Source: an optimization exercise on an open RTL-to-GDS flow (aim: small area). Production flows keep margins and buffers that such runs may drop. At most, simulation tests tie the RTL to the original design; equivalence was not proved. Not every run is shown, and edits may drop behaviour that the tests do not exercise. Only the layout flow was run in runs 4, 5 and 11; the RTL was not checked for function there. The clock cells of runs 6 to 12 come from the design's own scripts or RTL, not from TritonCTS. The clock input has no modelled driver; a real chip could not lean on it and would need a root buffer or a full tree.

[config.mk]
export PLATFORM = sky130hd
export DESIGN_NAME = Matrix_Calculator
export DESIGN_NICKNAME = Matrix_Calculator
export VERILOG_FILES = /design/flow/design.v
export SDC_FILE = /design/flow/constraint.sdc
export NUM_CORES = 4
export LEC_CHECK = 0
export CAP_MARGIN = 20
export CORE_MARGIN = 2
export CORE_UTILIZATION = 45
export PLACE_DENSITY = 0.6
export SLEW_MARGIN = 20
export SYNTH_HIERARCHICAL = 1
export SYNTH_MINIMUM_KEEP_SIZE = 0
[constraint.sdc]
create_clock -name core_clock -period 10.0 [get_ports {clk}]
set_input_delay 2.0000 -clock core_clock [delete_from_list [all_inputs] [get_ports {clk}]]
set_output_delay 2.0000 -clock core_clock [all_outputs]
set_load 0.01 [all_outputs]
[design.v]
`default_nettype none
`default_nettype none
`default_nettype none
`default_nettype none
module Matrix_Calculator
    (input logic [7:0] data_in,
     input logic enter, sw,
     input logic [1:0] operation,
     input logic clk, rst,
     output logic [4:0] data_out,
     output logic finish, error,
     output logic [3:0] index);
    logic enter_d, sw_d;
    logic enter_pulse, switch_pulse;
    logic [4:0] c;
    logic done;
    logic accept, second;     
    logic [3:0] low_nib;
    logic [1:0] op;
    logic invalid, step, rot_a, rot_b;
    always_ff @(posedge clk) begin
        enter_d <= enter;
        sw_d <= sw;
        low_nib <= data_in[3:0];
    end
    assign enter_pulse = enter & ~enter_d;
    assign switch_pulse = sw & ~sw_d;
    assign accept = enter_pulse & ~done & ~rst;
    always_ff @(posedge clk) begin
        second <= accept;
        if (accept)
            op <= operation;
    end
    assign invalid = ~op[1] & op[0];
    assign finish = done & ~invalid;
    assign error = invalid & (done | (second & (&c[3:0])));
    assign step = finish & switch_pulse;
    always_ff @(posedge clk) begin
        if (rst) begin
            c <= 5'd0;
            done <= 1'b0;
        end else begin
            if ((second & ~done) | step)
                c[3:0] <= c[3:0] + 4'd1;
            if (step & (&c[3:0]))
                c[4] <= ~c[4];
            if (second & (&c[3:0]))
                done <= 1'b1;
        end
    end
    assign index = done ? c[4:1] : 4'd0;
    assign rot_b = step & c[0];
    assign rot_a = rot_b & c[1] & c[2];
    logic [7:0] pa [0:3];     
    logic [7:0] qa [0:3];     
    logic en_pa, en_qa;
    assign en_pa = (accept & ~c[3] & ~c[0]) | rot_a;
    assign en_qa = (accept & ~c[3] & c[0]) | rot_a;
    always_ff @(posedge clk) begin
        if (en_pa) begin
            pa[0] <= done ? pa[3] : data_in;
            pa[1] <= pa[0];
            pa[2] <= pa[1];
            pa[3] <= pa[2];
        end
        if (en_qa) begin
            qa[0] <= done ? qa[3] : data_in;
            qa[1] <= qa[0];
            qa[2] <= qa[1];
            qa[3] <= qa[2];
        end
    end
    logic [3:0] rb [0:3][0:3];
    logic [3:0] nib_in;
    assign nib_in = second ? low_nib : data_in[7:4];
    genvar gk;
    generate
        for (gk = 0; gk < 4; gk++) begin : brow
            logic en;
            assign en = ((accept | second) & c[3] & (c[2:1] == gk)) | rot_b;
            always_ff @(posedge clk) begin
                if (en) begin
                    rb[gk][0] <= done ? rb[gk][3] : nib_in;
                    rb[gk][1] <= rb[gk][0];
                    rb[gk][2] <= rb[gk][1];
                    rb[gk][3] <= rb[gk][2];
                end
            end
        end
    endgenerate
    logic [3:0] ak [0:3];
    logic [3:0] bk [0:3];
    assign ak[0] = pa[3][7:4];
    assign ak[1] = pa[3][3:0];
    assign ak[2] = qa[3][7:4];
    assign ak[3] = qa[3][3:0];
    assign bk[0] = rb[0][3];
    assign bk[1] = rb[1][3];
    assign bk[2] = rb[2][3];
    assign bk[3] = rb[3][3];
    logic [9:0] prod;
    logic pp1;
    logic pp2;
    logic pp3;
    logic pp4;
    logic pp5;
    logic pp6;
    logic pp7;
    logic pp8;
    logic pp9;
    logic pp10;
    logic pp11;
    logic pp12;
    logic pp13;
    logic pp14;
    logic pp15;
    logic pp16;
    logic pp17;
    logic pp18;
    logic pp19;
    logic pp20;
    logic pp21;
    logic pp22;
    logic pp23;
    logic pp24;
    logic pp25;
    logic pp26;
    logic pp27;
    logic pp28;
    logic pp29;
    logic pp30;
    logic pp31;
    logic pp32;
    logic pp33;
    logic pp34;
    logic pp35;
    logic pp36;
    logic pp37;
    logic pp38;
    logic pp39;
    logic pp40;
    logic pp41;
    logic pp42;
    logic pp43;
    logic pp44;
    logic pp45;
    logic pp46;
    logic pp47;
    logic pp48;
    logic pp49;
    logic pp50;
    logic pp51;
    logic pp52;
    logic pp53;
    logic pp54;
    logic pp55;
    logic pp56;
    logic pp57;
    logic pp58;
    logic pp59;
    logic pp60;
    logic pp61;
    logic pp62;
    logic pp63;
    logic pp64;
    logic s65;
    logic c66;
    logic s67;
    logic c68;
    logic s69;
    logic c70;
    logic s71;
    logic c72;
    logic s73;
    logic c74;
    logic s75;
    logic c76;
    logic s77;
    logic c78;
    logic s79;
    logic c80;
    logic s81;
    logic c82;
    logic s83;
    logic c84;
    logic s85;
    logic c86;
    logic s87;
    logic c88;
    logic s89;
    logic c90;
    logic s91;
    logic c92;
    logic s93;
    logic c94;
    logic s95;
    logic c96;
    logic s97;
    logic c98;
    logic s99;
    logic c100;
    logic s101;
    logic c102;
    logic s103;
    logic c104;
    logic s105;
    logic c106;
    logic s107;
    logic c108;
    logic s109;
    logic c110;
    logic s111;
    logic c112;
    logic s113;
    logic c114;
    logic s115;
    logic c116;
    logic s117;
    logic c118;
    logic s119;
    logic c120;
    logic s121;
    logic c122;
    logic s123;
    logic c124;
    logic s125;
    logic c126;
    logic s127;
    logic c128;
    logic s129;
    logic c130;
    logic s131;
    logic c132;
    logic s133;
    logic c134;
    logic s135;
    logic c136;
    logic s137;
    logic c138;
    logic s139;
    logic c140;
    logic s141;
    logic c142;
    logic s143;
    logic c144;
    logic s145;
    logic c146;
    logic s147;
    logic c148;
    logic s149;
    logic c150;
    logic s151;
    logic c152;
    logic s153;
    logic c154;
    logic s155;
    logic c156;
    logic s157;
    logic c158;
    logic s159;
    logic c160;
    logic s161;
    logic c162;
    logic s163;
    logic c164;
    logic s165;
    logic c166;
    logic s167;
    logic c168;
    logic s169;
    logic c170;
    logic s171;
    logic c172;
    logic s173;
    logic c174;
    logic s175;
    logic c176;
    logic s177;
    logic c178;
    logic s179;
    logic c180;
    logic s181;
    logic c182;
    logic s183;
    logic c184;
    assign pp1 = ~(ak[0][0] & bk[0][0]);
    assign pp2 = ~(ak[0][0] & bk[0][1]);
    assign pp3 = ~(ak[0][0] & bk[0][2]);
    assign pp4 = ~(ak[0][0] & bk[0][3]);
    assign pp5 = ~(ak[0][1] & bk[0][0]);
    assign pp6 = ~(ak[0][1] & bk[0][1]);
    assign pp7 = ~(ak[0][1] & bk[0][2]);
    assign pp8 = ~(ak[0][1] & bk[0][3]);
    assign pp9 = ~(ak[0][2] & bk[0][0]);
    assign pp10 = ~(ak[0][2] & bk[0][1]);
    assign pp11 = ~(ak[0][2] & bk[0][2]);
    assign pp12 = ~(ak[0][2] & bk[0][3]);
    assign pp13 = ~(ak[0][3] & bk[0][0]);
    assign pp14 = ~(ak[0][3] & bk[0][1]);
    assign pp15 = ~(ak[0][3] & bk[0][2]);
    assign pp16 = ~(ak[0][3] & bk[0][3]);
    assign pp17 = ~(ak[1][0] & bk[1][0]);
    assign pp18 = ~(ak[1][0] & bk[1][1]);
    assign pp19 = ~(ak[1][0] & bk[1][2]);
    assign pp20 = ~(ak[1][0] & bk[1][3]);
    assign pp21 = ~(ak[1][1] & bk[1][0]);
    assign pp22 = ~(ak[1][1] & bk[1][1]);
    assign pp23 = ~(ak[1][1] & bk[1][2]);
    assign pp24 = ~(ak[1][1] & bk[1][3]);
    assign pp25 = ~(ak[1][2] & bk[1][0]);
    assign pp26 = ~(ak[1][2] & bk[1][1]);
    assign pp27 = ~(ak[1][2] & bk[1][2]);
    assign pp28 = ~(ak[1][2] & bk[1][3]);
    assign pp29 = ~(ak[1][3] & bk[1][0]);
    assign pp30 = ~(ak[1][3] & bk[1][1]);
    assign pp31 = ~(ak[1][3] & bk[1][2]);
    assign pp32 = ~(ak[1][3] & bk[1][3]);
    assign pp33 = ~(ak[2][0] & bk[2][0]);
    assign pp34 = ~(ak[2][0] & bk[2][1]);
    assign pp35 = ~(ak[2][0] & bk[2][2]);
    assign pp36 = ~(ak[2][0] & bk[2][3]);
    assign pp37 = ~(ak[2][1] & bk[2][0]);
    assign pp38 = ~(ak[2][1] & bk[2][1]);
    assign pp39 = ~(ak[2][1] & bk[2][2]);
    assign pp40 = ~(ak[2][1] & bk[2][3]);
    assign pp41 = ~(ak[2][2] & bk[2][0]);
    assign pp42 = ~(ak[2][2] & bk[2][1]);
    assign pp43 = ~(ak[2][2] & bk[2][2]);
    assign pp44 = ~(ak[2][2] & bk[2][3]);
    assign pp45 = ~(ak[2][3] & bk[2][0]);
    assign pp46 = ~(ak[2][3] & bk[2][1]);
    assign pp47 = ~(ak[2][3] & bk[2][2]);
    assign pp48 = ~(ak[2][3] & bk[2][3]);
    assign pp49 = ~(ak[3][0] & bk[3][0]);
    assign pp50 = ~(ak[3][0] & bk[3][1]);
    assign pp51 = ~(ak[3][0] & bk[3][2]);
    assign pp52 = ~(ak[3][0] & bk[3][3]);
    assign pp53 = ~(ak[3][1] & bk[3][0]);
    assign pp54 = ~(ak[3][1] & bk[3][1]);
    assign pp55 = ~(ak[3][1] & bk[3][2]);
    assign pp56 = ~(ak[3][1] & bk[3][3]);
    assign pp57 = ~(ak[3][2] & bk[3][0]);
    assign pp58 = ~(ak[3][2] & bk[3][1]);
    assign pp59 = ~(ak[3][2] & bk[3][2]);
    assign pp60 = ~(ak[3][2] & bk[3][3]);
    assign pp61 = ~(ak[3][3] & bk[3][0]);
    assign pp62 = ~(ak[3][3] & bk[3][1]);
    assign pp63 = ~(ak[3][3] & bk[3][2]);
    assign pp64 = ~(ak[3][3] & bk[3][3]);
    FullAdder fa66 (.a(pp1), .b(pp17), .c(pp33), .s(s65), .co(c66));
    InvHalfAdder ha68 (.a(pp49), .b(s65), .s(s67), .co(c68));
    FullAdder fa70 (.a(pp2), .b(pp5), .c(pp18), .s(s69), .co(c70));
    FullAdder fa72 (.a(pp21), .b(pp34), .c(pp37), .s(s71), .co(c72));
    FullAdder fa74 (.a(pp50), .b(pp53), .c(c66), .s(s73), .co(c74));
    FullAdder fa76 (.a(s69), .b(s71), .c(c68), .s(s75), .co(c76));
    InvHalfAdder ha78 (.a(s73), .b(s75), .s(s77), .co(c78));
    FullAdder fa80 (.a(pp3), .b(pp6), .c(pp9), .s(s79), .co(c80));
    FullAdder fa82 (.a(pp19), .b(pp22), .c(pp25), .s(s81), .co(c82));
    FullAdder fa84 (.a(pp35), .b(pp38), .c(pp41), .s(s83), .co(c84));
    FullAdder fa86 (.a(pp51), .b(pp54), .c(pp57), .s(s85), .co(c86));
    FullAdder fa88 (.a(c70), .b(c72), .c(s79), .s(s87), .co(c88));
    FullAdder fa90 (.a(s81), .b(s83), .c(s85), .s(s89), .co(c90));
    FullAdder fa92 (.a(c74), .b(s87), .c(s89), .s(s91), .co(c92));
    FullAdder fa94 (.a(c76), .b(c78), .c(s91), .s(s93), .co(c94));
    FullAdder fa96 (.a(pp4), .b(pp7), .c(pp10), .s(s95), .co(c96));
    FullAdder fa98 (.a(pp13), .b(pp20), .c(pp23), .s(s97), .co(c98));
    FullAdder fa100 (.a(pp26), .b(pp29), .c(pp36), .s(s99), .co(c100));
    FullAdder fa102 (.a(pp39), .b(pp42), .c(pp45), .s(s101), .co(c102));
    FullAdder fa104 (.a(pp52), .b(pp55), .c(pp58), .s(s103), .co(c104));
    FullAdder fa106 (.a(pp61), .b(c80), .c(c82), .s(s105), .co(c106));
    FullAdder fa108 (.a(c84), .b(c86), .c(s95), .s(s107), .co(c108));
    FullAdder fa110 (.a(s97), .b(s99), .c(s101), .s(s109), .co(c110));
    FullAdder fa112 (.a(s103), .b(c88), .c(c90), .s(s111), .co(c112));
    FullAdder fa114 (.a(s105), .b(s107), .c(s109), .s(s113), .co(c114));
    FullAdder fa116 (.a(c92), .b(s111), .c(s113), .s(s115), .co(c116));
    InvHalfAdder ha118 (.a(c94), .b(s115), .s(s117), .co(c118));
    FullAdder fa120 (.a(pp8), .b(pp11), .c(pp14), .s(s119), .co(c120));
    FullAdder fa122 (.a(pp24), .b(pp27), .c(pp30), .s(s121), .co(c122));
    FullAdder fa124 (.a(pp40), .b(pp43), .c(pp46), .s(s123), .co(c124));
    FullAdder fa126 (.a(pp56), .b(pp59), .c(pp62), .s(s125), .co(c126));
    FullAdder fa128 (.a(c96), .b(c98), .c(c100), .s(s127), .co(c128));
    FullAdder fa130 (.a(c102), .b(c104), .c(s119), .s(s129), .co(c130));
    FullAdder fa132 (.a(s121), .b(s123), .c(s125), .s(s131), .co(c132));
    FullAdder fa134 (.a(c106), .b(c108), .c(c110), .s(s133), .co(c134));
    FullAdder fa136 (.a(s127), .b(s129), .c(s131), .s(s135), .co(c136));
    FullAdder fa138 (.a(c112), .b(c114), .c(s133), .s(s137), .co(c138));
    FullAdder fa140 (.a(s135), .b(c116), .c(s137), .s(s139), .co(c140));
    InvHalfAdder ha142 (.a(c118), .b(s139), .s(s141), .co(c142));
    FullAdder fa144 (.a(pp12), .b(pp15), .c(pp28), .s(s143), .co(c144));
    FullAdder fa146 (.a(pp31), .b(pp44), .c(pp47), .s(s145), .co(c146));
    FullAdder fa148 (.a(pp60), .b(pp63), .c(c120), .s(s147), .co(c148));
    FullAdder fa150 (.a(c122), .b(c124), .c(c126), .s(s149), .co(c150));
    FullAdder fa152 (.a(s143), .b(s145), .c(c128), .s(s151), .co(c152));
    FullAdder fa154 (.a(c130), .b(c132), .c(s147), .s(s153), .co(c154));
    FullAdder fa156 (.a(s149), .b(c134), .c(c136), .s(s155), .co(c156));
    FullAdder fa158 (.a(s151), .b(s153), .c(c138), .s(s157), .co(c158));
    FullAdder fa160 (.a(s155), .b(c140), .c(s157), .s(s159), .co(c160));
    InvHalfAdder ha162 (.a(c142), .b(s159), .s(s161), .co(c162));
    FullAdder fa164 (.a(pp16), .b(pp32), .c(pp48), .s(s163), .co(c164));
    FullAdder fa166 (.a(pp64), .b(c144), .c(c146), .s(s165), .co(c166));
    FullAdder fa168 (.a(s163), .b(c148), .c(c150), .s(s167), .co(c168));
    FullAdder fa170 (.a(s165), .b(c152), .c(c154), .s(s169), .co(c170));
    FullAdder fa172 (.a(s167), .b(c156), .c(s169), .s(s171), .co(c172));
    FullAdder fa174 (.a(c158), .b(s171), .c(c160), .s(s173), .co(c174));
    InvHalfAdder ha176 (.a(c162), .b(s173), .s(s175), .co(c176));
    FullAdder fa178 (.a(c164), .b(c166), .c(c168), .s(s177), .co(c178));
    FullAdder fa180 (.a(c170), .b(s177), .c(c172), .s(s179), .co(c180));
    FullAdder fa182 (.a(s179), .b(c174), .c(c176), .s(s181), .co(c182));
    FullAdder fa184 (.a(c178), .b(c180), .c(c182), .s(s183), .co(c184));
    assign prod = {~c184, ~s183, ~s181, ~s175, ~s161, ~s141, ~s117, ~s93, ~s77, ~s67};
    logic [3:0] aij, bij;
    assign aij = ak[c[2:1]];
    assign bij = bk[c[4:3]];
    logic [4:0] sum;
    assign sum = op[0] ? {1'b0, aij} - {1'b0, bij} : {1'b0, aij} + {1'b0, bij};
    always_comb begin
        if (op[1])
            data_out = c[0] ? sum : 5'd0;
        else
            data_out = c[0] ? prod[4:0] : prod[9:5];
    end
endmodule
module FullAdder (input logic a, b, c, output logic s, co);
    assign s = a ^ b ^ c;
    assign co = (a & b) | (a & c) | (b & c);
endmodule
module InvHalfAdder (input logic a, b, output logic s, co);
    Xnor2 x (.a(a), .b(b), .y(s));
    assign co = a | b;
endmodule
module Xnor2 (input logic a, b, output logic y);
    assign y = ~(a ^ b);
endmodule
[flow/run.sh]
#!/bin/bash
# The standard layout, with smaller port buffers and a clock tree without
# dummy loads. Each tool's full output goes to the ORFS logs under orfs/logs;
# make's own output goes to make.log here.
set -euo pipefail
cd "$(dirname "$0")/.."
bash standard.sh \
  "BUFFER_PORTS_ARGS=-buffer_cell sky130_fd_sc_hd__buf_1" \
  "CTS_ARGS=-sink_clustering_enable -repair_clock_nets -dont_use_dummy_load -buf_list sky130_fd_sc_hd__clkbuf_8 -sink_clustering_size 20 -sink_clustering_max_diameter 80" \
  finish > make.log 2>&1
[standard.sh]
#!/bin/bash
# synth_recipe.tcl (not shown) runs the flow's synth.tcl, then flattens the netlist and writes it again
# the make line also repeats each setting of config.mk as NAME=value (left out here)
make -C /OpenROAD-flow-scripts/flow DESIGN_CONFIG=/design/flow/config.mk WORK_HOME=/design/flow/orfs CLKGATE_MAP_FILE= SYNTH_SCRIPT=/design/flow/synth_recipe.tcl "${@:-finish}"
==> results.cfg, run 1 <==
[critical_path]
regToRegSetupSlack_ns = 7.40
crit_required_ns = 8.00
path_common_cell = fa_1
end_kind = output port
cpPeakStageDelay_ns = 0.62
path_buf_inv = 1
crit_type = reg2out

[timing]
setup_ws_ns = 2.02
period_needed_ns = 7.98
finalMaxSlewViolations = 0
fin_tns_setup_ns = 0
setup-violations-final = 0
tightest_slew_ns = 0.883
finalHoldViolCount = 0

[place]
gp_congestion = 0.862
io_buffer_count = 24
placed_cell_area_um2 = 7070

[grt]
grt.busiest_layer = met2
antenna_found_initial = 0
grt_pass1_wl_um = 21400
grtUsageMet3_pct = 4.43

[cts]
cts_tree = done
h-tree-depth = 4
cts.clk_slew.worst_paths_ns = 0.08
numCtsBuffers = 17
postCtsSetupBuffers = 0
cts_resized = 0

[status]
outcome = complete, no violations

[logic_synthesis]
synth.most_common_cell = edfxtp_1
synth.yosys.seq_area_share_pct = 61.7
yosys.area.top_type_share_pct = 57.8
muxShareOfSynthArea_pct = 3.47
yosys.area_share.simple_pct = 10.0

[layout]
most-common-layout-cells = edfxtp_1 (130), nand2_1 (108), fa_1 (55)
final_core_util_pct = 50.1
fin_nets = 567
final_cell_area_um2 = 7300
final_cells = 676

[routing]
met3_length_um = 562
wl_met2_um = 6450
wl_met1_um = 6200
vias = 3616
routedWlPerCell_um = 20.0
postRouteAntennaNets = 0
wirelength_um = 13500

[floorplan]
core_um2 = 14600
die_h_um = 126
die_x_um = 126
die-area_um2 = 16000

[min_path]
hold_path_class = reg2reg
-- run 1: area by class of cell --
class | count | area [um^2] | share of cell area (%)
Tap cell | 184 | 230 | 3.15
Sequential cell | 143 | 4160 | 57.0
Timing Repair Buffer | 30 | 135 | 1.85
Inverter | 20 | 75.1 | 1.03
Clock buffer | 17 | 234 | 3.20
Multi-Input combinational cell | 282 | 2460 | 33.8
-- run 1: path summary, 6_finish.rpt --
check | to | from | cells past startpoint
worst max-delay path | data_out[3] | pa[3][4] | 15
worst min-delay path | rb[15][2] | rb[14][2] | 0
worst max register to register | rb[8][0] | done | 7
worst min register to register | rb[15][2] | rb[14][2] | 0
-- run 1: state kept, by name (all words and copies together) (netlist names) --
register / cells
done: 1
pa: 32
op: 2
sw_d: 1
enter_d: 1
rb: 64
qa: 32
second: 1
c: 5
low_nib: 4
-- run 1: modules after synthesis (local to each module, per instance) --
module / cells inside / copies in the design
Xnor2: 1 / 6
FullAdder: 1 / 54
Matrix_Calculator: 392 / 1
InvHalfAdder: 1 / 6
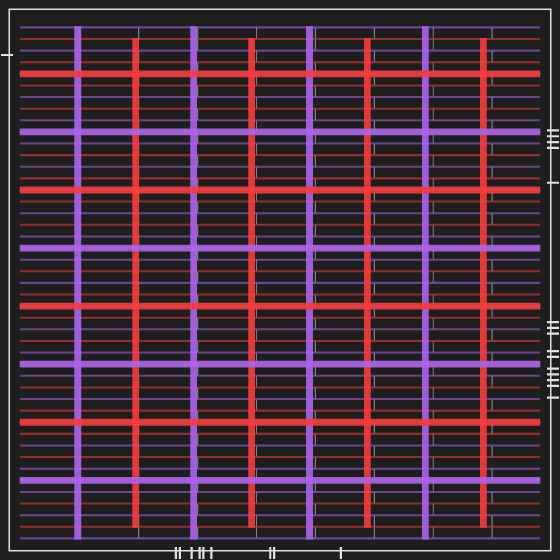
Run 1: supply network
Pins as bars on the die edge. Tap cells in grey.
red -> VDD
purple -> VSS
signal pins = 25
tap cells = 184
met4 straps = 8
rows = 44
met1 rails = 45

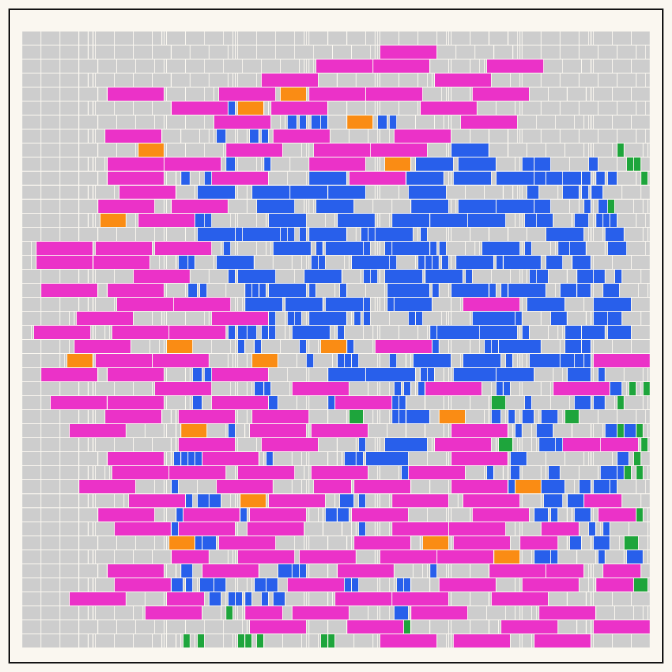
Run 1: cells coloured by class
Fill, decap, tap and diode cells in grey.
magenta -> registers  # cells 143
green -> remaining buffers and delay cells  # cells 30
orange -> clock-net drivers  # cells 17
blue -> remaining logic cells  # cells 302

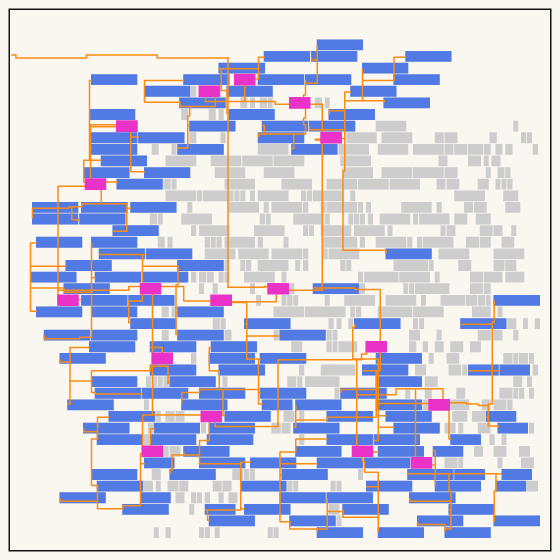
Run 1: routed clock nets over the placement
orange -> clock wires  # length 1670 um
magenta -> clock-net drivers  # count 17
blue -> flip-flops  # count 143
flops lie = all over the die
clock skew: 0.0459 ns

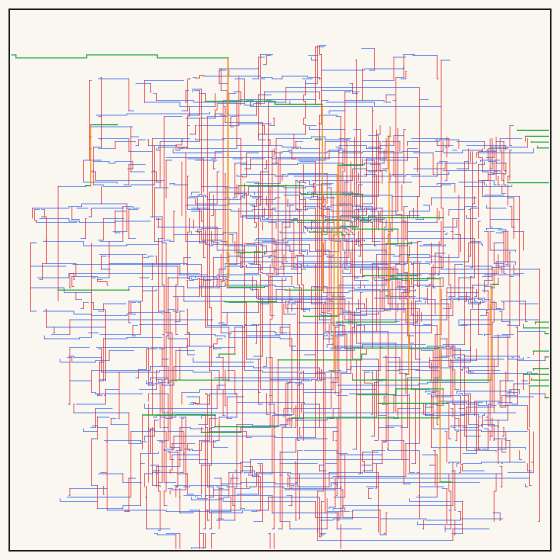
Run 1: wiring by layer
orange -> M4  # wire length 318 um
blue -> M1  # wire length 6200 um
green -> M3  # wire length 563 um
red -> M2  # wire length 6450 um

==> inputs of run 2 (changes only) <==
--- a/config.mk
+++ b/config.mk
@@ -7,8 +7,8 @@
 export LEC_CHECK = 0
 export CAP_MARGIN = 20
 export CORE_MARGIN = 2
-export CORE_UTILIZATION = 45
-export PLACE_DENSITY = 0.6
+export CORE_UTILIZATION = 70
+export PLACE_DENSITY = 0.8
 export SLEW_MARGIN = 20
 export SYNTH_HIERARCHICAL = 1
 export SYNTH_MINIMUM_KEEP_SIZE = 0
==> run 2 against run 1 <==
Still clean. Area after synthesis did not move. Worst hold slack improved by 0.018 ns. Critical endpoint unchanged.
==> results.cfg, run 2 <==
[cts]
cts_resized = 0
postCtsSetupBuffers = 0
cts.clk_slew.worst_paths_ns = 0.09
numCtsBuffers = 17
h-tree-depth = 4

[layout]
final_cells = 621
largest_register_ffs = 64
reg.largest.list = rb: 64 flops, pa: 32 flops, qa: 32 flops

[routing]
routedWlPerCell_um = 21.4
wirelength_um = 13300
postRouteAntennaNets = 0

[floorplan]
core_um2 = 9280
die_h_um = 102

[timing]
finalHoldViolCount = 0
setup-violations-final = 0
period_needed_ns = 7.97
fin_tns_setup_ns = 0
finalMaxSlewViolations = 0
tightest_slew_ns = 0.889
setup_ws_ns = 2.03

[place]
placed_cell_area_um2 = 7000
gp_congestion = 0.919
io_buffer_count = 24

[min_path]
hold_end = pa[2][2]
min_from = pa[1][2]
hold_depth = 0

[critical_path]
r2r_cells = 7
crit_required_ns = 8.00
crit_cells = 15
endpoint = data_out[3]
cpPeakStageDelay_ns = 0.58
end_kind = output port
regToRegSetupSlack_ns = 7.43
rr_startpoint = done
crit_start = qa[3][2]

[logic_synthesis]
synth.most_common_cell = edfxtp_1
yosys.area.top_type_share_pct = 57.8
synth.yosys.seq_area_share_pct = 61.7
yosys.area_share.simple_pct = 10.0

[status]
outcome = complete, no violations

[grt]
grt_pass1_wl_um = 21100
[run 2: cell counts after synthesis]
No cell type changed its count.
[run 2: cell type report]
| cell class | count | area, um^2 | area share, % |
|---|---|---|---|
| Sequential cell | 143 | 4160 | 57.6 |
| Multi-Input combinational cell | 282 | 2460 | 34.1 |
| Clock buffer | 17 | 234 | 3.23 |
| Tap cell | 129 | 161 | 2.23 |
| Timing Repair Buffer | 30 | 135 | 1.87 |
| Inverter | 20 | 75.1 | 1.04 |
[run 2: metal layers]
metal	share of wire [%]	wire [um]	vias to the layer above	global-route usage, %
li1	-	-	1649	-
met3	9.3	1240	52	8.96
met4	3.5	470	0	12.0
met2	48	6380	229	45.0
met1	39	5230	1869	39.3
met5	0	0	-	0
[run 2: per-module statistics from Yosys (local to each module, per instance)]
| module | flops+latches | cells | cell area (um^2) |
|---|---|---|---|
| Matrix_Calculator | 143 | 392 | 5580 |
| InvHalfAdder | 0 | 1 | 6.26 |
| Xnor2 | 0 | 1 | 8.76 |
| FullAdder | 0 | 1 | 20.0 |
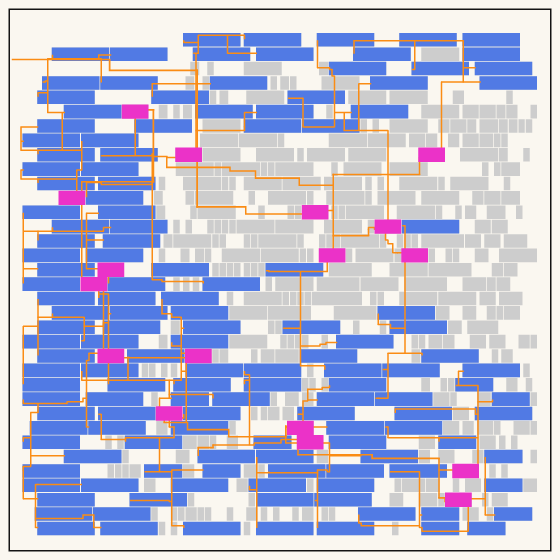
Run 2: routed clock nets over the placement
blue -> flip-flops  # count 143
magenta -> clock-net drivers  # count 17
orange -> clock wires  # length 1450 um
flops lie = all over the die
routed clock nets = 18
Clock Latency Late Sink: 0.44 ns

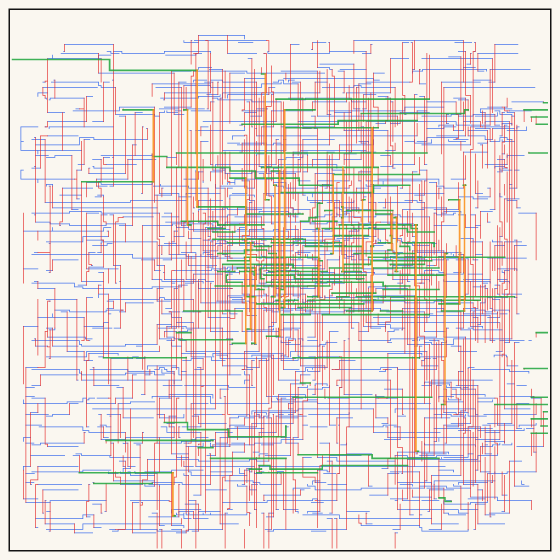
Run 2: wiring by layer
green -> M3  # wire length 1240 um
blue -> M1  # wire length 5230 um
orange -> M4  # wire length 471 um
red -> M2  # wire length 6380 um

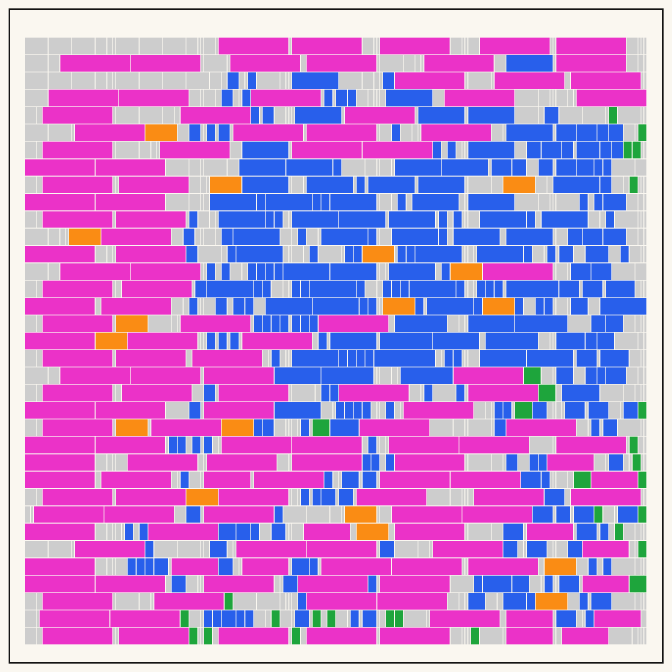
Run 2: cells coloured by class
Fill, decap, tap and diode cells in grey.
orange -> clock-net drivers  # cells 17
magenta -> registers  # cells 143
green -> remaining buffers and delay cells  # cells 30
blue -> remaining logic cells  # cells 302
design area: 7230 um^2
Seq area share: 57.6%

==> inputs of run 3 (changes only) <==
==> run.sh (new file) <==
#!/bin/bash
# synth_recipe.tcl (not shown) runs the flow's synth.tcl, then flattens the netlist and writes it again
# the make line also repeats each setting of config.mk as NAME=value (left out here)
make -C /OpenROAD-flow-scripts/flow DESIGN_CONFIG=/design/flow/config.mk WORK_HOME=/design/flow/orfs CLKGATE_MAP_FILE= SYNTH_SCRIPT=/design/flow/synth_recipe.tcl finish
--- a/config.mk
+++ b/config.mk
@@ -7,8 +7,8 @@
 export LEC_CHECK = 0
 export CAP_MARGIN = 20
 export CORE_MARGIN = 2
-export CORE_UTILIZATION = 70
-export PLACE_DENSITY = 0.8
+export CORE_UTILIZATION = 45
+export PLACE_DENSITY = 0.6
 export SLEW_MARGIN = 20
 export SYNTH_HIERARCHICAL = 1
 export SYNTH_MINIMUM_KEEP_SIZE = 0
removed: flow/run.sh
removed: standard.sh
==> run 3 against run 2 <==
Still clean. Via count is 2.8% lower. Setup slack worse by 0.34 ns. Critical path type unchanged. Largest cell class unchanged.
==> results.cfg, run 3 <==
[status]
outcome = complete, no violations

[grt]
grt.busiest_layer = met2
antenna_found_initial = 0
use_met1_pct = 25.0
grtUsageMet3_pct = 5.69
grt_pass1_wl_um = 22100

[critical_path]
path_buf_inv = 1
crit_type = reg2out
crit_required_ns = 8.00
end_kind = output port
path_common_cell = fa_1

[logic_synthesis]
synth.most_common_cell = edfxtp_1
synth.yosys.seq_area_share_pct = 61.7

[layout]
nClkBuffers = 22
reg.largest.list = rb: 64 flops, pa: 32 flops, qa: 32 flops
seq_area_um2 = 4160
clock_area_share_pct = 6.92
seq_share_pct = 53.7
largest_register_ffs = 64
top_area_cell_class = flip-flops and latches
multi_input_area_share_pct = 31.8
multi_input_area_um2 = 2460
layout.nonclk_buf_share_pct = 3.68
seq_cells = 143
largest-register = rb
fin_nets = 567
final_cells = 689
n_all_buffers = 30
most-common-layout-cells = edfxtp_1 (130), nand2_1 (108), fa_1 (55)

[floorplan]
core_um2 = 14600
die_h_um = 126
taps = 184
die-area_um2 = 16000

[cts]
numCtsBuffers = 17
cts_tree = done
cts.clk_slew.worst_paths_ns = 0.06
clk_latency_ns = 0.43
cts_resized = 0
postCtsSetupBuffers = 0

[place]
placed_cell_area_um2 = 7220
io_buffer_count = 24
gp_congestion = 0.865

[timing]
tightest_slew_ns = 0.961
setup-violations-final = 0
setup_ws_ns = 1.70
fin_skew_ns = 0.0154
period_needed_ns = 8.30
finalMaxSlewViolations = 0

[routing]
wirelength_um = 14000
postRouteAntennaNets = 0
wl_met1_um = 6030
wl_met2_um = 6540
met3_length_um = 937

[min_path]
hold_path_class = reg2reg
[run 3: worst paths after layout]
path	from	to	slack (ns)	cells past startpoint
max	pa[3][7]	data_out[3]	1.70	15
min	pa[0][7]	pa[1][7]	0.41	0
max reg2reg	done	rb[8][1]	7.42	7
min reg2reg	pa[0][7]	pa[1][7]	0.41	0
[run 3: cells by family (layout without fill, tap and decap cells)]
logic type | after synthesis | in the layout | share of synthesized area, %
compound gates | 39 | 39 | 3.60
xor+xnor | 17 | 17 | 2.21
fa+ha+maj | 59 | 59 | 17.1
buf+inv | 33 | 80 | 1.96
flops | 143 | 143 | 61.7
mux | 13 | 13 | 3.47
simple gates | 154 | 154 | 10.0
[run 3: modules after synthesis (local to each module, per instance)]
module,area (um^2),cells inside,flops+latches
Xnor2,8.76,1,0
FullAdder,20.0,1,0
Matrix_Calculator,5580,392,143
InvHalfAdder,6.26,1,0
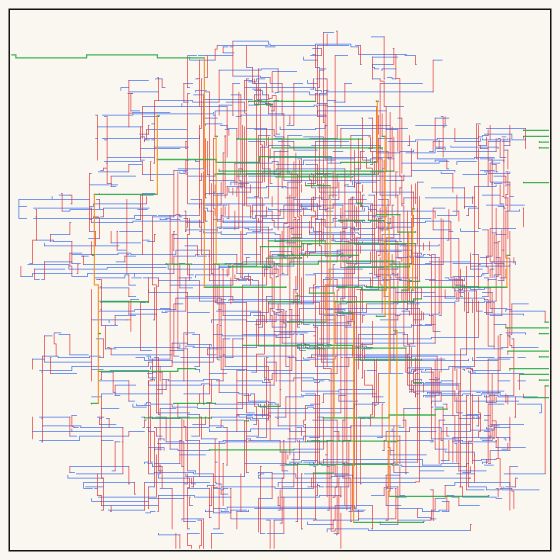
Run 3: wiring by layer
red -> M2  # wire length 6540 um
blue -> M1  # wire length 6030 um
green -> M3  # wire length 937 um
orange -> M4  # wire length 455 um

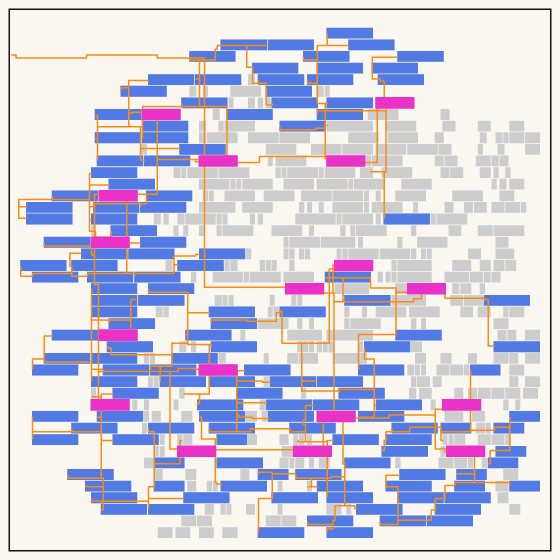
Run 3: routed clock nets over the placement
orange -> clock wires  # length 1820 um
blue -> flip-flops  # count 143
magenta -> clock-net drivers  # count 17
routed clock nets = 18

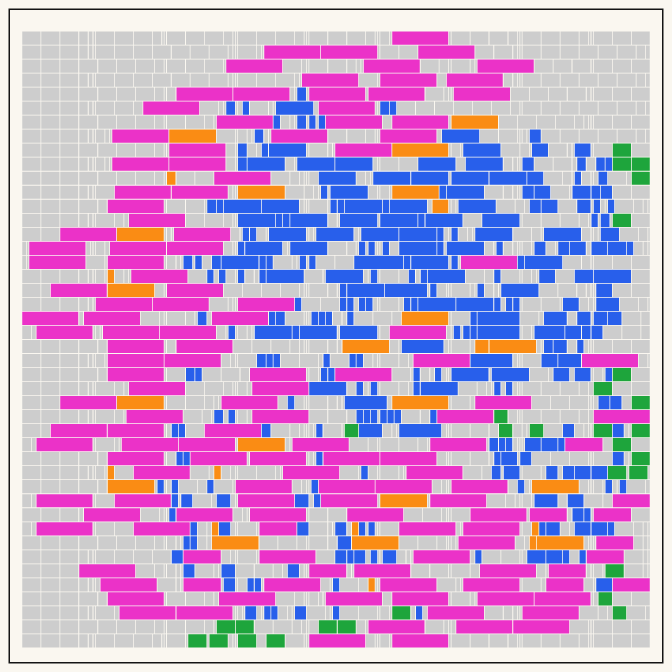
Run 3: cells coloured by class
Fill, decap, tap and diode cells in grey.
magenta -> registers  # cells 143
orange -> clock drivers and dummy loads  # cells 30
green -> remaining buffers and delay cells  # cells 30
blue -> remaining logic cells  # cells 302

==> inputs of run 4 (changes only) <==
--- a/design.v
+++ b/design.v
@@ -12,12 +12,12 @@
      output logic [3:0] index);
     logic enter_d, sw_d;
     logic enter_pulse, switch_pulse;
-    logic [4:0] c;
-    logic done;
+    logic [4:0] count;        
     logic accept, second;     
     logic [3:0] low_nib;
     logic [1:0] op;
-    logic invalid, step, rot_a, rot_b;
+    logic [4:0] n;            
+    logic rot_a, rot_b;
     always_ff @(posedge clk) begin
         enter_d <= enter;
         sw_d <= sw;
@@ -25,46 +25,43 @@
     end
     assign enter_pulse = enter & ~enter_d;
     assign switch_pulse = sw & ~sw_d;
-    assign accept = enter_pulse & ~done & ~rst;
+    assign accept = enter_pulse & ~count[4] & ~rst;
     always_ff @(posedge clk) begin
         second <= accept;
         if (accept)
             op <= operation;
     end
-    assign invalid = ~op[1] & op[0];
-    assign finish = done & ~invalid;
-    assign error = invalid & (done | (second & (&c[3:0])));
-    assign step = finish & switch_pulse;
     always_ff @(posedge clk) begin
-        if (rst) begin
-            c <= 5'd0;
-            done <= 1'b0;
-        end else begin
-            if ((second & ~done) | step)
-                c[3:0] <= c[3:0] + 4'd1;
-            if (step & (&c[3:0]))
-                c[4] <= ~c[4];
-            if (second & (&c[3:0]))
-                done <= 1'b1;
-        end
+        if (rst)
+            count <= 5'd0;
+        else if (second)
+            count <= count + 5'd1;
+    end
+    assign error = ~op[1] & op[0] & (count[4] | (second & (&count[3:0])));
+    assign finish = count[4] & ~(~op[1] & op[0]);
+    always_ff @(posedge clk) begin
+        if (rst)
+            n <= 5'd0;
+        else if (finish & switch_pulse)
+            n <= n + 5'd1;
     end
-    assign index = done ? c[4:1] : 4'd0;
-    assign rot_b = step & c[0];
-    assign rot_a = rot_b & c[1] & c[2];
+    assign index = n[4:1];
+    assign rot_b = finish & switch_pulse & n[0];
+    assign rot_a = rot_b & n[1] & n[2];
     logic [7:0] pa [0:3];     
     logic [7:0] qa [0:3];     
     logic en_pa, en_qa;
-    assign en_pa = (accept & ~c[3] & ~c[0]) | rot_a;
-    assign en_qa = (accept & ~c[3] & c[0]) | rot_a;
+    assign en_pa = (accept & ~count[3] & ~count[0]) | rot_a;
+    assign en_qa = (accept & ~count[3] & count[0]) | rot_a;
     always_ff @(posedge clk) begin
         if (en_pa) begin
-            pa[0] <= done ? pa[3] : data_in;
+            pa[0] <= count[4] ? pa[3] : data_in;
             pa[1] <= pa[0];
             pa[2] <= pa[1];
             pa[3] <= pa[2];
         end
         if (en_qa) begin
-            qa[0] <= done ? qa[3] : data_in;
+            qa[0] <= count[4] ? qa[3] : data_in;
             qa[1] <= qa[0];
             qa[2] <= qa[1];
             qa[3] <= qa[2];
@@ -77,10 +74,10 @@
     generate
         for (gk = 0; gk < 4; gk++) begin : brow
             logic en;
-            assign en = ((accept | second) & c[3] & (c[2:1] == gk)) | rot_b;
+            assign en = ((accept | second) & count[3] & (count[2:1] == gk)) | rot_b;
             always_ff @(posedge clk) begin
                 if (en) begin
-                    rb[gk][0] <= done ? rb[gk][3] : nib_in;
+                    rb[gk][0] <= count[4] ? rb[gk][3] : nib_in;
                     rb[gk][1] <= rb[gk][0];
                     rb[gk][2] <= rb[gk][1];
                     rb[gk][3] <= rb[gk][2];
@@ -409,15 +406,15 @@
     FullAdder fa184 (.a(c178), .b(c180), .c(c182), .s(s183), .co(c184));
     assign prod = {~c184, ~s183, ~s181, ~s175, ~s161, ~s141, ~s117, ~s93, ~s77, ~s67};
     logic [3:0] aij, bij;
-    assign aij = ak[c[2:1]];
-    assign bij = bk[c[4:3]];
+    assign aij = ak[n[2:1]];
+    assign bij = bk[n[4:3]];
     logic [4:0] sum;
     assign sum = op[0] ? {1'b0, aij} - {1'b0, bij} : {1'b0, aij} + {1'b0, bij};
     always_comb begin
         if (op[1])
-            data_out = c[0] ? sum : 5'd0;
+            data_out = n[0] ? sum : 5'd0;
         else
-            data_out = c[0] ? prod[4:0] : prod[9:5];
+            data_out = n[0] ? prod[4:0] : prod[9:5];
     end
 endmodule
 module FullAdder (input logic a, b, c, output logic s, co);
--- a/config.mk
+++ b/config.mk
@@ -8,6 +8,7 @@
 export CAP_MARGIN = 20
 export CORE_MARGIN = 2
 export CORE_UTILIZATION = 45
+export CTS_BUF_LIST = sky130_fd_sc_hd__clkbuf_4 sky130_fd_sc_hd__clkbuf_8
 export PLACE_DENSITY = 0.6
 export SLEW_MARGIN = 20
 export SYNTH_HIERARCHICAL = 1
==> run 4 against run 3 <==
Count of clock-buffer cells in the layout decreased by 3. Non-clock buffer count unchanged. First-iteration DRC count decreased by 3.2%. Critical path depth unchanged. Global-route usage decreased by 0.072 points. Core utilization decreased by 1.9 points. Largest cell class unchanged. Highest routed layer unchanged.
==> results.cfg, run 4 <==
[timing]
period_needed_ns = 8.41
setup-violations-final = 0
tightest_slew_ns = 0.883

[cts]
cts.clk_slew.worst_paths_ns = 0.09
h-tree-depth = 4
cts_resized = 0

[critical_path]
r2r_cells = 5
crit_required_ns = 8.00
path_common_cell = fa_1
endpoint = data_out[3]
path_buf_inv = 1
rr_startpoint = count[4]
cpPeakStageDelay_ns = 0.59

[floorplan]
die_h_um = 127

[grt]
use_met2_pct = 27.7

[status]
outcome = complete, no violations

[layout]
multi_input_area_um2 = 2470
clock_area_share_pct = 5.20
final_cell_area_um2 = 7710
top_area_cell_class = flip-flops and latches
nClkBuffers = 19

[min_path]
hold_path_class = reg2reg

[logic_synthesis]
synth.yosys.seq_area_share_pct = 61.9

[place]
placed_cell_area_um2 = 7310
-- run 4: cell types whose count changed in the layout (fill, tap and decap cells not counted), sizes merged, moves of 2 or more --
cell,previous run,this run
dfxtp,13,17
nand2b,9,4
nand2,108,115
o21ai,8,10
inv,20,26
and2,5,1
a41oi,2,0
clkbuf,22,19
nand4,2,4
xor2,7,10
nor2b,7,4
-- run 4: kinds of logic after synthesis --
family | count (synthesis) | share of synthesized area (%)
compound gates | 39 | 3.39
buf+inv | 36 | 2.32
flops | 147 | 61.9
fa+ha+maj | 60 | 17.0
simple gates | 151 | 9.24
xor+xnor | 21 | 2.68
mux | 14 | 3.56
-- run 4: layer usage --
metal,vias to the layer above,routed length [um]
li1,1682,-
met1,1867,6650
met2,107,6520
met3,12,677
met4,0,170
met5,-,0
-- run 4: modules after synthesis (local to each module, per instance) --
module             cell area, um^2  cells
Matrix_Calculator             5690    402
InvHalfAdder                  6.26      1
FullAdder                     20.0      1
Xnor2                         8.76      1
-- run 4: worst reg2reg max path: cells and delay by family, from the launching register on --
family	cells	cell delay, ns
DFF	1	0.32
AOI/OAI and AO/OA	1	0.26
and+or+nand+nor	3	1.47
buffers and inverters	1	0.27
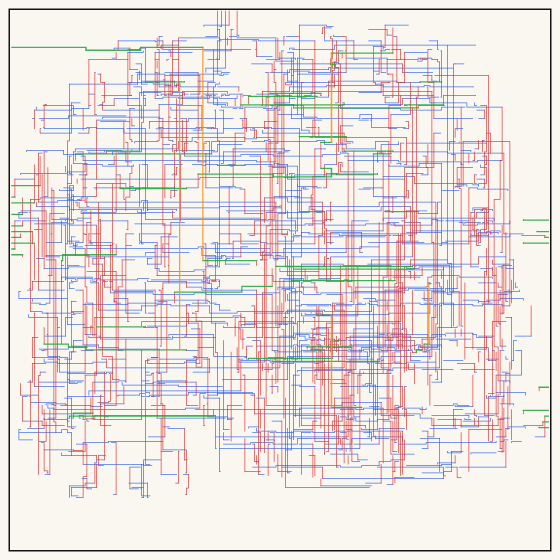
Run 4: wiring by layer
red -> M2  # wire length 6520 um
blue -> M1  # wire length 6650 um
green -> M3  # wire length 678 um
orange -> M4  # wire length 171 um
wire per inst: 20.0 um
WL final: 14000 um

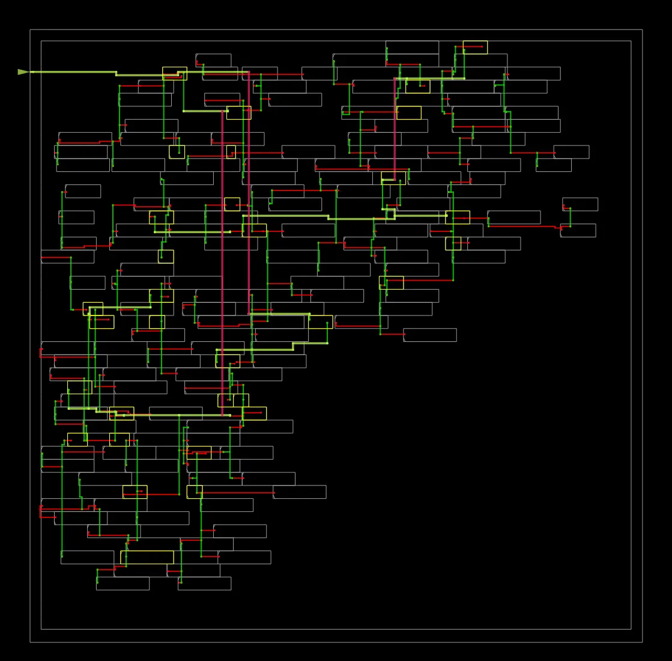
Run 4: the clock network
Clock Latency Late Sink: 0.45 ns
clock skew: 0.0120 ns

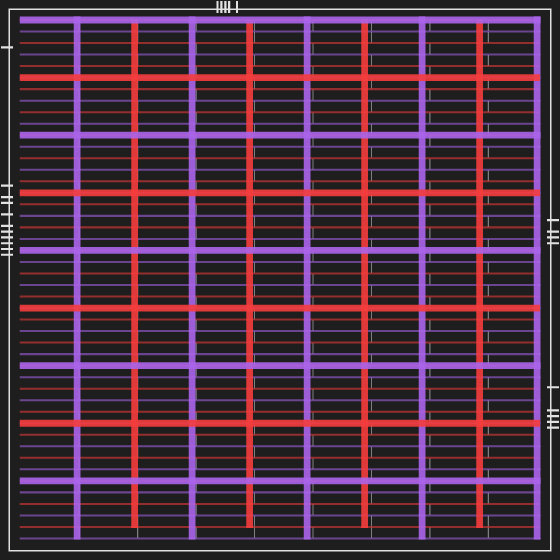
Run 4: supply network
Pins as bars on the die edge. Tap cells in grey.
red -> VDD
purple -> VSS
met4 straps = 9
tap cells = 188
met1 rails = 46

==> inputs of run 5 (changes only) <==
--- a/config.mk
+++ b/config.mk
@@ -8,7 +8,6 @@
 export CAP_MARGIN = 20
 export CORE_MARGIN = 2
 export CORE_UTILIZATION = 45
-export CTS_BUF_LIST = sky130_fd_sc_hd__clkbuf_4 sky130_fd_sc_hd__clkbuf_8
 export PLACE_DENSITY = 0.6
 export SLEW_MARGIN = 20
 export SYNTH_HIERARCHICAL = 1
==> run 5 against run 4 <==
Setup slack better by 0.054 ns. Cell area increased by 2.5%. Register-to-register slack is essentially flat. Maximum frequency grew 0.65%. Synthesized cell count unchanged. Flip-flop and latch count is the same.
==> results.cfg, run 5 <==
[grt]
antenna_found_initial = 0
grt.busiest_layer = met1
use_met2_pct = 27.6
grt_pass1_wl_um = 22100

[floorplan]
die-area_um2 = 16300

[logic_synthesis]
yosys.area.top_type_share_pct = 56.9

[critical_path]
crit_required_ns = 8.00
cpPeakStageDelay_ns = 0.61
end_kind = output port
crit_cells = 15

[layout]
largest_register_ffs = 64
fin_nets = 575
seq_area_um2 = 4240
most-common-layout-cells = edfxtp_1 (130), nand2_1 (115), fa_1 (55)
multi_input_area_um2 = 2470
largest-register = rb
reg.largest.list = rb: 64 flops, pa: 32 flops, qa: 32 flops

[timing]
tightest_slew_ns = 0.867

[place]
gp_congestion = 0.905

[status]
outcome = complete, no violations

[routing]
wirelength_um = 14100
postRouteAntennaNets = 0
vias = 3723
met3_length_um = 670

[cts]
cts.clk_slew.worst_paths_ns = 0.06
cts_tree = done
cts_resized = 0
clk_latency_ns = 0.43

[min_path]
hold_end = rb[6][1]
hold_depth = 0
run 5: final cells by class:
cell class / count / area share, %
sequential: 147 / 53.7
multi-input combinational: 285 / 31.2
clock buffer: 19 / 5.74
timing repair buffer: 30 / 3.61
tap: 188 / 2.98
clock inverter: 13 / 1.76
inverter: 20 / 0.951
run 5: metrics by stage:
step / worst slack (ns)
floorplan: 2.97
global placement: 2.14
detailed placement: 2.05
CTS: 1.59
global route: 1.41
finish: 1.64
run 5: kinds of logic (layout without fill, tap and decap cells):
logic type	Yosys count	after routing	synth area share (%)
DFF	147	147	61.9
buffers and inverters	36	82	2.32
and+or+nand+nor	151	151	9.24
xor gates and xnor gates	21	21	2.68
AOI/OAI and AO/OA	39	39	3.39
muxes	14	14	3.56
adders and majority gates	60	60	17.0
run 5: modules after synthesis (local to each module, per instance):
module / flops+latches / cells inside / cell area, um^2 / copies in the design
Xnor2: 0 / 1 / 8.76 / 6
InvHalfAdder: 0 / 1 / 6.26 / 6
FullAdder: 0 / 1 / 20.0 / 54
Matrix_Calculator: 147 / 402 / 5690 / 1
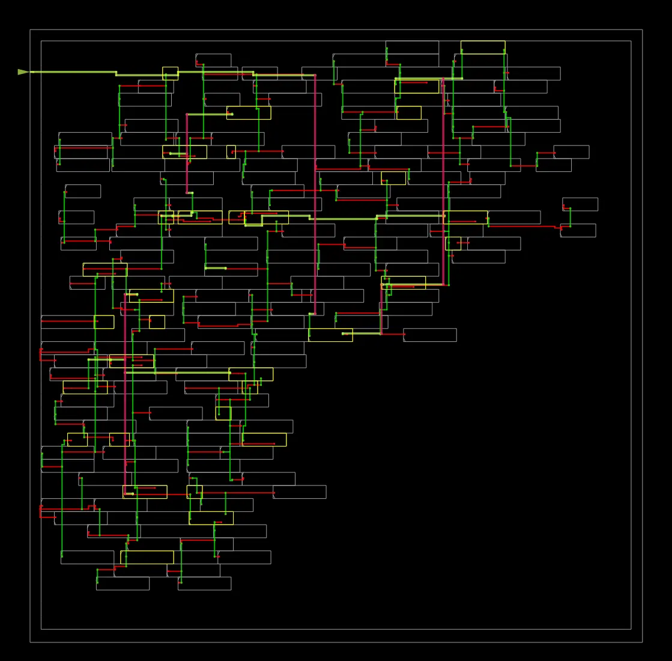
Run 5: the clock network
clock skew: 0.0101 ns
clkbuf count: 19

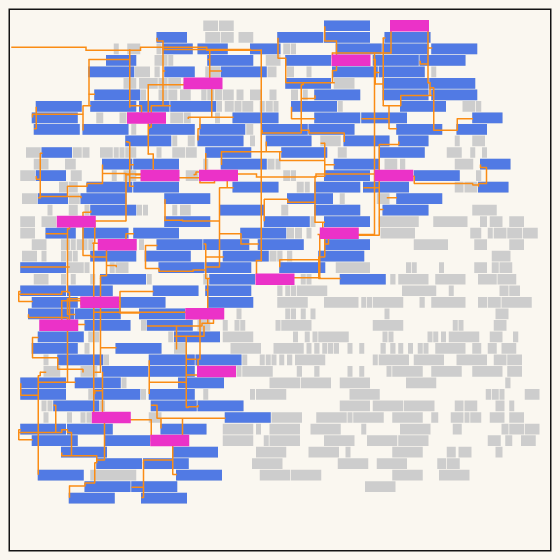
Run 5: routed clock nets over the placement
magenta -> clock-net drivers  # count 17
blue -> flip-flops  # count 147
orange -> clock wires  # length 1690 um
flops lie = all over the die
routed clock nets = 18

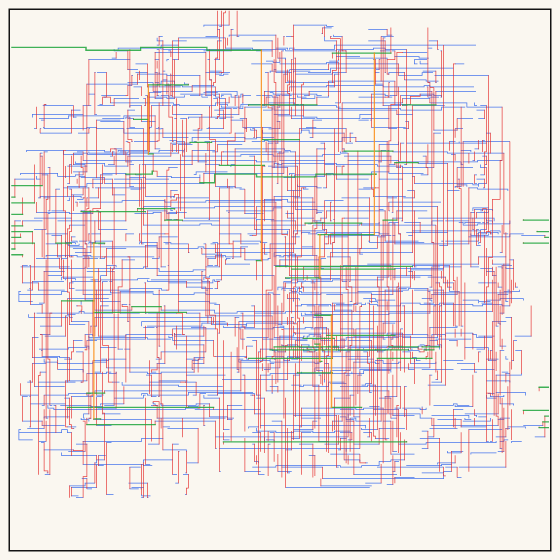
Run 5: wiring by layer
red -> M2  # wire length 6620 um
blue -> M1  # wire length 6610 um
orange -> M4  # wire length 186 um
green -> M3  # wire length 671 um

==> inputs of run 6 (changes only) <==
--- a/design.v
+++ b/design.v
@@ -12,12 +12,12 @@
      output logic [3:0] index);
     logic enter_d, sw_d;
     logic enter_pulse, switch_pulse;
-    logic [4:0] count;        
+    logic [4:0] c;
+    logic done;
     logic accept, second;     
     logic [3:0] low_nib;
     logic [1:0] op;
-    logic [4:0] n;            
-    logic rot_a, rot_b;
+    logic invalid, step, rot_a, rot_b;
     always_ff @(posedge clk) begin
         enter_d <= enter;
         sw_d <= sw;
@@ -25,43 +25,46 @@
     end
     assign enter_pulse = enter & ~enter_d;
     assign switch_pulse = sw & ~sw_d;
-    assign accept = enter_pulse & ~count[4] & ~rst;
+    assign accept = enter_pulse & ~done & ~rst;
     always_ff @(posedge clk) begin
         second <= accept;
         if (accept)
             op <= operation;
     end
+    assign invalid = ~op[1] & op[0];
+    assign finish = done & ~invalid;
+    assign error = invalid & (done | (second & (&c[3:0])));
+    assign step = finish & switch_pulse;
     always_ff @(posedge clk) begin
-        if (rst)
-            count <= 5'd0;
-        else if (second)
-            count <= count + 5'd1;
-    end
-    assign error = ~op[1] & op[0] & (count[4] | (second & (&count[3:0])));
-    assign finish = count[4] & ~(~op[1] & op[0]);
-    always_ff @(posedge clk) begin
-        if (rst)
-            n <= 5'd0;
-        else if (finish & switch_pulse)
-            n <= n + 5'd1;
+        if (rst) begin
+            c <= 5'd0;
+            done <= 1'b0;
+        end else begin
+            if ((second & ~done) | step)
+                c[3:0] <= c[3:0] + 4'd1;
+            if (step & (&c[3:0]))
+                c[4] <= ~c[4];
+            if (second & (&c[3:0]))
+                done <= 1'b1;
+        end
     end
-    assign index = n[4:1];
-    assign rot_b = finish & switch_pulse & n[0];
-    assign rot_a = rot_b & n[1] & n[2];
+    assign index = done ? c[4:1] : 4'd0;
+    assign rot_b = step & c[0];
+    assign rot_a = rot_b & c[1] & c[2];
     logic [7:0] pa [0:3];     
     logic [7:0] qa [0:3];     
     logic en_pa, en_qa;
-    assign en_pa = (accept & ~count[3] & ~count[0]) | rot_a;
-    assign en_qa = (accept & ~count[3] & count[0]) | rot_a;
+    assign en_pa = (accept & ~c[3] & ~c[0]) | rot_a;
+    assign en_qa = (accept & ~c[3] & c[0]) | rot_a;
     always_ff @(posedge clk) begin
         if (en_pa) begin
-            pa[0] <= count[4] ? pa[3] : data_in;
+            pa[0] <= done ? pa[3] : data_in;
             pa[1] <= pa[0];
             pa[2] <= pa[1];
             pa[3] <= pa[2];
         end
         if (en_qa) begin
-            qa[0] <= count[4] ? qa[3] : data_in;
+            qa[0] <= done ? qa[3] : data_in;
             qa[1] <= qa[0];
             qa[2] <= qa[1];
             qa[3] <= qa[2];
@@ -74,10 +77,10 @@
     generate
         for (gk = 0; gk < 4; gk++) begin : brow
             logic en;
-            assign en = ((accept | second) & count[3] & (count[2:1] == gk)) | rot_b;
+            assign en = ((accept | second) & c[3] & (c[2:1] == gk)) | rot_b;
             always_ff @(posedge clk) begin
                 if (en) begin
-                    rb[gk][0] <= count[4] ? rb[gk][3] : nib_in;
+                    rb[gk][0] <= done ? rb[gk][3] : nib_in;
                     rb[gk][1] <= rb[gk][0];
                     rb[gk][2] <= rb[gk][1];
                     rb[gk][3] <= rb[gk][2];
@@ -406,15 +409,15 @@
     FullAdder fa184 (.a(c178), .b(c180), .c(c182), .s(s183), .co(c184));
     assign prod = {~c184, ~s183, ~s181, ~s175, ~s161, ~s141, ~s117, ~s93, ~s77, ~s67};
     logic [3:0] aij, bij;
-    assign aij = ak[n[2:1]];
-    assign bij = bk[n[4:3]];
+    assign aij = ak[c[2:1]];
+    assign bij = bk[c[4:3]];
     logic [4:0] sum;
     assign sum = op[0] ? {1'b0, aij} - {1'b0, bij} : {1'b0, aij} + {1'b0, bij};
     always_comb begin
         if (op[1])
-            data_out = n[0] ? sum : 5'd0;
+            data_out = c[0] ? sum : 5'd0;
         else
-            data_out = n[0] ? prod[4:0] : prod[9:5];
+            data_out = c[0] ? prod[4:0] : prod[9:5];
     end
 endmodule
 module FullAdder (input logic a, b, c, output logic s, co);
==> flow/run.sh (new file) <==
#!/bin/bash
# The standard layout with two changes: port buffers are buf_1, and the clock
# tree is built by manual_cts.tcl (a balanced two-level tree of clkbuf
# cells) instead of TritonCTS. Each tool's full output goes to the ORFS logs
# under orfs/logs; make's own output goes to make.log here.
set -euo pipefail
cd "$(dirname "$0")/.."

bash standard.sh \
  "BUFFER_PORTS_ARGS=-buffer_cell sky130_fd_sc_hd__buf_1" \
  "PRE_CTS_TCL=$PWD/flow/manual_cts.tcl" \
  finish > make.log 2>&1
==> flow/manual_cts.tcl (new file) <==
# Used as PRE_CTS_TCL in place of TritonCTS: a two-level clock tree. The
# clock port drives NTOP buffers; each drives an equal share of NLEAF leaf
# buffers; each leaf buffer drives an equal share of the flip-flops. Groups
# come from recursive bisection of the placed locations, cutting the longer
# side of each group's bounding box.
set NTOP 2
set NLEAF 10
set TOPBUF sky130_fd_sc_hd__clkbuf_4
set LEAFBUF sky130_fd_sc_hd__clkbuf_8

proc mcts_split {items n} {
  if {$n <= 1} { return [list $items] }
  set xs {}; set ys {}
  foreach s $items { lappend xs [lindex $s 1]; lappend ys [lindex $s 2] }
  set xs [lsort -real $xs]; set ys [lsort -real $ys]
  set w [expr {[lindex $xs end] - [lindex $xs 0]}]
  set h [expr {[lindex $ys end] - [lindex $ys 0]}]
  set sorted [lsort -real -index [expr {$w >= $h ? 1 : 2}] $items]
  set n1 [expr {$n / 2}]
  set cut [expr {int(round([llength $sorted] * double($n1) / $n))}]
  return [concat [mcts_split [lrange $sorted 0 [expr {$cut - 1}]] $n1] \
                 [mcts_split [lrange $sorted $cut end] [expr {$n - $n1}]]]
}

proc mcts_buffer {block master name innet items} {
  set sx 0; set sy 0
  foreach s $items { set sx [expr {$sx + [lindex $s 1]}]; set sy [expr {$sy + [lindex $s 2]}] }
  set m [llength $items]
  set cx [expr {$sx / $m}]; set cy [expr {$sy / $m}]
  set net [odb::dbNet_create $block "${name}_net"]
  $net setSigType CLOCK
  set inst [odb::dbInst_create $block $master $name]
  $inst setLocation [expr {int($cx)}] [expr {int($cy)}]
  $inst setPlacementStatus PLACED
  [$inst findITerm A] connect $innet
  [$inst findITerm X] connect $net
  foreach s $items {
    set it [lindex $s 0]
    $it disconnect
    $it connect $net
  }
  puts "manual_cts: $name ([$master getName]) drives $m pins"
  return [list [$inst findITerm A] $cx $cy]
}

proc manual_cts {ntop nleaf topbuf leafbuf} {
  set block [ord::get_db_block]
  set clk [$block findNet clk]
  set tm [[ord::get_db] findMaster $topbuf]
  set lm [[ord::get_db] findMaster $leafbuf]
  set sinks {}
  foreach it [$clk getITerms] {
    set b [[$it getInst] getBBox]
    lappend sinks [list $it [expr {([$b xMin] + [$b xMax]) / 2.0}] [expr {([$b yMin] + [$b yMax]) / 2.0}]]
  }
  set leaves {}
  set k 0
  foreach group [mcts_split $sinks $nleaf] {
    lappend leaves [mcts_buffer $block $lm "clkbuf_leaf$k" $clk $group]
    incr k
  }
  set t 0
  foreach group [mcts_split $leaves $ntop] {
    mcts_buffer $block $tm "clkbuf_top$t" $clk $group
    incr t
  }
}

manual_cts $NTOP $NLEAF $TOPBUF $LEAFBUF
rename clock_tree_synthesis __tritoncts_unused
proc clock_tree_synthesis {args} {
  set_propagated_clock [all_clocks]
}
==> standard.sh (new file) <==
#!/bin/bash
# synth_recipe.tcl (not shown) runs the flow's synth.tcl, then flattens the netlist and writes it again
# the make line also repeats each setting of config.mk as NAME=value (left out here)
make -C /OpenROAD-flow-scripts/flow DESIGN_CONFIG=/design/flow/config.mk WORK_HOME=/design/flow/orfs CLKGATE_MAP_FILE= SYNTH_SCRIPT=/design/flow/synth_recipe.tcl "${@:-finish}"
removed: run.sh
==> run 6 against run 5 <==
Still clean. Setup slack gained 0.44 ns. Core utilization shrank 3.0 points. Clock skew grew 0.040 ns. Cell area shrank 8.6%. Sequential share of layout area grew 3.9 points. Final cell count shrank 4.4%. Critical path depth is the same. Global-route usage shrank 1.8 points. Worst hold slack lost 0.047 ns. Largest cell class unchanged. Highest routed layer unchanged.
==> results.cfg, run 6 <==
[status]
outcome = complete, no violations

[layout]
largest-register = rb
reg.largest.list = rb: 64 flops, pa: 32 flops, qa: 32 flops
final_core_util_pct = 49.5
seq_area_um2 = 4160
inverters = 20
final_cell_area_um2 = 7220

[place]
io_buffer_count = 24
gp_congestion = 0.862
placed_cell_area_um2 = 7070
dp_worst_setup_slack_ns = 2.50

[timing]
finalMaxSlewViolations = 0
tightest_slew_ns = 0.897

[critical_path]
crit_required_ns = 8.00
endpoint = data_out[3]
r2r_cells = 7
crit_start = rb[3][2]
rr_startpoint = done
regToRegSetupSlack_ns = 7.47
end_kind = output port

[logic_synthesis]
synth_fa_ha_area_share_pct = 17.1
yosys.area_share.simple_pct = 10.0
muxShareOfSynthArea_pct = 3.47
synth.yosys.seq_area_share_pct = 61.7

[cts]
cts.clk_slew.worst_paths_ns = 0.12

[routing]
routedWlPerCell_um = 19.9
vias = 3602
-- run 6: cell count changes in the layout (fill, tap and decap cells not counted), sizes merged, moves of 3 or more --
cell and change:
and2 +4, buf +24, clkbuf -7, clkdlybuf4s50 -24, clkinv -6, dfxtp -4, inv -6, nand2 -7
nand2b +5, nor2b +3, xor2 -3
-- run 6: worst min path at each step --
stage	depth (start not counted)	endpoint	from
after floorplan	0	pa[1][0]	pa[0][0]
after detailed placement	0	pa[3][1]	pa[2][1]
final	0	pa[3][2]	pa[2][2]
after global routing	0	pa[3][2]	pa[2][2]
after CTS	0	pa[3][2]	pa[2][2]
after global placement	0	pa[1][2]	pa[0][2]
-- run 6: critical path, stage by stage, from the launching register on --
cell	delay, ns
edfxtp_1	0.52
nand2_1	0.12
fa_1	0.60
fa_1	0.46
fa_1	0.43
fa_1	0.48
fa_1	0.41
fa_1	0.42
fa_1	0.48
or2_1	0.26
fa_1	0.39
fa_1	0.45
nor3_1	0.18
nor2_1	0.07
o21ai_0	0.08
buf_1	0.17
-- run 6: per-module statistics from Yosys, one instance, submodules excluded --
module,times used,flip-flops and latches
Xnor2,6,0
FullAdder,54,0
Matrix_Calculator,1,143
InvHalfAdder,6,0
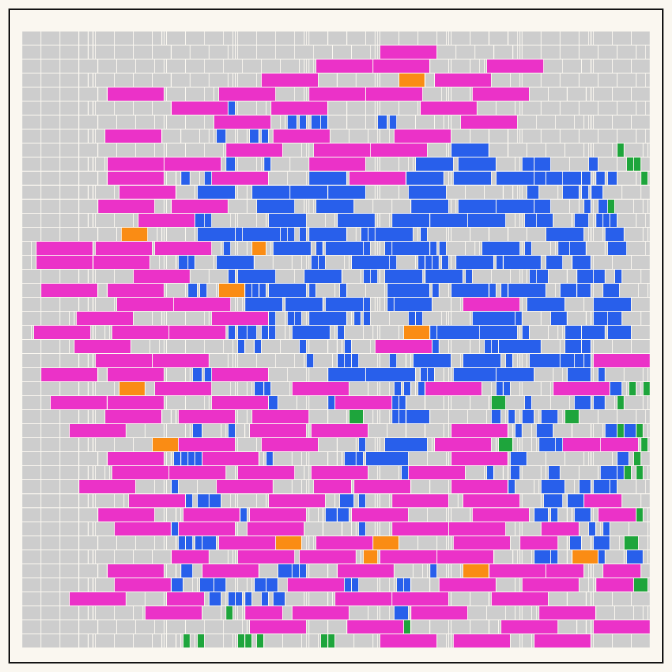
Run 6: cells coloured by class
Fill, decap, tap and diode cells in grey.
green -> remaining buffers and delay cells  # cells 30
magenta -> registers  # cells 143
orange -> clock-net drivers  # cells 12
blue -> remaining logic cells  # cells 302

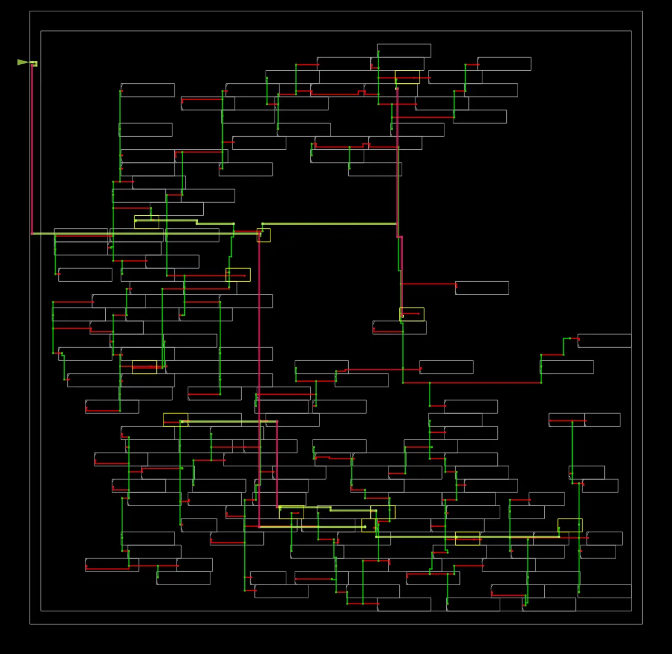
Run 6: the clock network
count of sequential standard cells: 143
Clock Latency Late Sink: 0.41 ns

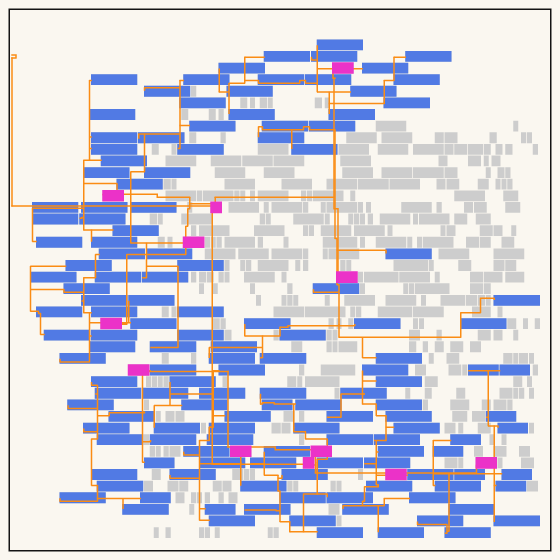
Run 6: routed clock nets over the placement
magenta -> clock-net drivers  # count 12
orange -> clock wires  # length 1570 um
blue -> flip-flops  # count 143
routed clock nets = 13
clock skew: 0.0501 ns

==> inputs of run 7 (changes only) <==
--- a/flow/manual_cts.tcl
+++ b/flow/manual_cts.tcl
@@ -4,7 +4,7 @@
 # come from recursive bisection of the placed locations, cutting the longer
 # side of each group's bounding box.
 set NTOP 2
-set NLEAF 10
+set NLEAF 11
 set TOPBUF sky130_fd_sc_hd__clkbuf_4
 set LEAFBUF sky130_fd_sc_hd__clkbuf_8
 
==> run 7 against run 6 <==
Still clean on timing, DRC and antenna. Synthesized cell count did not move. Clock skew down 0.029 ns. Sequential share of layout area is 0.13 points lower. First-iteration DRC count rose by 9.4%. Final cell count up 0.30%. Cell area grew 0.23%.
==> results.cfg, run 7 <==
[grt]
use_met2_pct = 26.6
grt.busiest_layer = met2
use_met1_pct = 25.6

[floorplan]
taps = 184
die_x_um = 126
die-area_um2 = 16000
die_h_um = 126

[min_path]
hold_depth = 0
min_from = rb[12][1]

[routing]
vias = 3583
postRouteAntennaNets = 0
routedWlPerCell_um = 19.9
wl_met1_um = 6090
highest_layer = met4

[layout]
largest_register_ffs = 64
seq_area_um2 = 4160
multi_input_area_um2 = 2460
largest-register = rb
most-common-layout-cells = edfxtp_1 (130), nand2_1 (108), fa_1 (55)
num-multi-input-gates = 282
multi_input_area_share_pct = 34.1

[place]
gp_congestion = 0.862
placed_cell_area_um2 = 7070
io_buffer_count = 24

[critical_path]
rr_startpoint = done
crit_slowest_cell = fa_1
crit_type = reg2out
end_kind = output port
path_delay_family = adder cells
crit_start = pa[3][5]
path_common_cell = fa_1
crit_cells = 15
r2r_cells = 7
crit_required_ns = 8.00

[timing]
period_needed_ns = 7.92
finalMaxSlewViolations = 0
tightest_slew_ns = 0.886
setup-violations-final = 0

[logic_synthesis]
yosys.area.top_type_share_pct = 57.8

[cts]
cts_resized = 0
cts.clk_slew.worst_paths_ns = 0.10

[status]
outcome = complete, no violations
==> run 7: cell families (layout without fill, tap and decap cells) <==
group	after synthesis	count (layout)	share of synthesized area [%]
adder cells (fa/ha/maj)	59	59	17.1
flip-flops	143	143	61.7
AO/OA/AOI/OAI	39	39	3.60
XOR/XNOR	17	17	2.21
buffers and inverters	33	63	1.96
multiplexers	13	13	3.47
AND/OR/NAND/NOR	154	154	10.0
other	0	1	0
==> run 7: per-stage QoR <==
stage	setup WS (ns)	hold WS [ns]	std cells	utilization, %
2_1_floorplan	2.97	0.400	458	-
3_3_place_gp	2.56	0.400	659	48.5
3_5_place_dp	2.50	0.405	659	48.5
4_1_cts	2.07	0.421	672	49.6
5_1_grt	1.90	0.428	673	49.6
6_report	2.08	0.418	673	49.6
==> run 7: worst reg2reg max path: cells and delay by family (launching register included) <==
kind / cells / cell delay [ns]
AO/OA/AOI/OAI: 1 / 0.49
AND/OR/NAND/NOR: 4 / 0.72
buffers and inverters: 2 / 0.64
flip-flops: 1 / 0.31
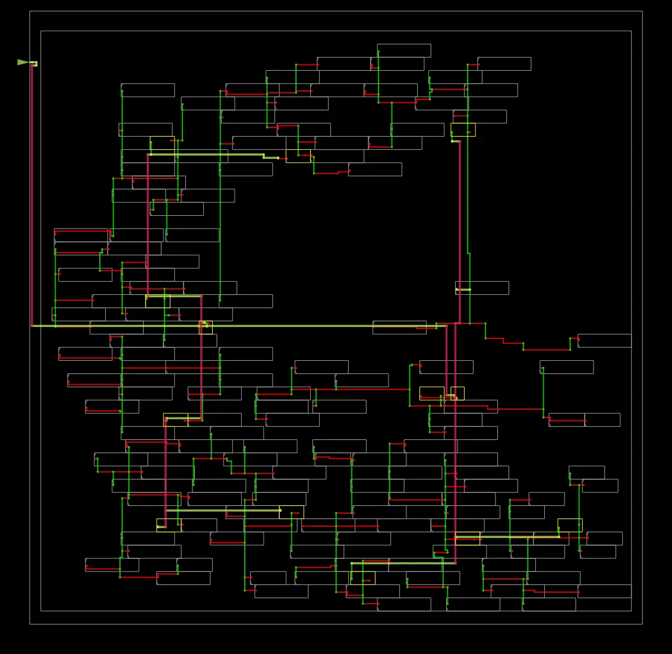
Run 7: the clock network
Clock Latency Late Sink: 0.40 ns
clock skew: 0.0209 ns

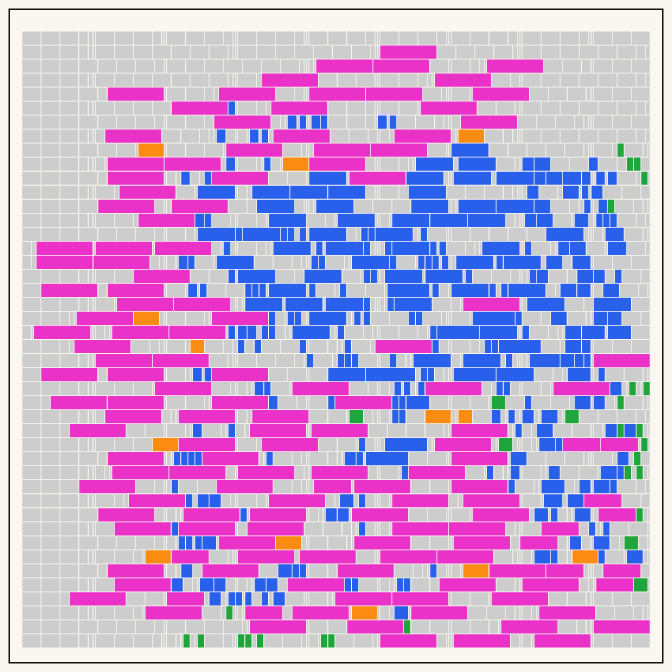
Run 7: cells coloured by class
Fill, decap, tap and diode cells in grey.
magenta -> registers  # cells 143
blue -> remaining logic cells  # cells 302
orange -> clock-net drivers  # cells 13
green -> remaining buffers and delay cells  # cells 30
Rows: 44
CORE AREA: 14600 um^2
design area: 7240 um^2
final core utilization: 49.6%

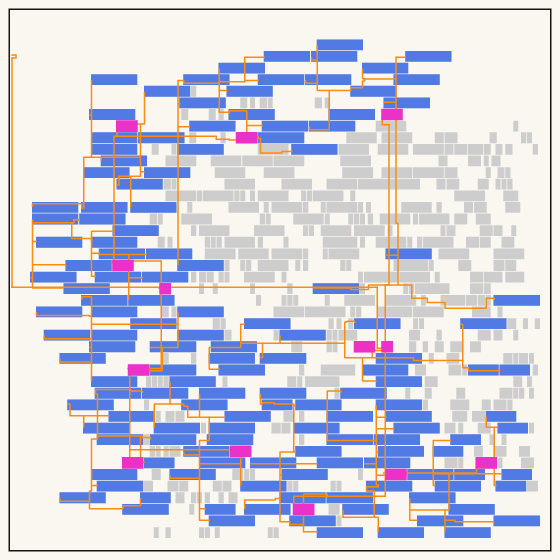
Run 7: routed clock nets over the placement
orange -> clock wires  # length 1640 um
magenta -> clock-net drivers  # count 13
blue -> flip-flops  # count 143
flops lie = all over the die
routed clock nets = 14

==> inputs of run 8 (changes only) <==
--- a/design.v
+++ b/design.v
@@ -412,7 +412,11 @@
     assign aij = ak[c[2:1]];
     assign bij = bk[c[4:3]];
     logic [4:0] sum;
-    assign sum = op[0] ? {1'b0, aij} - {1'b0, bij} : {1'b0, aij} + {1'b0, bij};
+    logic [3:0] bx;
+    logic [4:0] s4;
+    assign bx = bij ^ {4{op[0]}};
+    assign s4 = {1'b0, aij} + {1'b0, bx} + {4'd0, op[0]};
+    assign sum = {s4[4] ^ op[0], s4[3:0]};
     always_comb begin
         if (op[1])
             data_out = c[0] ? sum : 5'd0;
==> run 8 against run 7 <==
Core utilization fell by 0.13 points. Register-to-register slack lost 0.04 ns. Wire length fell by 2.5%. Final cell count is 1.3% lower. Die area shrank 0.23%. Cell area decreased by 0.26%. Sequential share of layout area up 0.15 points. Synthesized cell count down 1.5%. First-iteration DRC count is 31% higher.
==> results.cfg, run 8 <==
[layout]
largest_register_ffs = 64
fin_nets = 555
reg.largest.list = rb: 64 flops, pa: 32 flops, qa: 32 flops
final_cells = 664
most-common-layout-cells = edfxtp_1 (130), nand2_1 (101), fa_1 (55)
final_cell_area_um2 = 7220
largest-register = rb

[place]
dp_worst_setup_slack_ns = 2.47
placed_cell_area_um2 = 7050

[logic_synthesis]
synth_fa_ha_area_share_pct = 17.1
synth.yosys.seq_area_share_pct = 61.8
synth_compound_area_share_pct = 3.72
muxShareOfSynthArea_pct = 3.55
yosys.area.top_type_share_pct = 58.0

[critical_path]
crit_cells = 14
crit_slowest_cell = fa_1
worstPathCellList = nand2_1, fa_1, fa_1, fa_1, fa_1, fa_1, fa_1, fa_1, or2_1, fa_1, fa_1, nor3_1, a311o_1, buf_1
endpoint = data_out[3]
crit_start = pa[3][0]
path_common_cell = fa_1
crit_type = reg2out
end_kind = output port
r2r_end = rb[7][2]
path_buf_inv = 1
r2r_cells = 7
path_delay_family = adder cells

[floorplan]
rows = 44
core_um2 = 14600

[grt]
antenna_found_initial = 0
grt_pass1_wl_um = 20500

[min_path]
min_from = rb[10][2]

[timing]
whs_ns = 0.416
fin_skew_ns = 0.0166
setup_ws_ns = 2.06
finalMaxSlewViolations = 0
tightest_slew_ns = 0.959
fin_tns_setup_ns = 0

[status]
outcome = complete, no violations
-- run 8: cell count changes after synthesis, sizes merged, moves of 2 or more --
cell and delta:
nand2 -7, mux2i -4, o21ai -4, o22ai +4, mux2 +3, a21oi +2
xnor2 +2, xor2 -2
-- run 8: final cells by class --
cell class / instances / area (um^2) / area share [%]
Sequential cell: 143 / 4160 / 57.7
Multi-Input combinational cell: 274 / 2440 / 33.9
Tap cell: 184 / 230 / 3.19
Buffer: 13 / 166 / 2.31
Timing Repair Buffer: 31 / 143 / 1.98
Inverter: 19 / 71.3 / 0.988
-- run 8: routing by layer --
metal	global-route usage, %	wire [um]	vias to the layer above
li1	-	-	1618
met1	24.5	6020	1798
met2	27.2	6220	92
met3	2.02	627	18
met4	2.39	220	0
met5	0	0	-
-- run 8: how the worst min path moves through the flow --
stage / cells after the start / to / slack (ns)
2_1_floorplan: 0 / pa[1][0] / 0.40
6_report: 0 / rb[11][2] / 0.42
5_1_grt: 0 / qa[1][7] / 0.43
3_5_place_dp: 0 / qa[3][4] / 0.40
4_1_cts: 0 / rb[11][2] / 0.42
3_3_place_gp: 0 / pa[1][1] / 0.40
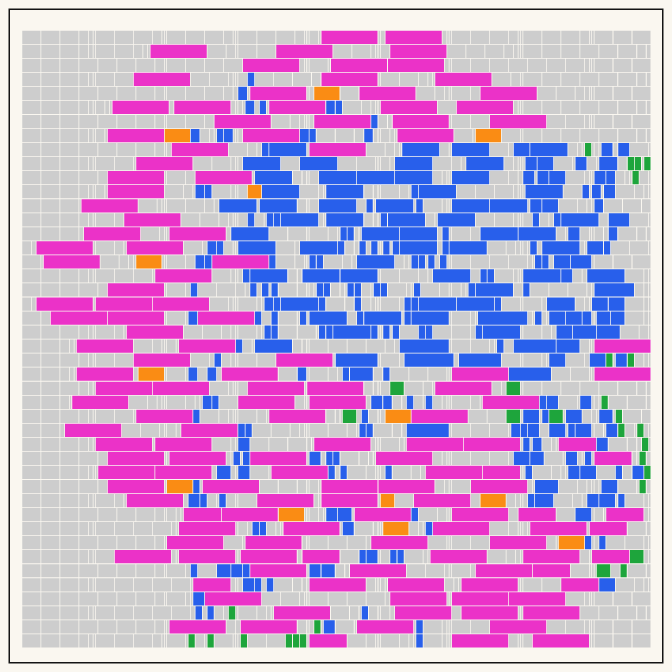
Run 8: cells coloured by class
Fill, decap, tap and diode cells in grey.
orange -> clock-net drivers  # cells 13
magenta -> registers  # cells 143
green -> remaining buffers and delay cells  # cells 31
blue -> remaining logic cells  # cells 293

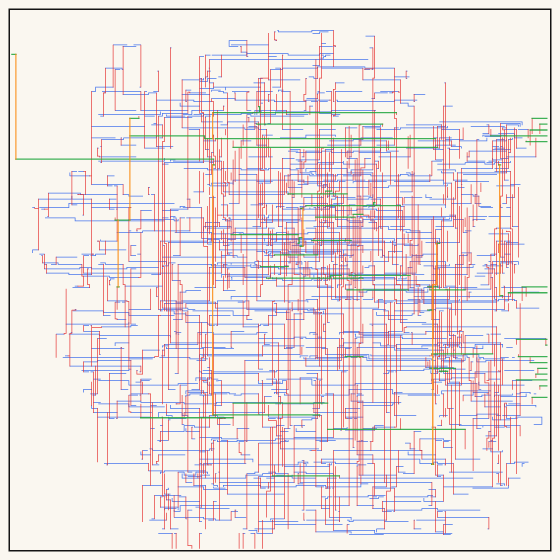
Run 8: wiring by layer
blue -> M1  # wire length 6020 um
orange -> M4  # wire length 221 um
red -> M2  # wire length 6220 um
green -> M3  # wire length 627 um
via count: 3526
WL final: 13100 um
GR Util All Layers: 16.5%
wire per inst: 19.7 um

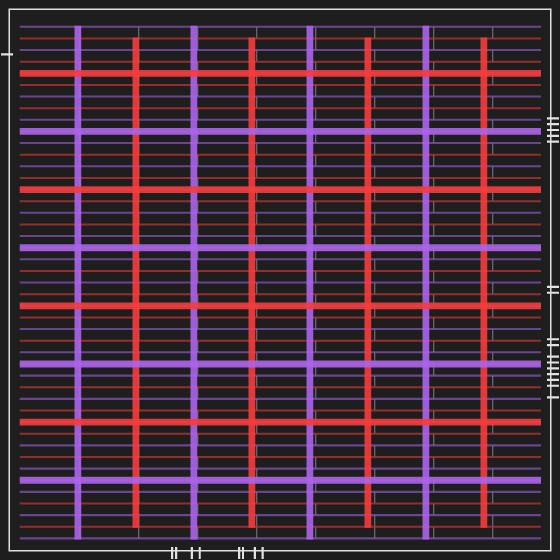
Run 8: supply network
Pins as bars on the die edge. Tap cells in grey.
purple -> VSS
red -> VDD
tap cells = 184
rows = 44
Die Span X: 126 um
DIE HEIGHT: 126 um

==> inputs of run 9 (changes only) <==
--- a/config.mk
+++ b/config.mk
@@ -5,10 +5,10 @@
 export SDC_FILE = /design/flow/constraint.sdc
 export NUM_CORES = 4
 export LEC_CHECK = 0
-export CAP_MARGIN = 20
+export CAP_MARGIN = 0
 export CORE_MARGIN = 2
 export CORE_UTILIZATION = 45
 export PLACE_DENSITY = 0.6
-export SLEW_MARGIN = 20
+export SLEW_MARGIN = 0
 export SYNTH_HIERARCHICAL = 1
 export SYNTH_MINIMUM_KEEP_SIZE = 0
==> run 9 against run 8 <==
Maximum frequency is the same. Clock skew did not move. Flip-flop and latch count stayed put. Sequential share of layout area did not move. Setup slack stayed put. Die area unchanged. Largest cell class unchanged. First-iteration DRC count stayed put. Core utilization is the same.
==> results.cfg, run 9 <==
[status]
outcome = complete, no violations

[min_path]
hold_end = rb[11][2]
hold_path_class = reg2reg

[layout]
final_cells = 664
most-common-layout-cells = edfxtp_1 (130), nand2_1 (101), fa_1 (55)
reg.largest.list = rb: 64 flops, pa: 32 flops, qa: 32 flops
fin_nets = 555
largest_register_ffs = 64
final_core_util_pct = 49.5

[critical_path]
crit_slowest_cell = fa_1
crit_type = reg2out
path_delay_family = adder cells
crit_cells = 14
r2r_cells = 7
cpPeakStageDelay_ns = 0.57
path_buf_inv = 1
end_kind = output port
crit_start = pa[3][0]
crit_required_ns = 8.00
rr_startpoint = done
path_common_cell = fa_1

[timing]
finalMaxSlewViolations = 0
tightest_slew_ns = 0.959
finalHoldViolCount = 0
fin_tns_setup_ns = 0

[routing]
postRouteAntennaNets = 0
wirelength_um = 13100

[logic_synthesis]
synth.most_common_cell = edfxtp_1
yosys.area_share.simple_pct = 9.57
yosys.area_share.xor_xnor_pct = 2.21
muxShareOfSynthArea_pct = 3.55
synth.yosys.seq_area_share_pct = 61.8

[cts]
cts_resized = 0
cts.clk_slew.worst_paths_ns = 0.09

[grt]
grt.busiest_layer = met2
grt_pass1_wl_um = 20500
track_usage_pct = 16.5
use_met1_pct = 24.5

[floorplan]
die-area_um2 = 16000
die_h_um = 126
die_x_um = 126
core_um2 = 14600
rows = 44
==> run 9: cell counts in the layout (fill, tap and decap cells not counted) <==
Identical to the previous run, type by type.
==> run 9: area by class of cell <==
type,count,area (um^2)
plain buffers,13,166
fillers,1258,7370
inverters,19,71.3
multi-input cells,274,2440
flip-flops and latches,143,4160
well taps,184,230
repair buffers,31,143
==> run 9: routing by layer <==
metal	part of all wire [%]	vias to the layer above	wire length [um]
li1	-	1618	-
met1	46	1798	6020
met2	48	92	6220
met3	4.8	18	627
met4	1.7	0	220
met5	0	-	0
==> run 9: per-module statistics from Yosys, one instance, submodules excluded <==
| module | cell area (um^2) | flops+latches | copies in the design | cells |
|---|---|---|---|---|
| Matrix_Calculator | 5560 | 143 | 1 | 385 |
| Xnor2 | 8.76 | 0 | 6 | 1 |
| InvHalfAdder | 6.26 | 0 | 6 | 1 |
| FullAdder | 20.0 | 0 | 54 | 1 |
==> run 9: stage by stage <==
stage               hold WS, ns  area [um^2]  setup WS [ns]
floorplan                 0.400         6730           2.86
global route              0.427         7220           1.85
finish                    0.416         7220           2.06
detailed placement        0.405         7050           2.47
CTS                       0.421         7220           2.04
global placement          0.401         7050           2.51
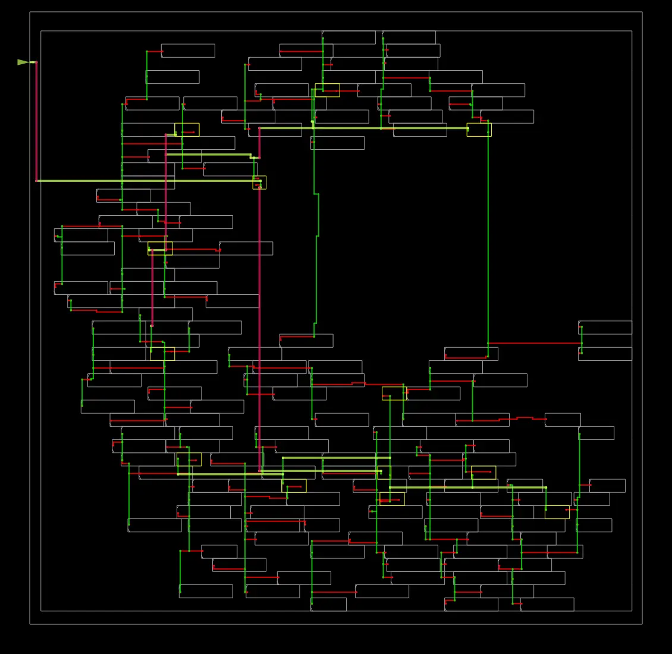
Run 9: the clock network
clock skew: 0.0166 ns
Clock Latency Late Sink: 0.38 ns

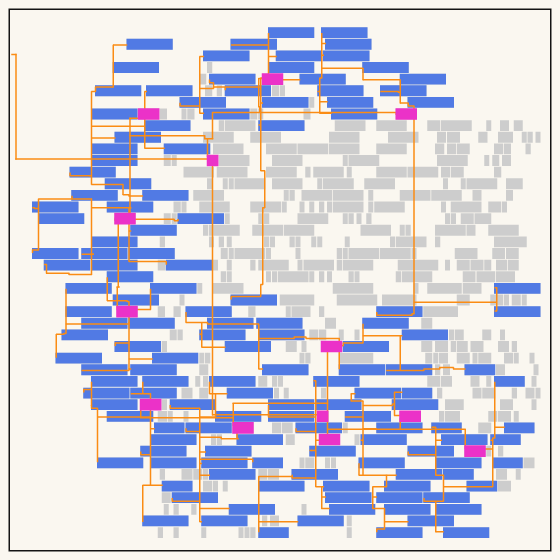
Run 9: routed clock nets over the placement
magenta -> clock-net drivers  # count 13
blue -> flip-flops  # count 143
orange -> clock wires  # length 1550 um
flops lie = all over the die

==> inputs of run 10 (changes only) <==
--- a/flow/manual_cts.tcl
+++ b/flow/manual_cts.tcl
@@ -4,7 +4,7 @@
 # come from recursive bisection of the placed locations, cutting the longer
 # side of each group's bounding box.
 set NTOP 2
-set NLEAF 11
+set NLEAF 8
 set TOPBUF sky130_fd_sc_hd__clkbuf_4
 set LEAFBUF sky130_fd_sc_hd__clkbuf_8
 
--- a/config.mk
+++ b/config.mk
@@ -5,10 +5,10 @@
 export SDC_FILE = /design/flow/constraint.sdc
 export NUM_CORES = 4
 export LEC_CHECK = 0
-export CAP_MARGIN = 0
+export CAP_MARGIN = 20
 export CORE_MARGIN = 2
 export CORE_UTILIZATION = 45
-export PLACE_DENSITY = 0.6
-export SLEW_MARGIN = 0
+export PLACE_DENSITY = 0.85
+export SLEW_MARGIN = 20
 export SYNTH_HIERARCHICAL = 1
 export SYNTH_MINIMUM_KEEP_SIZE = 0
==> run 10 against run 9 <==
Final cell count decreased by 0.45%. Flip-flop and latch count unchanged. Die area unchanged. Worst hold slack got worse by 0.0061 ns. Setup slack got worse by 0.090 ns. Sequential share of layout area increased by 0.33 points. Via count increased by 4.0%. Critical path depth unchanged. Area after synthesis unchanged.
==> results.cfg, run 10 <==
[min_path]
min_from = rb[1][2]
hold_path_class = reg2reg

[place]
placed_cell_area_um2 = 7050
io_buffer_count = 24
dp_worst_setup_slack_ns = 2.38

[layout]
largest-register = rb
most-common-layout-cells = edfxtp_1 (130), nand2_1 (101), fa_1 (55)
reg.largest.list = rb: 64 flops, pa: 32 flops, qa: 32 flops
n_fill_cell = 1222
fin_nets = 552
final_cell_area_um2 = 7180
largest_register_ffs = 64

[logic_synthesis]
muxShareOfSynthArea_pct = 3.55
yosys.area_share.xor_xnor_pct = 2.21
synth_fa_ha_area_share_pct = 17.1
synth_top_family_by_area = adder cells
yosys.area.top_type_share_pct = 58.0
synth_compound_area_share_pct = 3.72

[routing]
vias = 3667
wirelength_um = 13500
met3_length_um = 1200
routedWlPerCell_um = 20.4
postRouteAntennaNets = 0
wl_met1_um = 5760
wl_met2_um = 6270
highest_layer = met4

[critical_path]
r2r_cells = 7
crit_required_ns = 8.00
crit_type = reg2out
crit_start = rb[7][2]
r2r_end = rb[4][3]

[floorplan]
die_x_um = 126
die_h_um = 126
core_um2 = 14600

[timing]
period_needed_ns = 8.03
fin_tns_setup_ns = 0
setup_ws_ns = 1.97
finalMaxSlewViolations = 0
finalHoldViolCount = 0
setup-violations-final = 0
whs_ns = 0.410
tightest_slew_ns = 0.822

[grt]
grt.busiest_layer = met2
antenna_found_initial = 0
grt_pass1_wl_um = 20700
grtUsageMet3_pct = 2.45
use_met1_pct = 24.8
use_met2_pct = 26.5

[status]
outcome = complete, no violations

[cts]
cts.clk_slew.worst_paths_ns = 0.10
cts_resized = 0
run 10: final cells by class:
cell class / count / area [um^2] / area share, %
Buffer: 10 / 125 / 1.74
Multi-Input combinational cell: 274 / 2440 / 34.1
Tap cell: 184 / 230 / 3.21
Inverter: 19 / 71.3 / 0.994
Timing Repair Buffer: 31 / 143 / 1.99
Sequential cell: 143 / 4160 / 58.0
run 10: worst max-delay path by stage:
stage          slack, ns     endpoint  cells after the start
4_1_cts             1.95  data_out[3]                     14
5_1_grt             1.78  data_out[3]                     14
3_3_place_gp        2.44  data_out[3]                     14
2_1_floorplan       2.86  data_out[3]                     13
3_5_place_dp        2.38  data_out[3]                     14
6_report            1.97  data_out[3]                     14
run 10: critical path: stages (launching register included):
cell and delay (ns):
edfxtp_1 0.57, nand2_1 0.14, fa_1 0.56, fa_1 0.51, fa_1 0.42, fa_1 0.46
fa_1 0.43, fa_1 0.42, fa_1 0.49, or2_1 0.26, fa_1 0.38, fa_1 0.49
nor3_1 0.05, a311o_1 0.33, buf_1 0.13
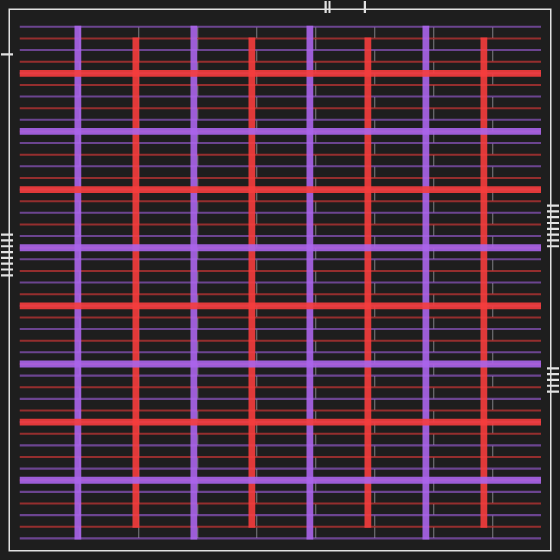
Run 10: supply network
Pins as bars on the die edge. Tap cells in grey.
purple -> VSS
red -> VDD
met5 straps = 8
tap cells = 184

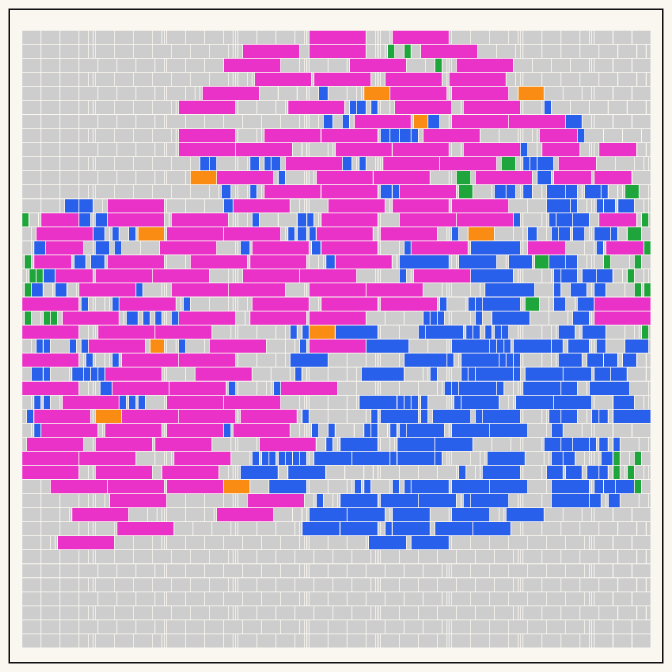
Run 10: cells coloured by class
Fill, decap, tap and diode cells in grey.
blue -> remaining logic cells  # cells 293
orange -> clock-net drivers  # cells 10
green -> remaining buffers and delay cells  # cells 31
magenta -> registers  # cells 143

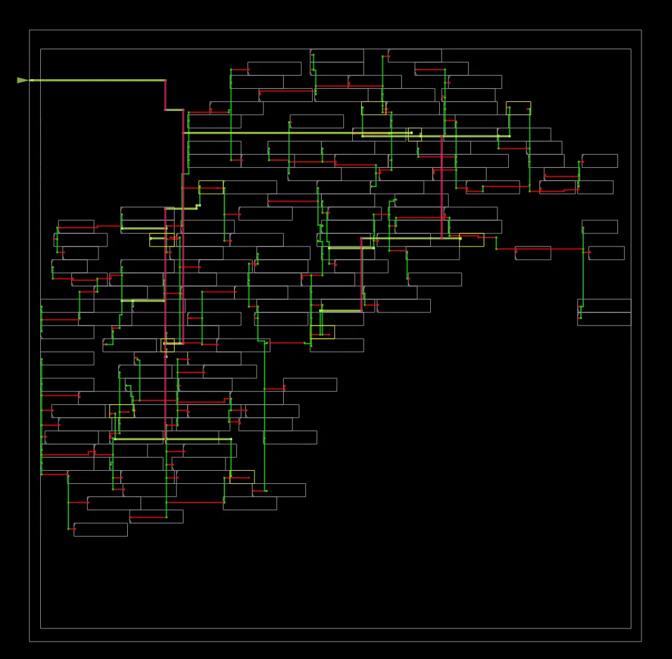
Run 10: the clock network
Clock Latency Late Sink: 0.39 ns
clock skew: 0.0318 ns

## Run 11: files that changed since run 10, shown whole
==> design.v <==
`default_nettype none
`default_nettype none
`default_nettype none
`default_nettype none
module Matrix_Calculator
    (input logic [7:0] data_in,
     input logic enter, sw,
     input logic [1:0] operation,
     input logic clk, rst,
     output logic [4:0] data_out,
     output logic finish, error,
     output logic [3:0] index);
    logic enter_d, sw_d;
    logic enter_pulse, switch_pulse;
    logic [4:0] c;
    logic done;
    logic accept, second;     
    logic [3:0] low_nib;
    logic [1:0] op;
    logic invalid, mult, step, elem, last;
    logic busy, first, ready;
    logic [1:0] k;
    logic start, rot_a, rot_b;
    always_ff @(posedge clk) begin
        enter_d <= enter;
        sw_d <= sw;
        low_nib <= data_in[3:0];
    end
    assign enter_pulse = enter & ~enter_d;
    assign switch_pulse = sw & ~sw_d;
    assign accept = enter_pulse & ~done & ~rst;
    always_ff @(posedge clk) begin
        second <= accept;
        if (accept)
            op <= operation;
    end
    assign invalid = ~op[1] & op[0];
    assign mult = ~op[1] & ~op[0];
    assign finish = done & ~invalid & (op[1] | ready);
    assign error = invalid & (done | (second & (&c[3:0])));
    assign last = second & (&c[3:0]);
    assign step = finish & switch_pulse;
    assign elem = step & c[0];
    always_ff @(posedge clk) begin
        if (rst) begin
            c <= 5'd0;
            done <= 1'b0;
        end else begin
            if ((second & ~done) | step)
                c[3:0] <= c[3:0] + 4'd1;
            if (step & (&c[3:0]))
                c[4] <= ~c[4];
            if (last)
                done <= 1'b1;
        end
    end
    assign index = done ? c[4:1] : 4'd0;
    logic first_step;
    assign first_step = done & mult & ~first & ~busy;
    assign start = last | first_step | elem;
    always_ff @(posedge clk) begin
        if (rst) begin
            busy <= 1'b0;
            k <= 2'd0;
            first <= 1'b0;
            ready <= 1'b0;
        end else begin
            if (start) begin
                busy <= 1'b1;
                k <= 2'd0;
            end else if (busy) begin
                k <= k + 2'd1;
                if (k == 2'd3)
                    busy <= 1'b0;
            end
            if (first_step)
                first <= 1'b1;
            ready <= first;
        end
    end
    assign rot_b = elem | first_step;
    assign rot_a = elem & c[2] & (c[1] ^ mult);
    logic [7:0] pa [0:3];     
    logic [7:0] qa [0:3];     
    logic en_pa, en_qa;
    assign en_pa = (accept & ~c[3] & ~c[0]) | rot_a;
    assign en_qa = (accept & ~c[3] & c[0]) | rot_a;
    always_ff @(posedge clk) begin
        if (en_pa) begin
            pa[0] <= done ? pa[3] : data_in;
            pa[1] <= pa[0];
            pa[2] <= pa[1];
            pa[3] <= pa[2];
        end
        if (en_qa) begin
            qa[0] <= done ? qa[3] : data_in;
            qa[1] <= qa[0];
            qa[2] <= qa[1];
            qa[3] <= qa[2];
        end
    end
    logic [3:0] rb [0:3][0:3];
    logic [3:0] nib_in;
    assign nib_in = second ? low_nib : data_in[7:4];
    genvar gk;
    generate
        for (gk = 0; gk < 4; gk++) begin : brow
            logic en;
            assign en = ((accept | second) & c[3] & (c[2:1] == gk)) | rot_b;
            always_ff @(posedge clk) begin
                if (en) begin
                    rb[gk][0] <= done ? rb[gk][3] : nib_in;
                    rb[gk][1] <= rb[gk][0];
                    rb[gk][2] <= rb[gk][1];
                    rb[gk][3] <= rb[gk][2];
                end
            end
        end
    endgenerate
    logic [3:0] ak [0:3];
    logic [3:0] bk [0:3];
    assign ak[0] = pa[3][7:4];
    assign ak[1] = pa[3][3:0];
    assign ak[2] = qa[3][7:4];
    assign ak[3] = qa[3][3:0];
    assign bk[0] = rb[0][3];
    assign bk[1] = rb[1][3];
    assign bk[2] = rb[2][3];
    assign bk[3] = rb[3][3];
    logic [1:0] sel_a, sel_b;
    logic [3:0] xa, yb;
    assign sel_a = mult ? k : c[2:1];
    assign sel_b = mult ? k : c[4:3];
    assign xa = ak[sel_a];
    assign yb = bk[sel_b];
    logic [3:0] mx, my;
    assign mx = xa & {4{busy}};
    assign my = yb;
    logic [9:0] acc_n, res_n, mac_n;
    logic pp1;
    logic pp2;
    logic pp3;
    logic pp4;
    logic pp5;
    logic pp6;
    logic pp7;
    logic pp8;
    logic pp9;
    logic pp10;
    logic pp11;
    logic pp12;
    logic pp13;
    logic pp14;
    logic pp15;
    logic pp16;
    logic s17;
    logic c18;
    logic s19;
    logic c20;
    logic s21;
    logic c22;
    logic s23;
    logic c24;
    logic s25;
    logic c26;
    logic s27;
    logic c28;
    logic s29;
    logic c30;
    logic s31;
    logic c32;
    logic s33;
    logic c34;
    logic s35;
    logic c36;
    logic s37;
    logic c38;
    logic s39;
    logic c40;
    logic s41;
    logic c42;
    logic s43;
    logic c44;
    logic s45;
    logic c46;
    logic s47;
    logic c48;
    logic s49;
    logic c50;
    logic s51;
    logic c52;
    logic s53;
    logic c54;
    logic s55;
    logic c56;
    logic s57;
    logic c58;
    logic s59;
    assign pp1 = ~(mx[0] & my[0]);
    assign pp2 = ~(mx[0] & my[1]);
    assign pp3 = ~(mx[0] & my[2]);
    assign pp4 = ~(mx[0] & my[3]);
    assign pp5 = ~(mx[1] & my[0]);
    assign pp6 = ~(mx[1] & my[1]);
    assign pp7 = ~(mx[1] & my[2]);
    assign pp8 = ~(mx[1] & my[3]);
    assign pp9 = ~(mx[2] & my[0]);
    assign pp10 = ~(mx[2] & my[1]);
    assign pp11 = ~(mx[2] & my[2]);
    assign pp12 = ~(mx[2] & my[3]);
    assign pp13 = ~(mx[3] & my[0]);
    assign pp14 = ~(mx[3] & my[1]);
    assign pp15 = ~(mx[3] & my[2]);
    assign pp16 = ~(mx[3] & my[3]);
    InvHalfAdder ha18 (.a(acc_n[0]), .b(pp1), .s(s17), .co(c18));
    FullAdder fa20 (.a(acc_n[1]), .b(pp2), .c(pp5), .s(s19), .co(c20));
    InvHalfAdder ha22 (.a(c18), .b(s19), .s(s21), .co(c22));
    FullAdder fa24 (.a(acc_n[2]), .b(pp3), .c(pp6), .s(s23), .co(c24));
    FullAdder fa26 (.a(pp9), .b(c20), .c(s23), .s(s25), .co(c26));
    InvHalfAdder ha28 (.a(c22), .b(s25), .s(s27), .co(c28));
    FullAdder fa30 (.a(acc_n[3]), .b(pp4), .c(pp7), .s(s29), .co(c30));
    FullAdder fa32 (.a(pp10), .b(pp13), .c(c24), .s(s31), .co(c32));
    FullAdder fa34 (.a(s29), .b(c26), .c(s31), .s(s33), .co(c34));
    InvHalfAdder ha36 (.a(c28), .b(s33), .s(s35), .co(c36));
    FullAdder fa38 (.a(acc_n[4]), .b(pp8), .c(pp11), .s(s37), .co(c38));
    FullAdder fa40 (.a(pp14), .b(c30), .c(s37), .s(s39), .co(c40));
    FullAdder fa42 (.a(c32), .b(s39), .c(c34), .s(s41), .co(c42));
    InvHalfAdder ha44 (.a(c36), .b(s41), .s(s43), .co(c44));
    FullAdder fa46 (.a(acc_n[5]), .b(pp12), .c(pp15), .s(s45), .co(c46));
    FullAdder fa48 (.a(c38), .b(s45), .c(c40), .s(s47), .co(c48));
    FullAdder fa50 (.a(s47), .b(c42), .c(c44), .s(s49), .co(c50));
    FullAdder fa52 (.a(acc_n[6]), .b(pp16), .c(c46), .s(s51), .co(c52));
    FullAdder fa54 (.a(s51), .b(c48), .c(c50), .s(s53), .co(c54));
    FullAdder fa56 (.a(acc_n[7]), .b(c52), .c(c54), .s(s55), .co(c56));
    InvHalfAdder ha58 (.a(acc_n[8]), .b(c56), .s(s57), .co(c58));
    assign s59 = ~(acc_n[9] ^ c58);
    assign mac_n = {s59, s57, s55, s53, s49, s43, s35, s27, s21, s17};
    always_ff @(posedge clk) begin
        acc_n <= start ? 10'h3ff : mac_n;
        if (elem | first_step)
            res_n <= mac_n;
    end
    logic [4:0] sum;
    logic [3:0] bx;
    logic [4:0] s4;
    assign bx = yb ^ {4{op[0]}};
    assign s4 = {1'b0, xa} + {1'b0, bx} + {4'd0, op[0]};
    assign sum = {s4[4] ^ op[0], s4[3:0]};
    always_comb begin
        if (op[1])
            data_out = c[0] ? sum : 5'd0;
        else
            data_out = c[0] ? ~res_n[4:0] : ~res_n[9:5];
    end
endmodule
module FullAdder (input logic a, b, c, output logic s, co);
    assign s = a ^ b ^ c;
    assign co = (a & b) | (a & c) | (b & c);
endmodule
module InvHalfAdder (input logic a, b, output logic s, co);
    Xnor2 x (.a(a), .b(b), .y(s));
    assign co = a | b;
endmodule
module Xnor2 (input logic a, b, output logic y);
    assign y = ~(a ^ b);
endmodule
==> flow/manual_cts.tcl <==
# Used as PRE_CTS_TCL in place of TritonCTS: a two-level clock tree. The
# clock port drives NTOP buffers; each drives an equal share of NLEAF leaf
# buffers; each leaf buffer drives an equal share of the flip-flops. Groups
# come from recursive bisection of the placed locations, cutting the longer
# side of each group's bounding box.
set NTOP 2
set NLEAF 12
set TOPBUF sky130_fd_sc_hd__clkbuf_4
set LEAFBUF sky130_fd_sc_hd__clkbuf_8

proc mcts_split {items n} {
  if {$n <= 1} { return [list $items] }
  set xs {}; set ys {}
  foreach s $items { lappend xs [lindex $s 1]; lappend ys [lindex $s 2] }
  set xs [lsort -real $xs]; set ys [lsort -real $ys]
  set w [expr {[lindex $xs end] - [lindex $xs 0]}]
  set h [expr {[lindex $ys end] - [lindex $ys 0]}]
  set sorted [lsort -real -index [expr {$w >= $h ? 1 : 2}] $items]
  set n1 [expr {$n / 2}]
  set cut [expr {int(round([llength $sorted] * double($n1) / $n))}]
  return [concat [mcts_split [lrange $sorted 0 [expr {$cut - 1}]] $n1] \
                 [mcts_split [lrange $sorted $cut end] [expr {$n - $n1}]]]
}

proc mcts_buffer {block master name innet items} {
  set sx 0; set sy 0
  foreach s $items { set sx [expr {$sx + [lindex $s 1]}]; set sy [expr {$sy + [lindex $s 2]}] }
  set m [llength $items]
  set cx [expr {$sx / $m}]; set cy [expr {$sy / $m}]
  set net [odb::dbNet_create $block "${name}_net"]
  $net setSigType CLOCK
  set inst [odb::dbInst_create $block $master $name]
  $inst setLocation [expr {int($cx)}] [expr {int($cy)}]
  $inst setPlacementStatus PLACED
  [$inst findITerm A] connect $innet
  [$inst findITerm X] connect $net
  foreach s $items {
    set it [lindex $s 0]
    $it disconnect
    $it connect $net
  }
  puts "manual_cts: $name ([$master getName]) drives $m pins"
  return [list [$inst findITerm A] $cx $cy]
}

proc manual_cts {ntop nleaf topbuf leafbuf} {
  set block [ord::get_db_block]
  set clk [$block findNet clk]
  set tm [[ord::get_db] findMaster $topbuf]
  set lm [[ord::get_db] findMaster $leafbuf]
  set sinks {}
  foreach it [$clk getITerms] {
    set b [[$it getInst] getBBox]
    lappend sinks [list $it [expr {([$b xMin] + [$b xMax]) / 2.0}] [expr {([$b yMin] + [$b yMax]) / 2.0}]]
  }
  set leaves {}
  set k 0
  foreach group [mcts_split $sinks $nleaf] {
    lappend leaves [mcts_buffer $block $lm "clkbuf_leaf$k" $clk $group]
    incr k
  }
  set t 0
  foreach group [mcts_split $leaves $ntop] {
    mcts_buffer $block $tm "clkbuf_top$t" $clk $group
    incr t
  }
}

manual_cts $NTOP $NLEAF $TOPBUF $LEAFBUF
rename clock_tree_synthesis __tritoncts_unused
proc clock_tree_synthesis {args} {
  set_propagated_clock [all_clocks]
}
==> config.mk <==
export PLATFORM = sky130hd
export DESIGN_NAME = Matrix_Calculator
export DESIGN_NICKNAME = Matrix_Calculator
export VERILOG_FILES = /design/flow/design.v
export SDC_FILE = /design/flow/constraint.sdc
export NUM_CORES = 4
export LEC_CHECK = 0
export CAP_MARGIN = 20
export CORE_MARGIN = 2
export CORE_UTILIZATION = 45
export PLACE_DENSITY = 0.6
export SLEW_MARGIN = 20
export SYNTH_HIERARCHICAL = 1
export SYNTH_MINIMUM_KEEP_SIZE = 0
==> run 11 against run 10 <==
Cell area fell by 0.40%. Final cell count fell by 0.45%. Worst hold slack better by 0.0014 ns. Flip-flop and latch count up 25. First-iteration DRC count decreased by 51%. Register-to-register slack got worse by 3.7 ns. Area after synthesis fell by 0.71%. Sequential share of layout area increased by 8.6 points. Wire length shrank 11%.
==> results.cfg, run 11 <==
[status]
outcome = complete, no violations

[logic_synthesis]
synth.most_common_cell = edfxtp_1
yosys.area.top_type_share_pct = 62.9
synth_top_family_by_area = simple AND/OR/NAND/NOR gates
muxShareOfSynthArea_pct = 3.16
yosys.area_share.xor_xnor_pct = 2.62
yosys.area_share.simple_pct = 9.71
synth_compound_area_share_pct = 5.09
synth.yosys.seq_area_share_pct = 71.3
synth_fa_ha_area_share_pct = 5.73

[place]
dp_worst_setup_slack_ns = 3.75
io_buffer_count = 24

[timing]
tightest_slew_ns = 0.940
whs_ns = 0.411
period_needed_ns = 6.25
setup_ws_ns = 3.75
finalHoldViolCount = 0
setup-violations-final = 0

[layout]
reg.largest.list = rb: 64 flops, pa: 32 flops, qa: 32 flops
seq_cells = 168
top_area_cell_class = flip-flops and latches
fin_nets = 511
multi_input_area_share_pct = 24.7
multi_input_area_um2 = 1760
largest-register = rb
largest_register_ffs = 64
final_cells = 658
num-multi-input-gates = 241

[routing]
postRouteAntennaNets = 0
routedWlPerCell_um = 18.2
wirelength_um = 12000
wl_met2_um = 5330
highest_layer = met4
wl_met1_um = 6100

[critical_path]
crit_start = op[1]
crit_slowest_cell = edfxtp_1
crit_cells = 16
crit_type = reg2reg
r2r_cells = 16
r2r_end = acc_n[9]
end_kind = flop
endpoint = acc_n[9]

[cts]
cts.clk_slew.worst_paths_ns = 0.10
cts_resized = 0
postCtsSetupBuffers = 0

[floorplan]
die-area_um2 = 15800

[grt]
track_usage_pct = 15.0
use_met1_pct = 23.8
antenna_found_initial = 0
use_met2_pct = 23.4
## run 11: cell count changes in the layout (fill, tap and decap cells not counted), moves of 4 or more
| cell | delta |
|---|---|
| nand2_1 | -34 |
| fa_1 | -39 |
| and2_1 | +6 |
| o22ai_1 | -4 |
| edfxtp_1 | +10 |
| nor2_1 | +4 |
| dfxtp_1 | +15 |
| or2_2 | +10 |
| clkbuf_8 | +4 |
| nand2b_1 | -9 |
| o21ai_0 | +13 |
| mux2i_1 | +4 |
## run 11: worst min-delay path by stage
stage,to,slack (ns)
2_1_floorplan,pa[1][0],0.40
3_3_place_gp,pa[1][0],0.40
3_5_place_dp,pa[2][7],0.40
4_1_cts,rb[2][3],0.42
5_1_grt,rb[2][3],0.42
6_report,qa[1][1],0.41
## run 11: per-module statistics from Yosys, one instance, submodules excluded
| module | cells inside | flip-flops and latches |
|---|---|---|
| Matrix_Calculator | 421 | 168 |
| FullAdder | 1 | 0 |
| Xnor2 | 1 | 0 |
| InvHalfAdder | 1 | 0 |
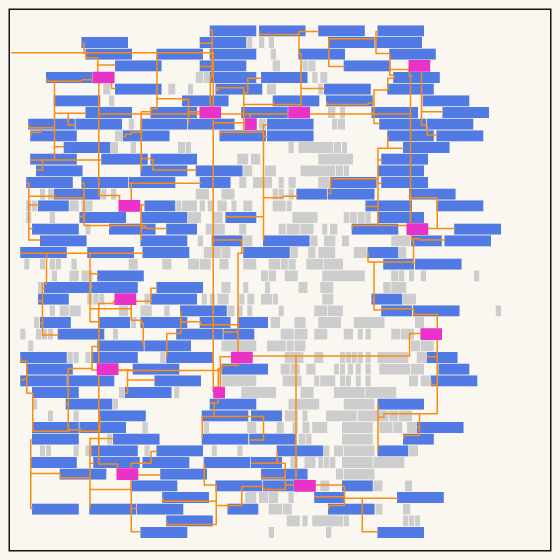
Run 11: routed clock nets over the placement
orange -> clock wires  # length 1750 um
magenta -> clock-net drivers  # count 14
blue -> flip-flops  # count 168
routed clock nets = 15
Clock Latency Late Sink: 0.41 ns
clock skew: 0.0242 ns

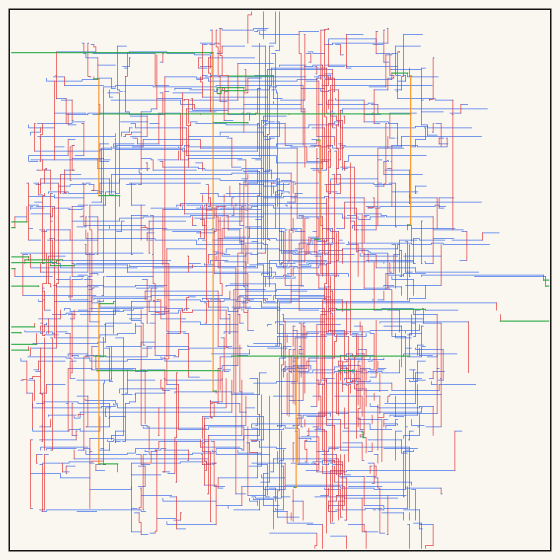
Run 11: wiring by layer
red -> M2  # wire length 5330 um
green -> M3  # wire length 342 um
orange -> M4  # wire length 232 um
blue -> M1  # wire length 6100 um

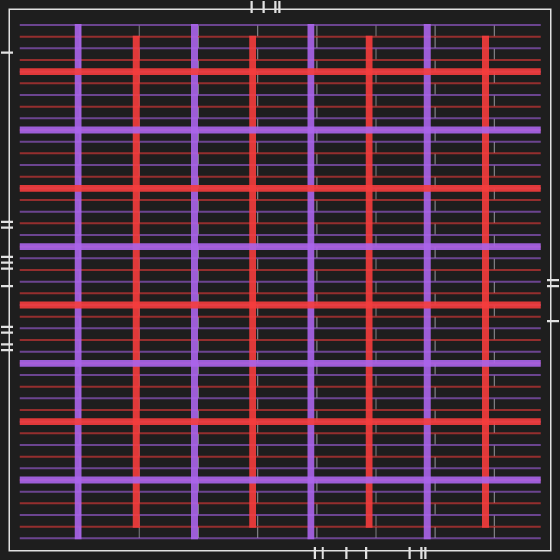
Run 11: supply network
Pins as bars on the die edge. Tap cells in grey.
red -> VDD
purple -> VSS
met1 rails = 45
met4 straps = 8
met5 straps = 8
signal pins = 25
CORE AREA: 14500 um^2
Die Span X: 126 um
DIE HEIGHT: 126 um

==> inputs of run 12 (changes only) <==
--- a/design.v
+++ b/design.v
@@ -14,31 +14,28 @@
     logic enter_pulse, switch_pulse;
     logic [4:0] c;
     logic done;
-    logic accept, second;     
-    logic [3:0] low_nib;
+    logic accept, last;
     logic [1:0] op;
-    logic invalid, mult, step, elem, last;
-    logic busy, first, ready;
+    logic invalid, mult, sub, step, elem;
+    logic busy, first, ready, first_step, start;
     logic [1:0] k;
-    logic start, rot_a, rot_b;
     always_ff @(posedge clk) begin
         enter_d <= enter;
         sw_d <= sw;
-        low_nib <= data_in[3:0];
     end
     assign enter_pulse = enter & ~enter_d;
     assign switch_pulse = sw & ~sw_d;
     assign accept = enter_pulse & ~done & ~rst;
-    always_ff @(posedge clk) begin
-        second <= accept;
+    assign last = accept & (&c[3:0]);
+    always_ff @(posedge clk) begin
         if (accept)
             op <= operation;
     end
     assign invalid = ~op[1] & op[0];
     assign mult = ~op[1] & ~op[0];
-    assign finish = done & ~invalid & (op[1] | ready);
-    assign error = invalid & (done | (second & (&c[3:0])));
-    assign last = second & (&c[3:0]);
+    assign sub = op[1] & op[0];
+    assign finish = done & ~invalid & ready;
+    assign error = done & invalid;
     assign step = finish & switch_pulse;
     assign elem = step & c[0];
     always_ff @(posedge clk) begin
@@ -46,7 +43,7 @@
             c <= 5'd0;
             done <= 1'b0;
         end else begin
-            if ((second & ~done) | step)
+            if (accept | step)
                 c[3:0] <= c[3:0] + 4'd1;
             if (step & (&c[3:0]))
                 c[4] <= ~c[4];
@@ -55,8 +52,7 @@
         end
     end
     assign index = done ? c[4:1] : 4'd0;
-    logic first_step;
-    assign first_step = done & mult & ~first & ~busy;
+    assign first_step = done & ~invalid & ~first & ~busy;
     assign start = last | first_step | elem;
     always_ff @(posedge clk) begin
         if (rst) begin
@@ -78,8 +74,10 @@
             ready <= first;
         end
     end
-    assign rot_b = elem | first_step;
-    assign rot_a = elem & c[2] & (c[1] ^ mult);
+    logic [3:0] ce;
+    assign ce = c[4:1] + {3'd0, first};
+    logic rot_a;
+    assign rot_a = elem & c[2] & ~c[1];
     logic [7:0] pa [0:3];     
     logic [7:0] qa [0:3];     
     logic en_pa, en_qa;
@@ -99,43 +97,40 @@
             qa[3] <= qa[2];
         end
     end
-    logic [3:0] rb [0:3][0:3];
-    logic [3:0] nib_in;
-    assign nib_in = second ? low_nib : data_in[7:4];
-    genvar gk;
+    logic [3:0] lb [0:3][0:3];
+    logic [3:0] tap;
+    assign tap = lb[0][3];
+    genvar gj;
     generate
-        for (gk = 0; gk < 4; gk++) begin : brow
+        for (gj = 0; gj < 4; gj++) begin : blane
             logic en;
-            assign en = ((accept | second) & c[3] & (c[2:1] == gk)) | rot_b;
+            logic [3:0] nib;
+            assign nib = gj[0] ? data_in[3:0] : data_in[7:4];
+            assign en = (accept & c[3] & (c[0] == gj[1])) | (done & busy);
             always_ff @(posedge clk) begin
                 if (en) begin
-                    rb[gk][0] <= done ? rb[gk][3] : nib_in;
-                    rb[gk][1] <= rb[gk][0];
-                    rb[gk][2] <= rb[gk][1];
-                    rb[gk][3] <= rb[gk][2];
+                    lb[gj][0] <= done ? lb[(gj + 1) % 4][3] : nib;
+                    lb[gj][1] <= lb[gj][0];
+                    lb[gj][2] <= lb[gj][1];
+                    lb[gj][3] <= lb[gj][2];
                 end
             end
         end
     endgenerate
     logic [3:0] ak [0:3];
-    logic [3:0] bk [0:3];
     assign ak[0] = pa[3][7:4];
     assign ak[1] = pa[3][3:0];
     assign ak[2] = qa[3][7:4];
     assign ak[3] = qa[3][3:0];
-    assign bk[0] = rb[0][3];
-    assign bk[1] = rb[1][3];
-    assign bk[2] = rb[2][3];
-    assign bk[3] = rb[3][3];
-    logic [1:0] sel_a, sel_b;
-    logic [3:0] xa, yb;
-    assign sel_a = mult ? k : c[2:1];
-    assign sel_b = mult ? k : c[4:3];
-    assign xa = ak[sel_a];
-    assign yb = bk[sel_b];
-    logic [3:0] mx, my;
-    assign mx = xa & {4{busy}};
-    assign my = yb;
+    logic [3:0] xa, mx, my;
+    logic [1:0] d;
+    logic add_b, add_a;
+    assign xa = ak[mult ? k : ce[1:0]];
+    assign d = k - ce[3:2];
+    assign add_b = ~mult & (d == 2'd0);
+    assign add_a = ~mult & (d == 2'd1);
+    assign mx = {4{busy}} & (mult ? xa : add_a ? (xa ^ {4{sub}}) : {3'd0, add_b});
+    assign my = (mult | add_b) ? tap : {3'd0, add_a};
     logic [9:0] acc_n, res_n, mac_n;
     logic pp1;
     logic pp2;
@@ -236,21 +231,15 @@
     assign s59 = ~(acc_n[9] ^ c58);
     assign mac_n = {s59, s57, s55, s53, s49, s43, s35, s27, s21, s17};
     always_ff @(posedge clk) begin
-        acc_n <= start ? 10'h3ff : mac_n;
+        acc_n <= start ? {5'h1f, ~(last ? &operation : sub), 4'hf} : mac_n;
         if (elem | first_step)
             res_n <= mac_n;
     end
-    logic [4:0] sum;
-    logic [3:0] bx;
-    logic [4:0] s4;
-    assign bx = yb ^ {4{op[0]}};
-    assign s4 = {1'b0, xa} + {1'b0, bx} + {4'd0, op[0]};
-    assign sum = {s4[4] ^ op[0], s4[3:0]};
     always_comb begin
-        if (op[1])
-            data_out = c[0] ? sum : 5'd0;
+        if (c[0])
+            data_out = res_n[4:0] ^ {5{~sub}};
         else
-            data_out = c[0] ? ~res_n[4:0] : ~res_n[9:5];
+            data_out = mult ? ~res_n[9:5] : 5'd0;
     end
 endmodule
 module FullAdder (input logic a, b, c, output logic s, co);
==> run 12 against run 11 <==
Cell area shrank 2.4%. Global-route usage about the same. First-iteration DRC count rose by 12%. Highest routed layer unchanged. Core utilization up 0.70 points. Critical path type unchanged.
==> results.cfg, run 12 <==
[status]
outcome = complete, no violations

[grt]
antenna_found_initial = 0
grt.busiest_layer = met2
track_usage_pct = 15.1
use_met2_pct = 24.2

[logic_synthesis]
synth.most_common_cell = edfxtp_1
yosys.area.top_type_share_pct = 64.9

[timing]
finalHoldViolCount = 0
setup_ws_ns = 3.69
tightest_slew_ns = 1.02
setup-violations-final = 0
finalMaxSlewViolations = 0
period_needed_ns = 6.31

[place]
gp_congestion = 0.837
dp_worst_setup_slack_ns = 3.73

[layout]
multi_input_area_share_pct = 25.0
n_fill_cell = 1208
seq_area_um2 = 4660
most-common-layout-cells = edfxtp_1 (140), nand2_1 (72), buf_1 (24)
num-multi-input-gates = 254
largest-register = lb
largest_register_ffs = 64
reg.largest.list = lb: 64 flops, pa: 32 flops, qa: 32 flops
multi_input_area_um2 = 1750
final_core_util_pct = 49.9

[critical_path]
r2r_cells = 16
crit_type = reg2reg
end_kind = flop
rr_startpoint = op[0]
crit_start = op[0]
regToRegSetupSlack_ns = 3.69
path_delay_family = adder cells
cpPeakStageDelay_ns = 0.59
crit_required_ns = 10.31
crit_slowest_cell = edfxtp_1

[routing]
vias = 3324
postRouteAntennaNets = 0
highest_layer = met4

[min_path]
hold_path_class = reg2reg
min_from = qa[1][0]

[cts]
postCtsSetupBuffers = 0
cts_resized = 0

[floorplan]
rows = 43
==> run 12: cell count changes after synthesis, sizes merged, moves of 5 or more <==
cell	delta
nand2b	+9
nand3	+9
dfxtp	-5
inv	-16
a21oi	-11
nor2	+6
nor2b	-5
nand2	+6
and3	+7
o22ai	+5
mux4	-5
==> run 12: cell families (layout without fill, tap and decap cells) <==
logic type,after synthesis,count (layout),share of synthesized area [%]
simple gates,162,162,12.2
xor+xnor,18,18,2.68
buf+inv,22,48,1.58
compound gates,47,47,4.63
fa+ha+maj,21,21,5.77
flops,163,163,72.0
mux,6,6,1.18
==> run 12: through the flow <==
step	area [um^2]	hold slack [ns]
6_report	6980	0.392
5_1_grt	6980	0.407
4_1_cts	6950	0.390
3_5_place_dp	6770	0.405
3_3_place_gp	6770	0.400
2_1_floorplan	6480	0.400
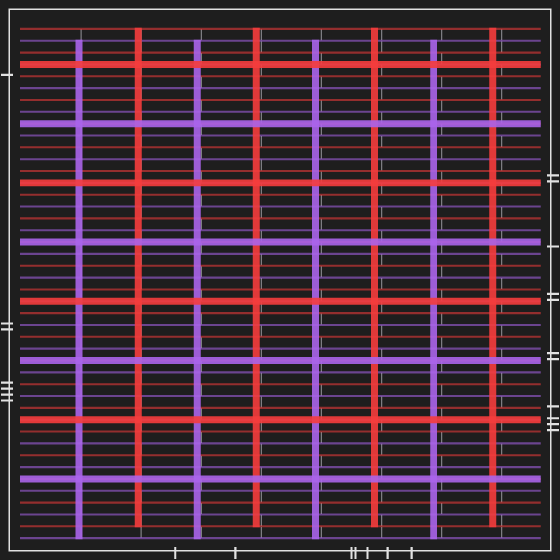
Run 12: supply network
Pins as bars on the die edge. Tap cells in grey.
red -> VDD
purple -> VSS
tap cells = 180
met4 straps = 8
met5 straps = 8
Die Span X: 124 um
DIE HEIGHT: 124 um
CORE AREA: 14000 um^2

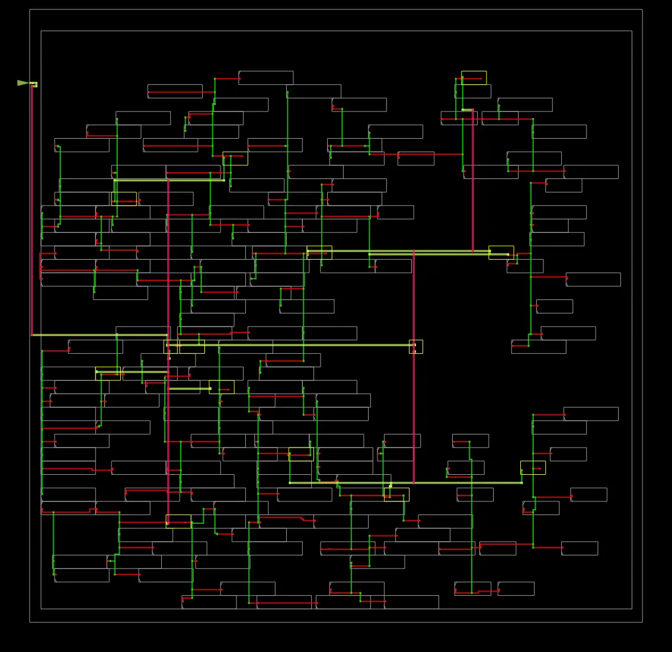
Run 12: the clock network
Clock Latency Late Sink: 0.42 ns
clock skew: 0.0376 ns
count of sequential standard cells: 163

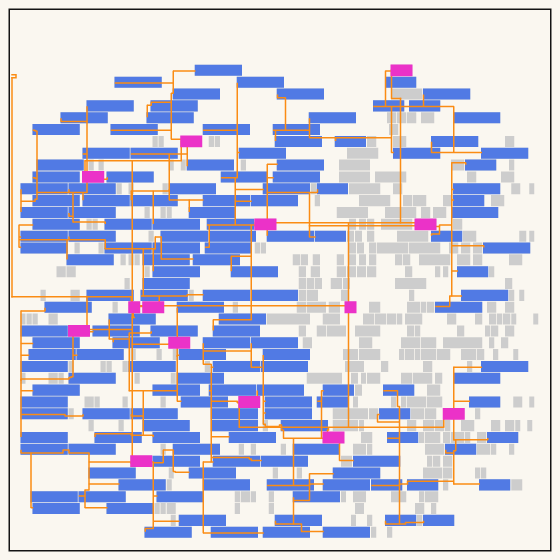
Run 12: routed clock nets over the placement
orange -> clock wires  # length 1770 um
magenta -> clock-net drivers  # count 14
blue -> flip-flops  # count 163
routed clock nets = 15

==> static timing again, ports no longer ideal <==
The results above use ideal ports. As a check the final layouts listed here were re-extracted and re-timed, cells and wires unchanged. Step 1 sets driving cells, clkbuf_16 on the clock port and buf_2 on the other inputs (assumed; they add their load-dependent delay and slew). Step 2 times the ports against the registers' clock, not the clock port: input delays grow and output delays shrink by t, the midpoint of the rising clock arrivals with the driver on. a / b / c = no drivers / after step 1 / after step 2; a / b = the first two.
| run | t, ns | setup slack, ns | worst register clock-pin slew, ns |
|---|---|---|---|
| run 1 | 0.473 | 2.024 / 1.988 / 2.461 | 0.08 / 0.08 |
| run 2 | 0.455 | 2.033 / 2.001 / 2.456 | 0.09 / 0.09 |
| run 3 | 0.460 | 1.695 / 1.653 / 2.113 | 0.06 / 0.06 |
| run 4 | 0.482 | 1.589 / 1.553 / 2.036 | 0.09 / 0.09 |
| run 5 | 0.465 | 1.643 / 1.601 / 2.066 | 0.07 / 0.07 |
| run 6 | 0.434 | 2.081 / 2.036 / 2.470 | 0.12 / 0.12 |
| run 7 | 0.433 | 2.084 / 2.040 / 2.473 | 0.10 / 0.10 |
| run 8 | 0.421 | 2.055 / 2.010 / 2.431 | 0.09 / 0.09 |
| run 9 | 0.421 | 2.055 / 2.010 / 2.431 | 0.09 / 0.09 |
| run 10 | 0.417 | 1.966 / 1.923 / 2.340 | 0.11 / 0.11 |
| run 11 | 0.442 | 3.753 / 3.753 / 3.753 | 0.10 / 0.10 |
| run 12 | 0.444 | 3.688 / 3.688 / 3.688 | 0.10 / 0.10 |
After both steps every run listed still meets setup and hold.
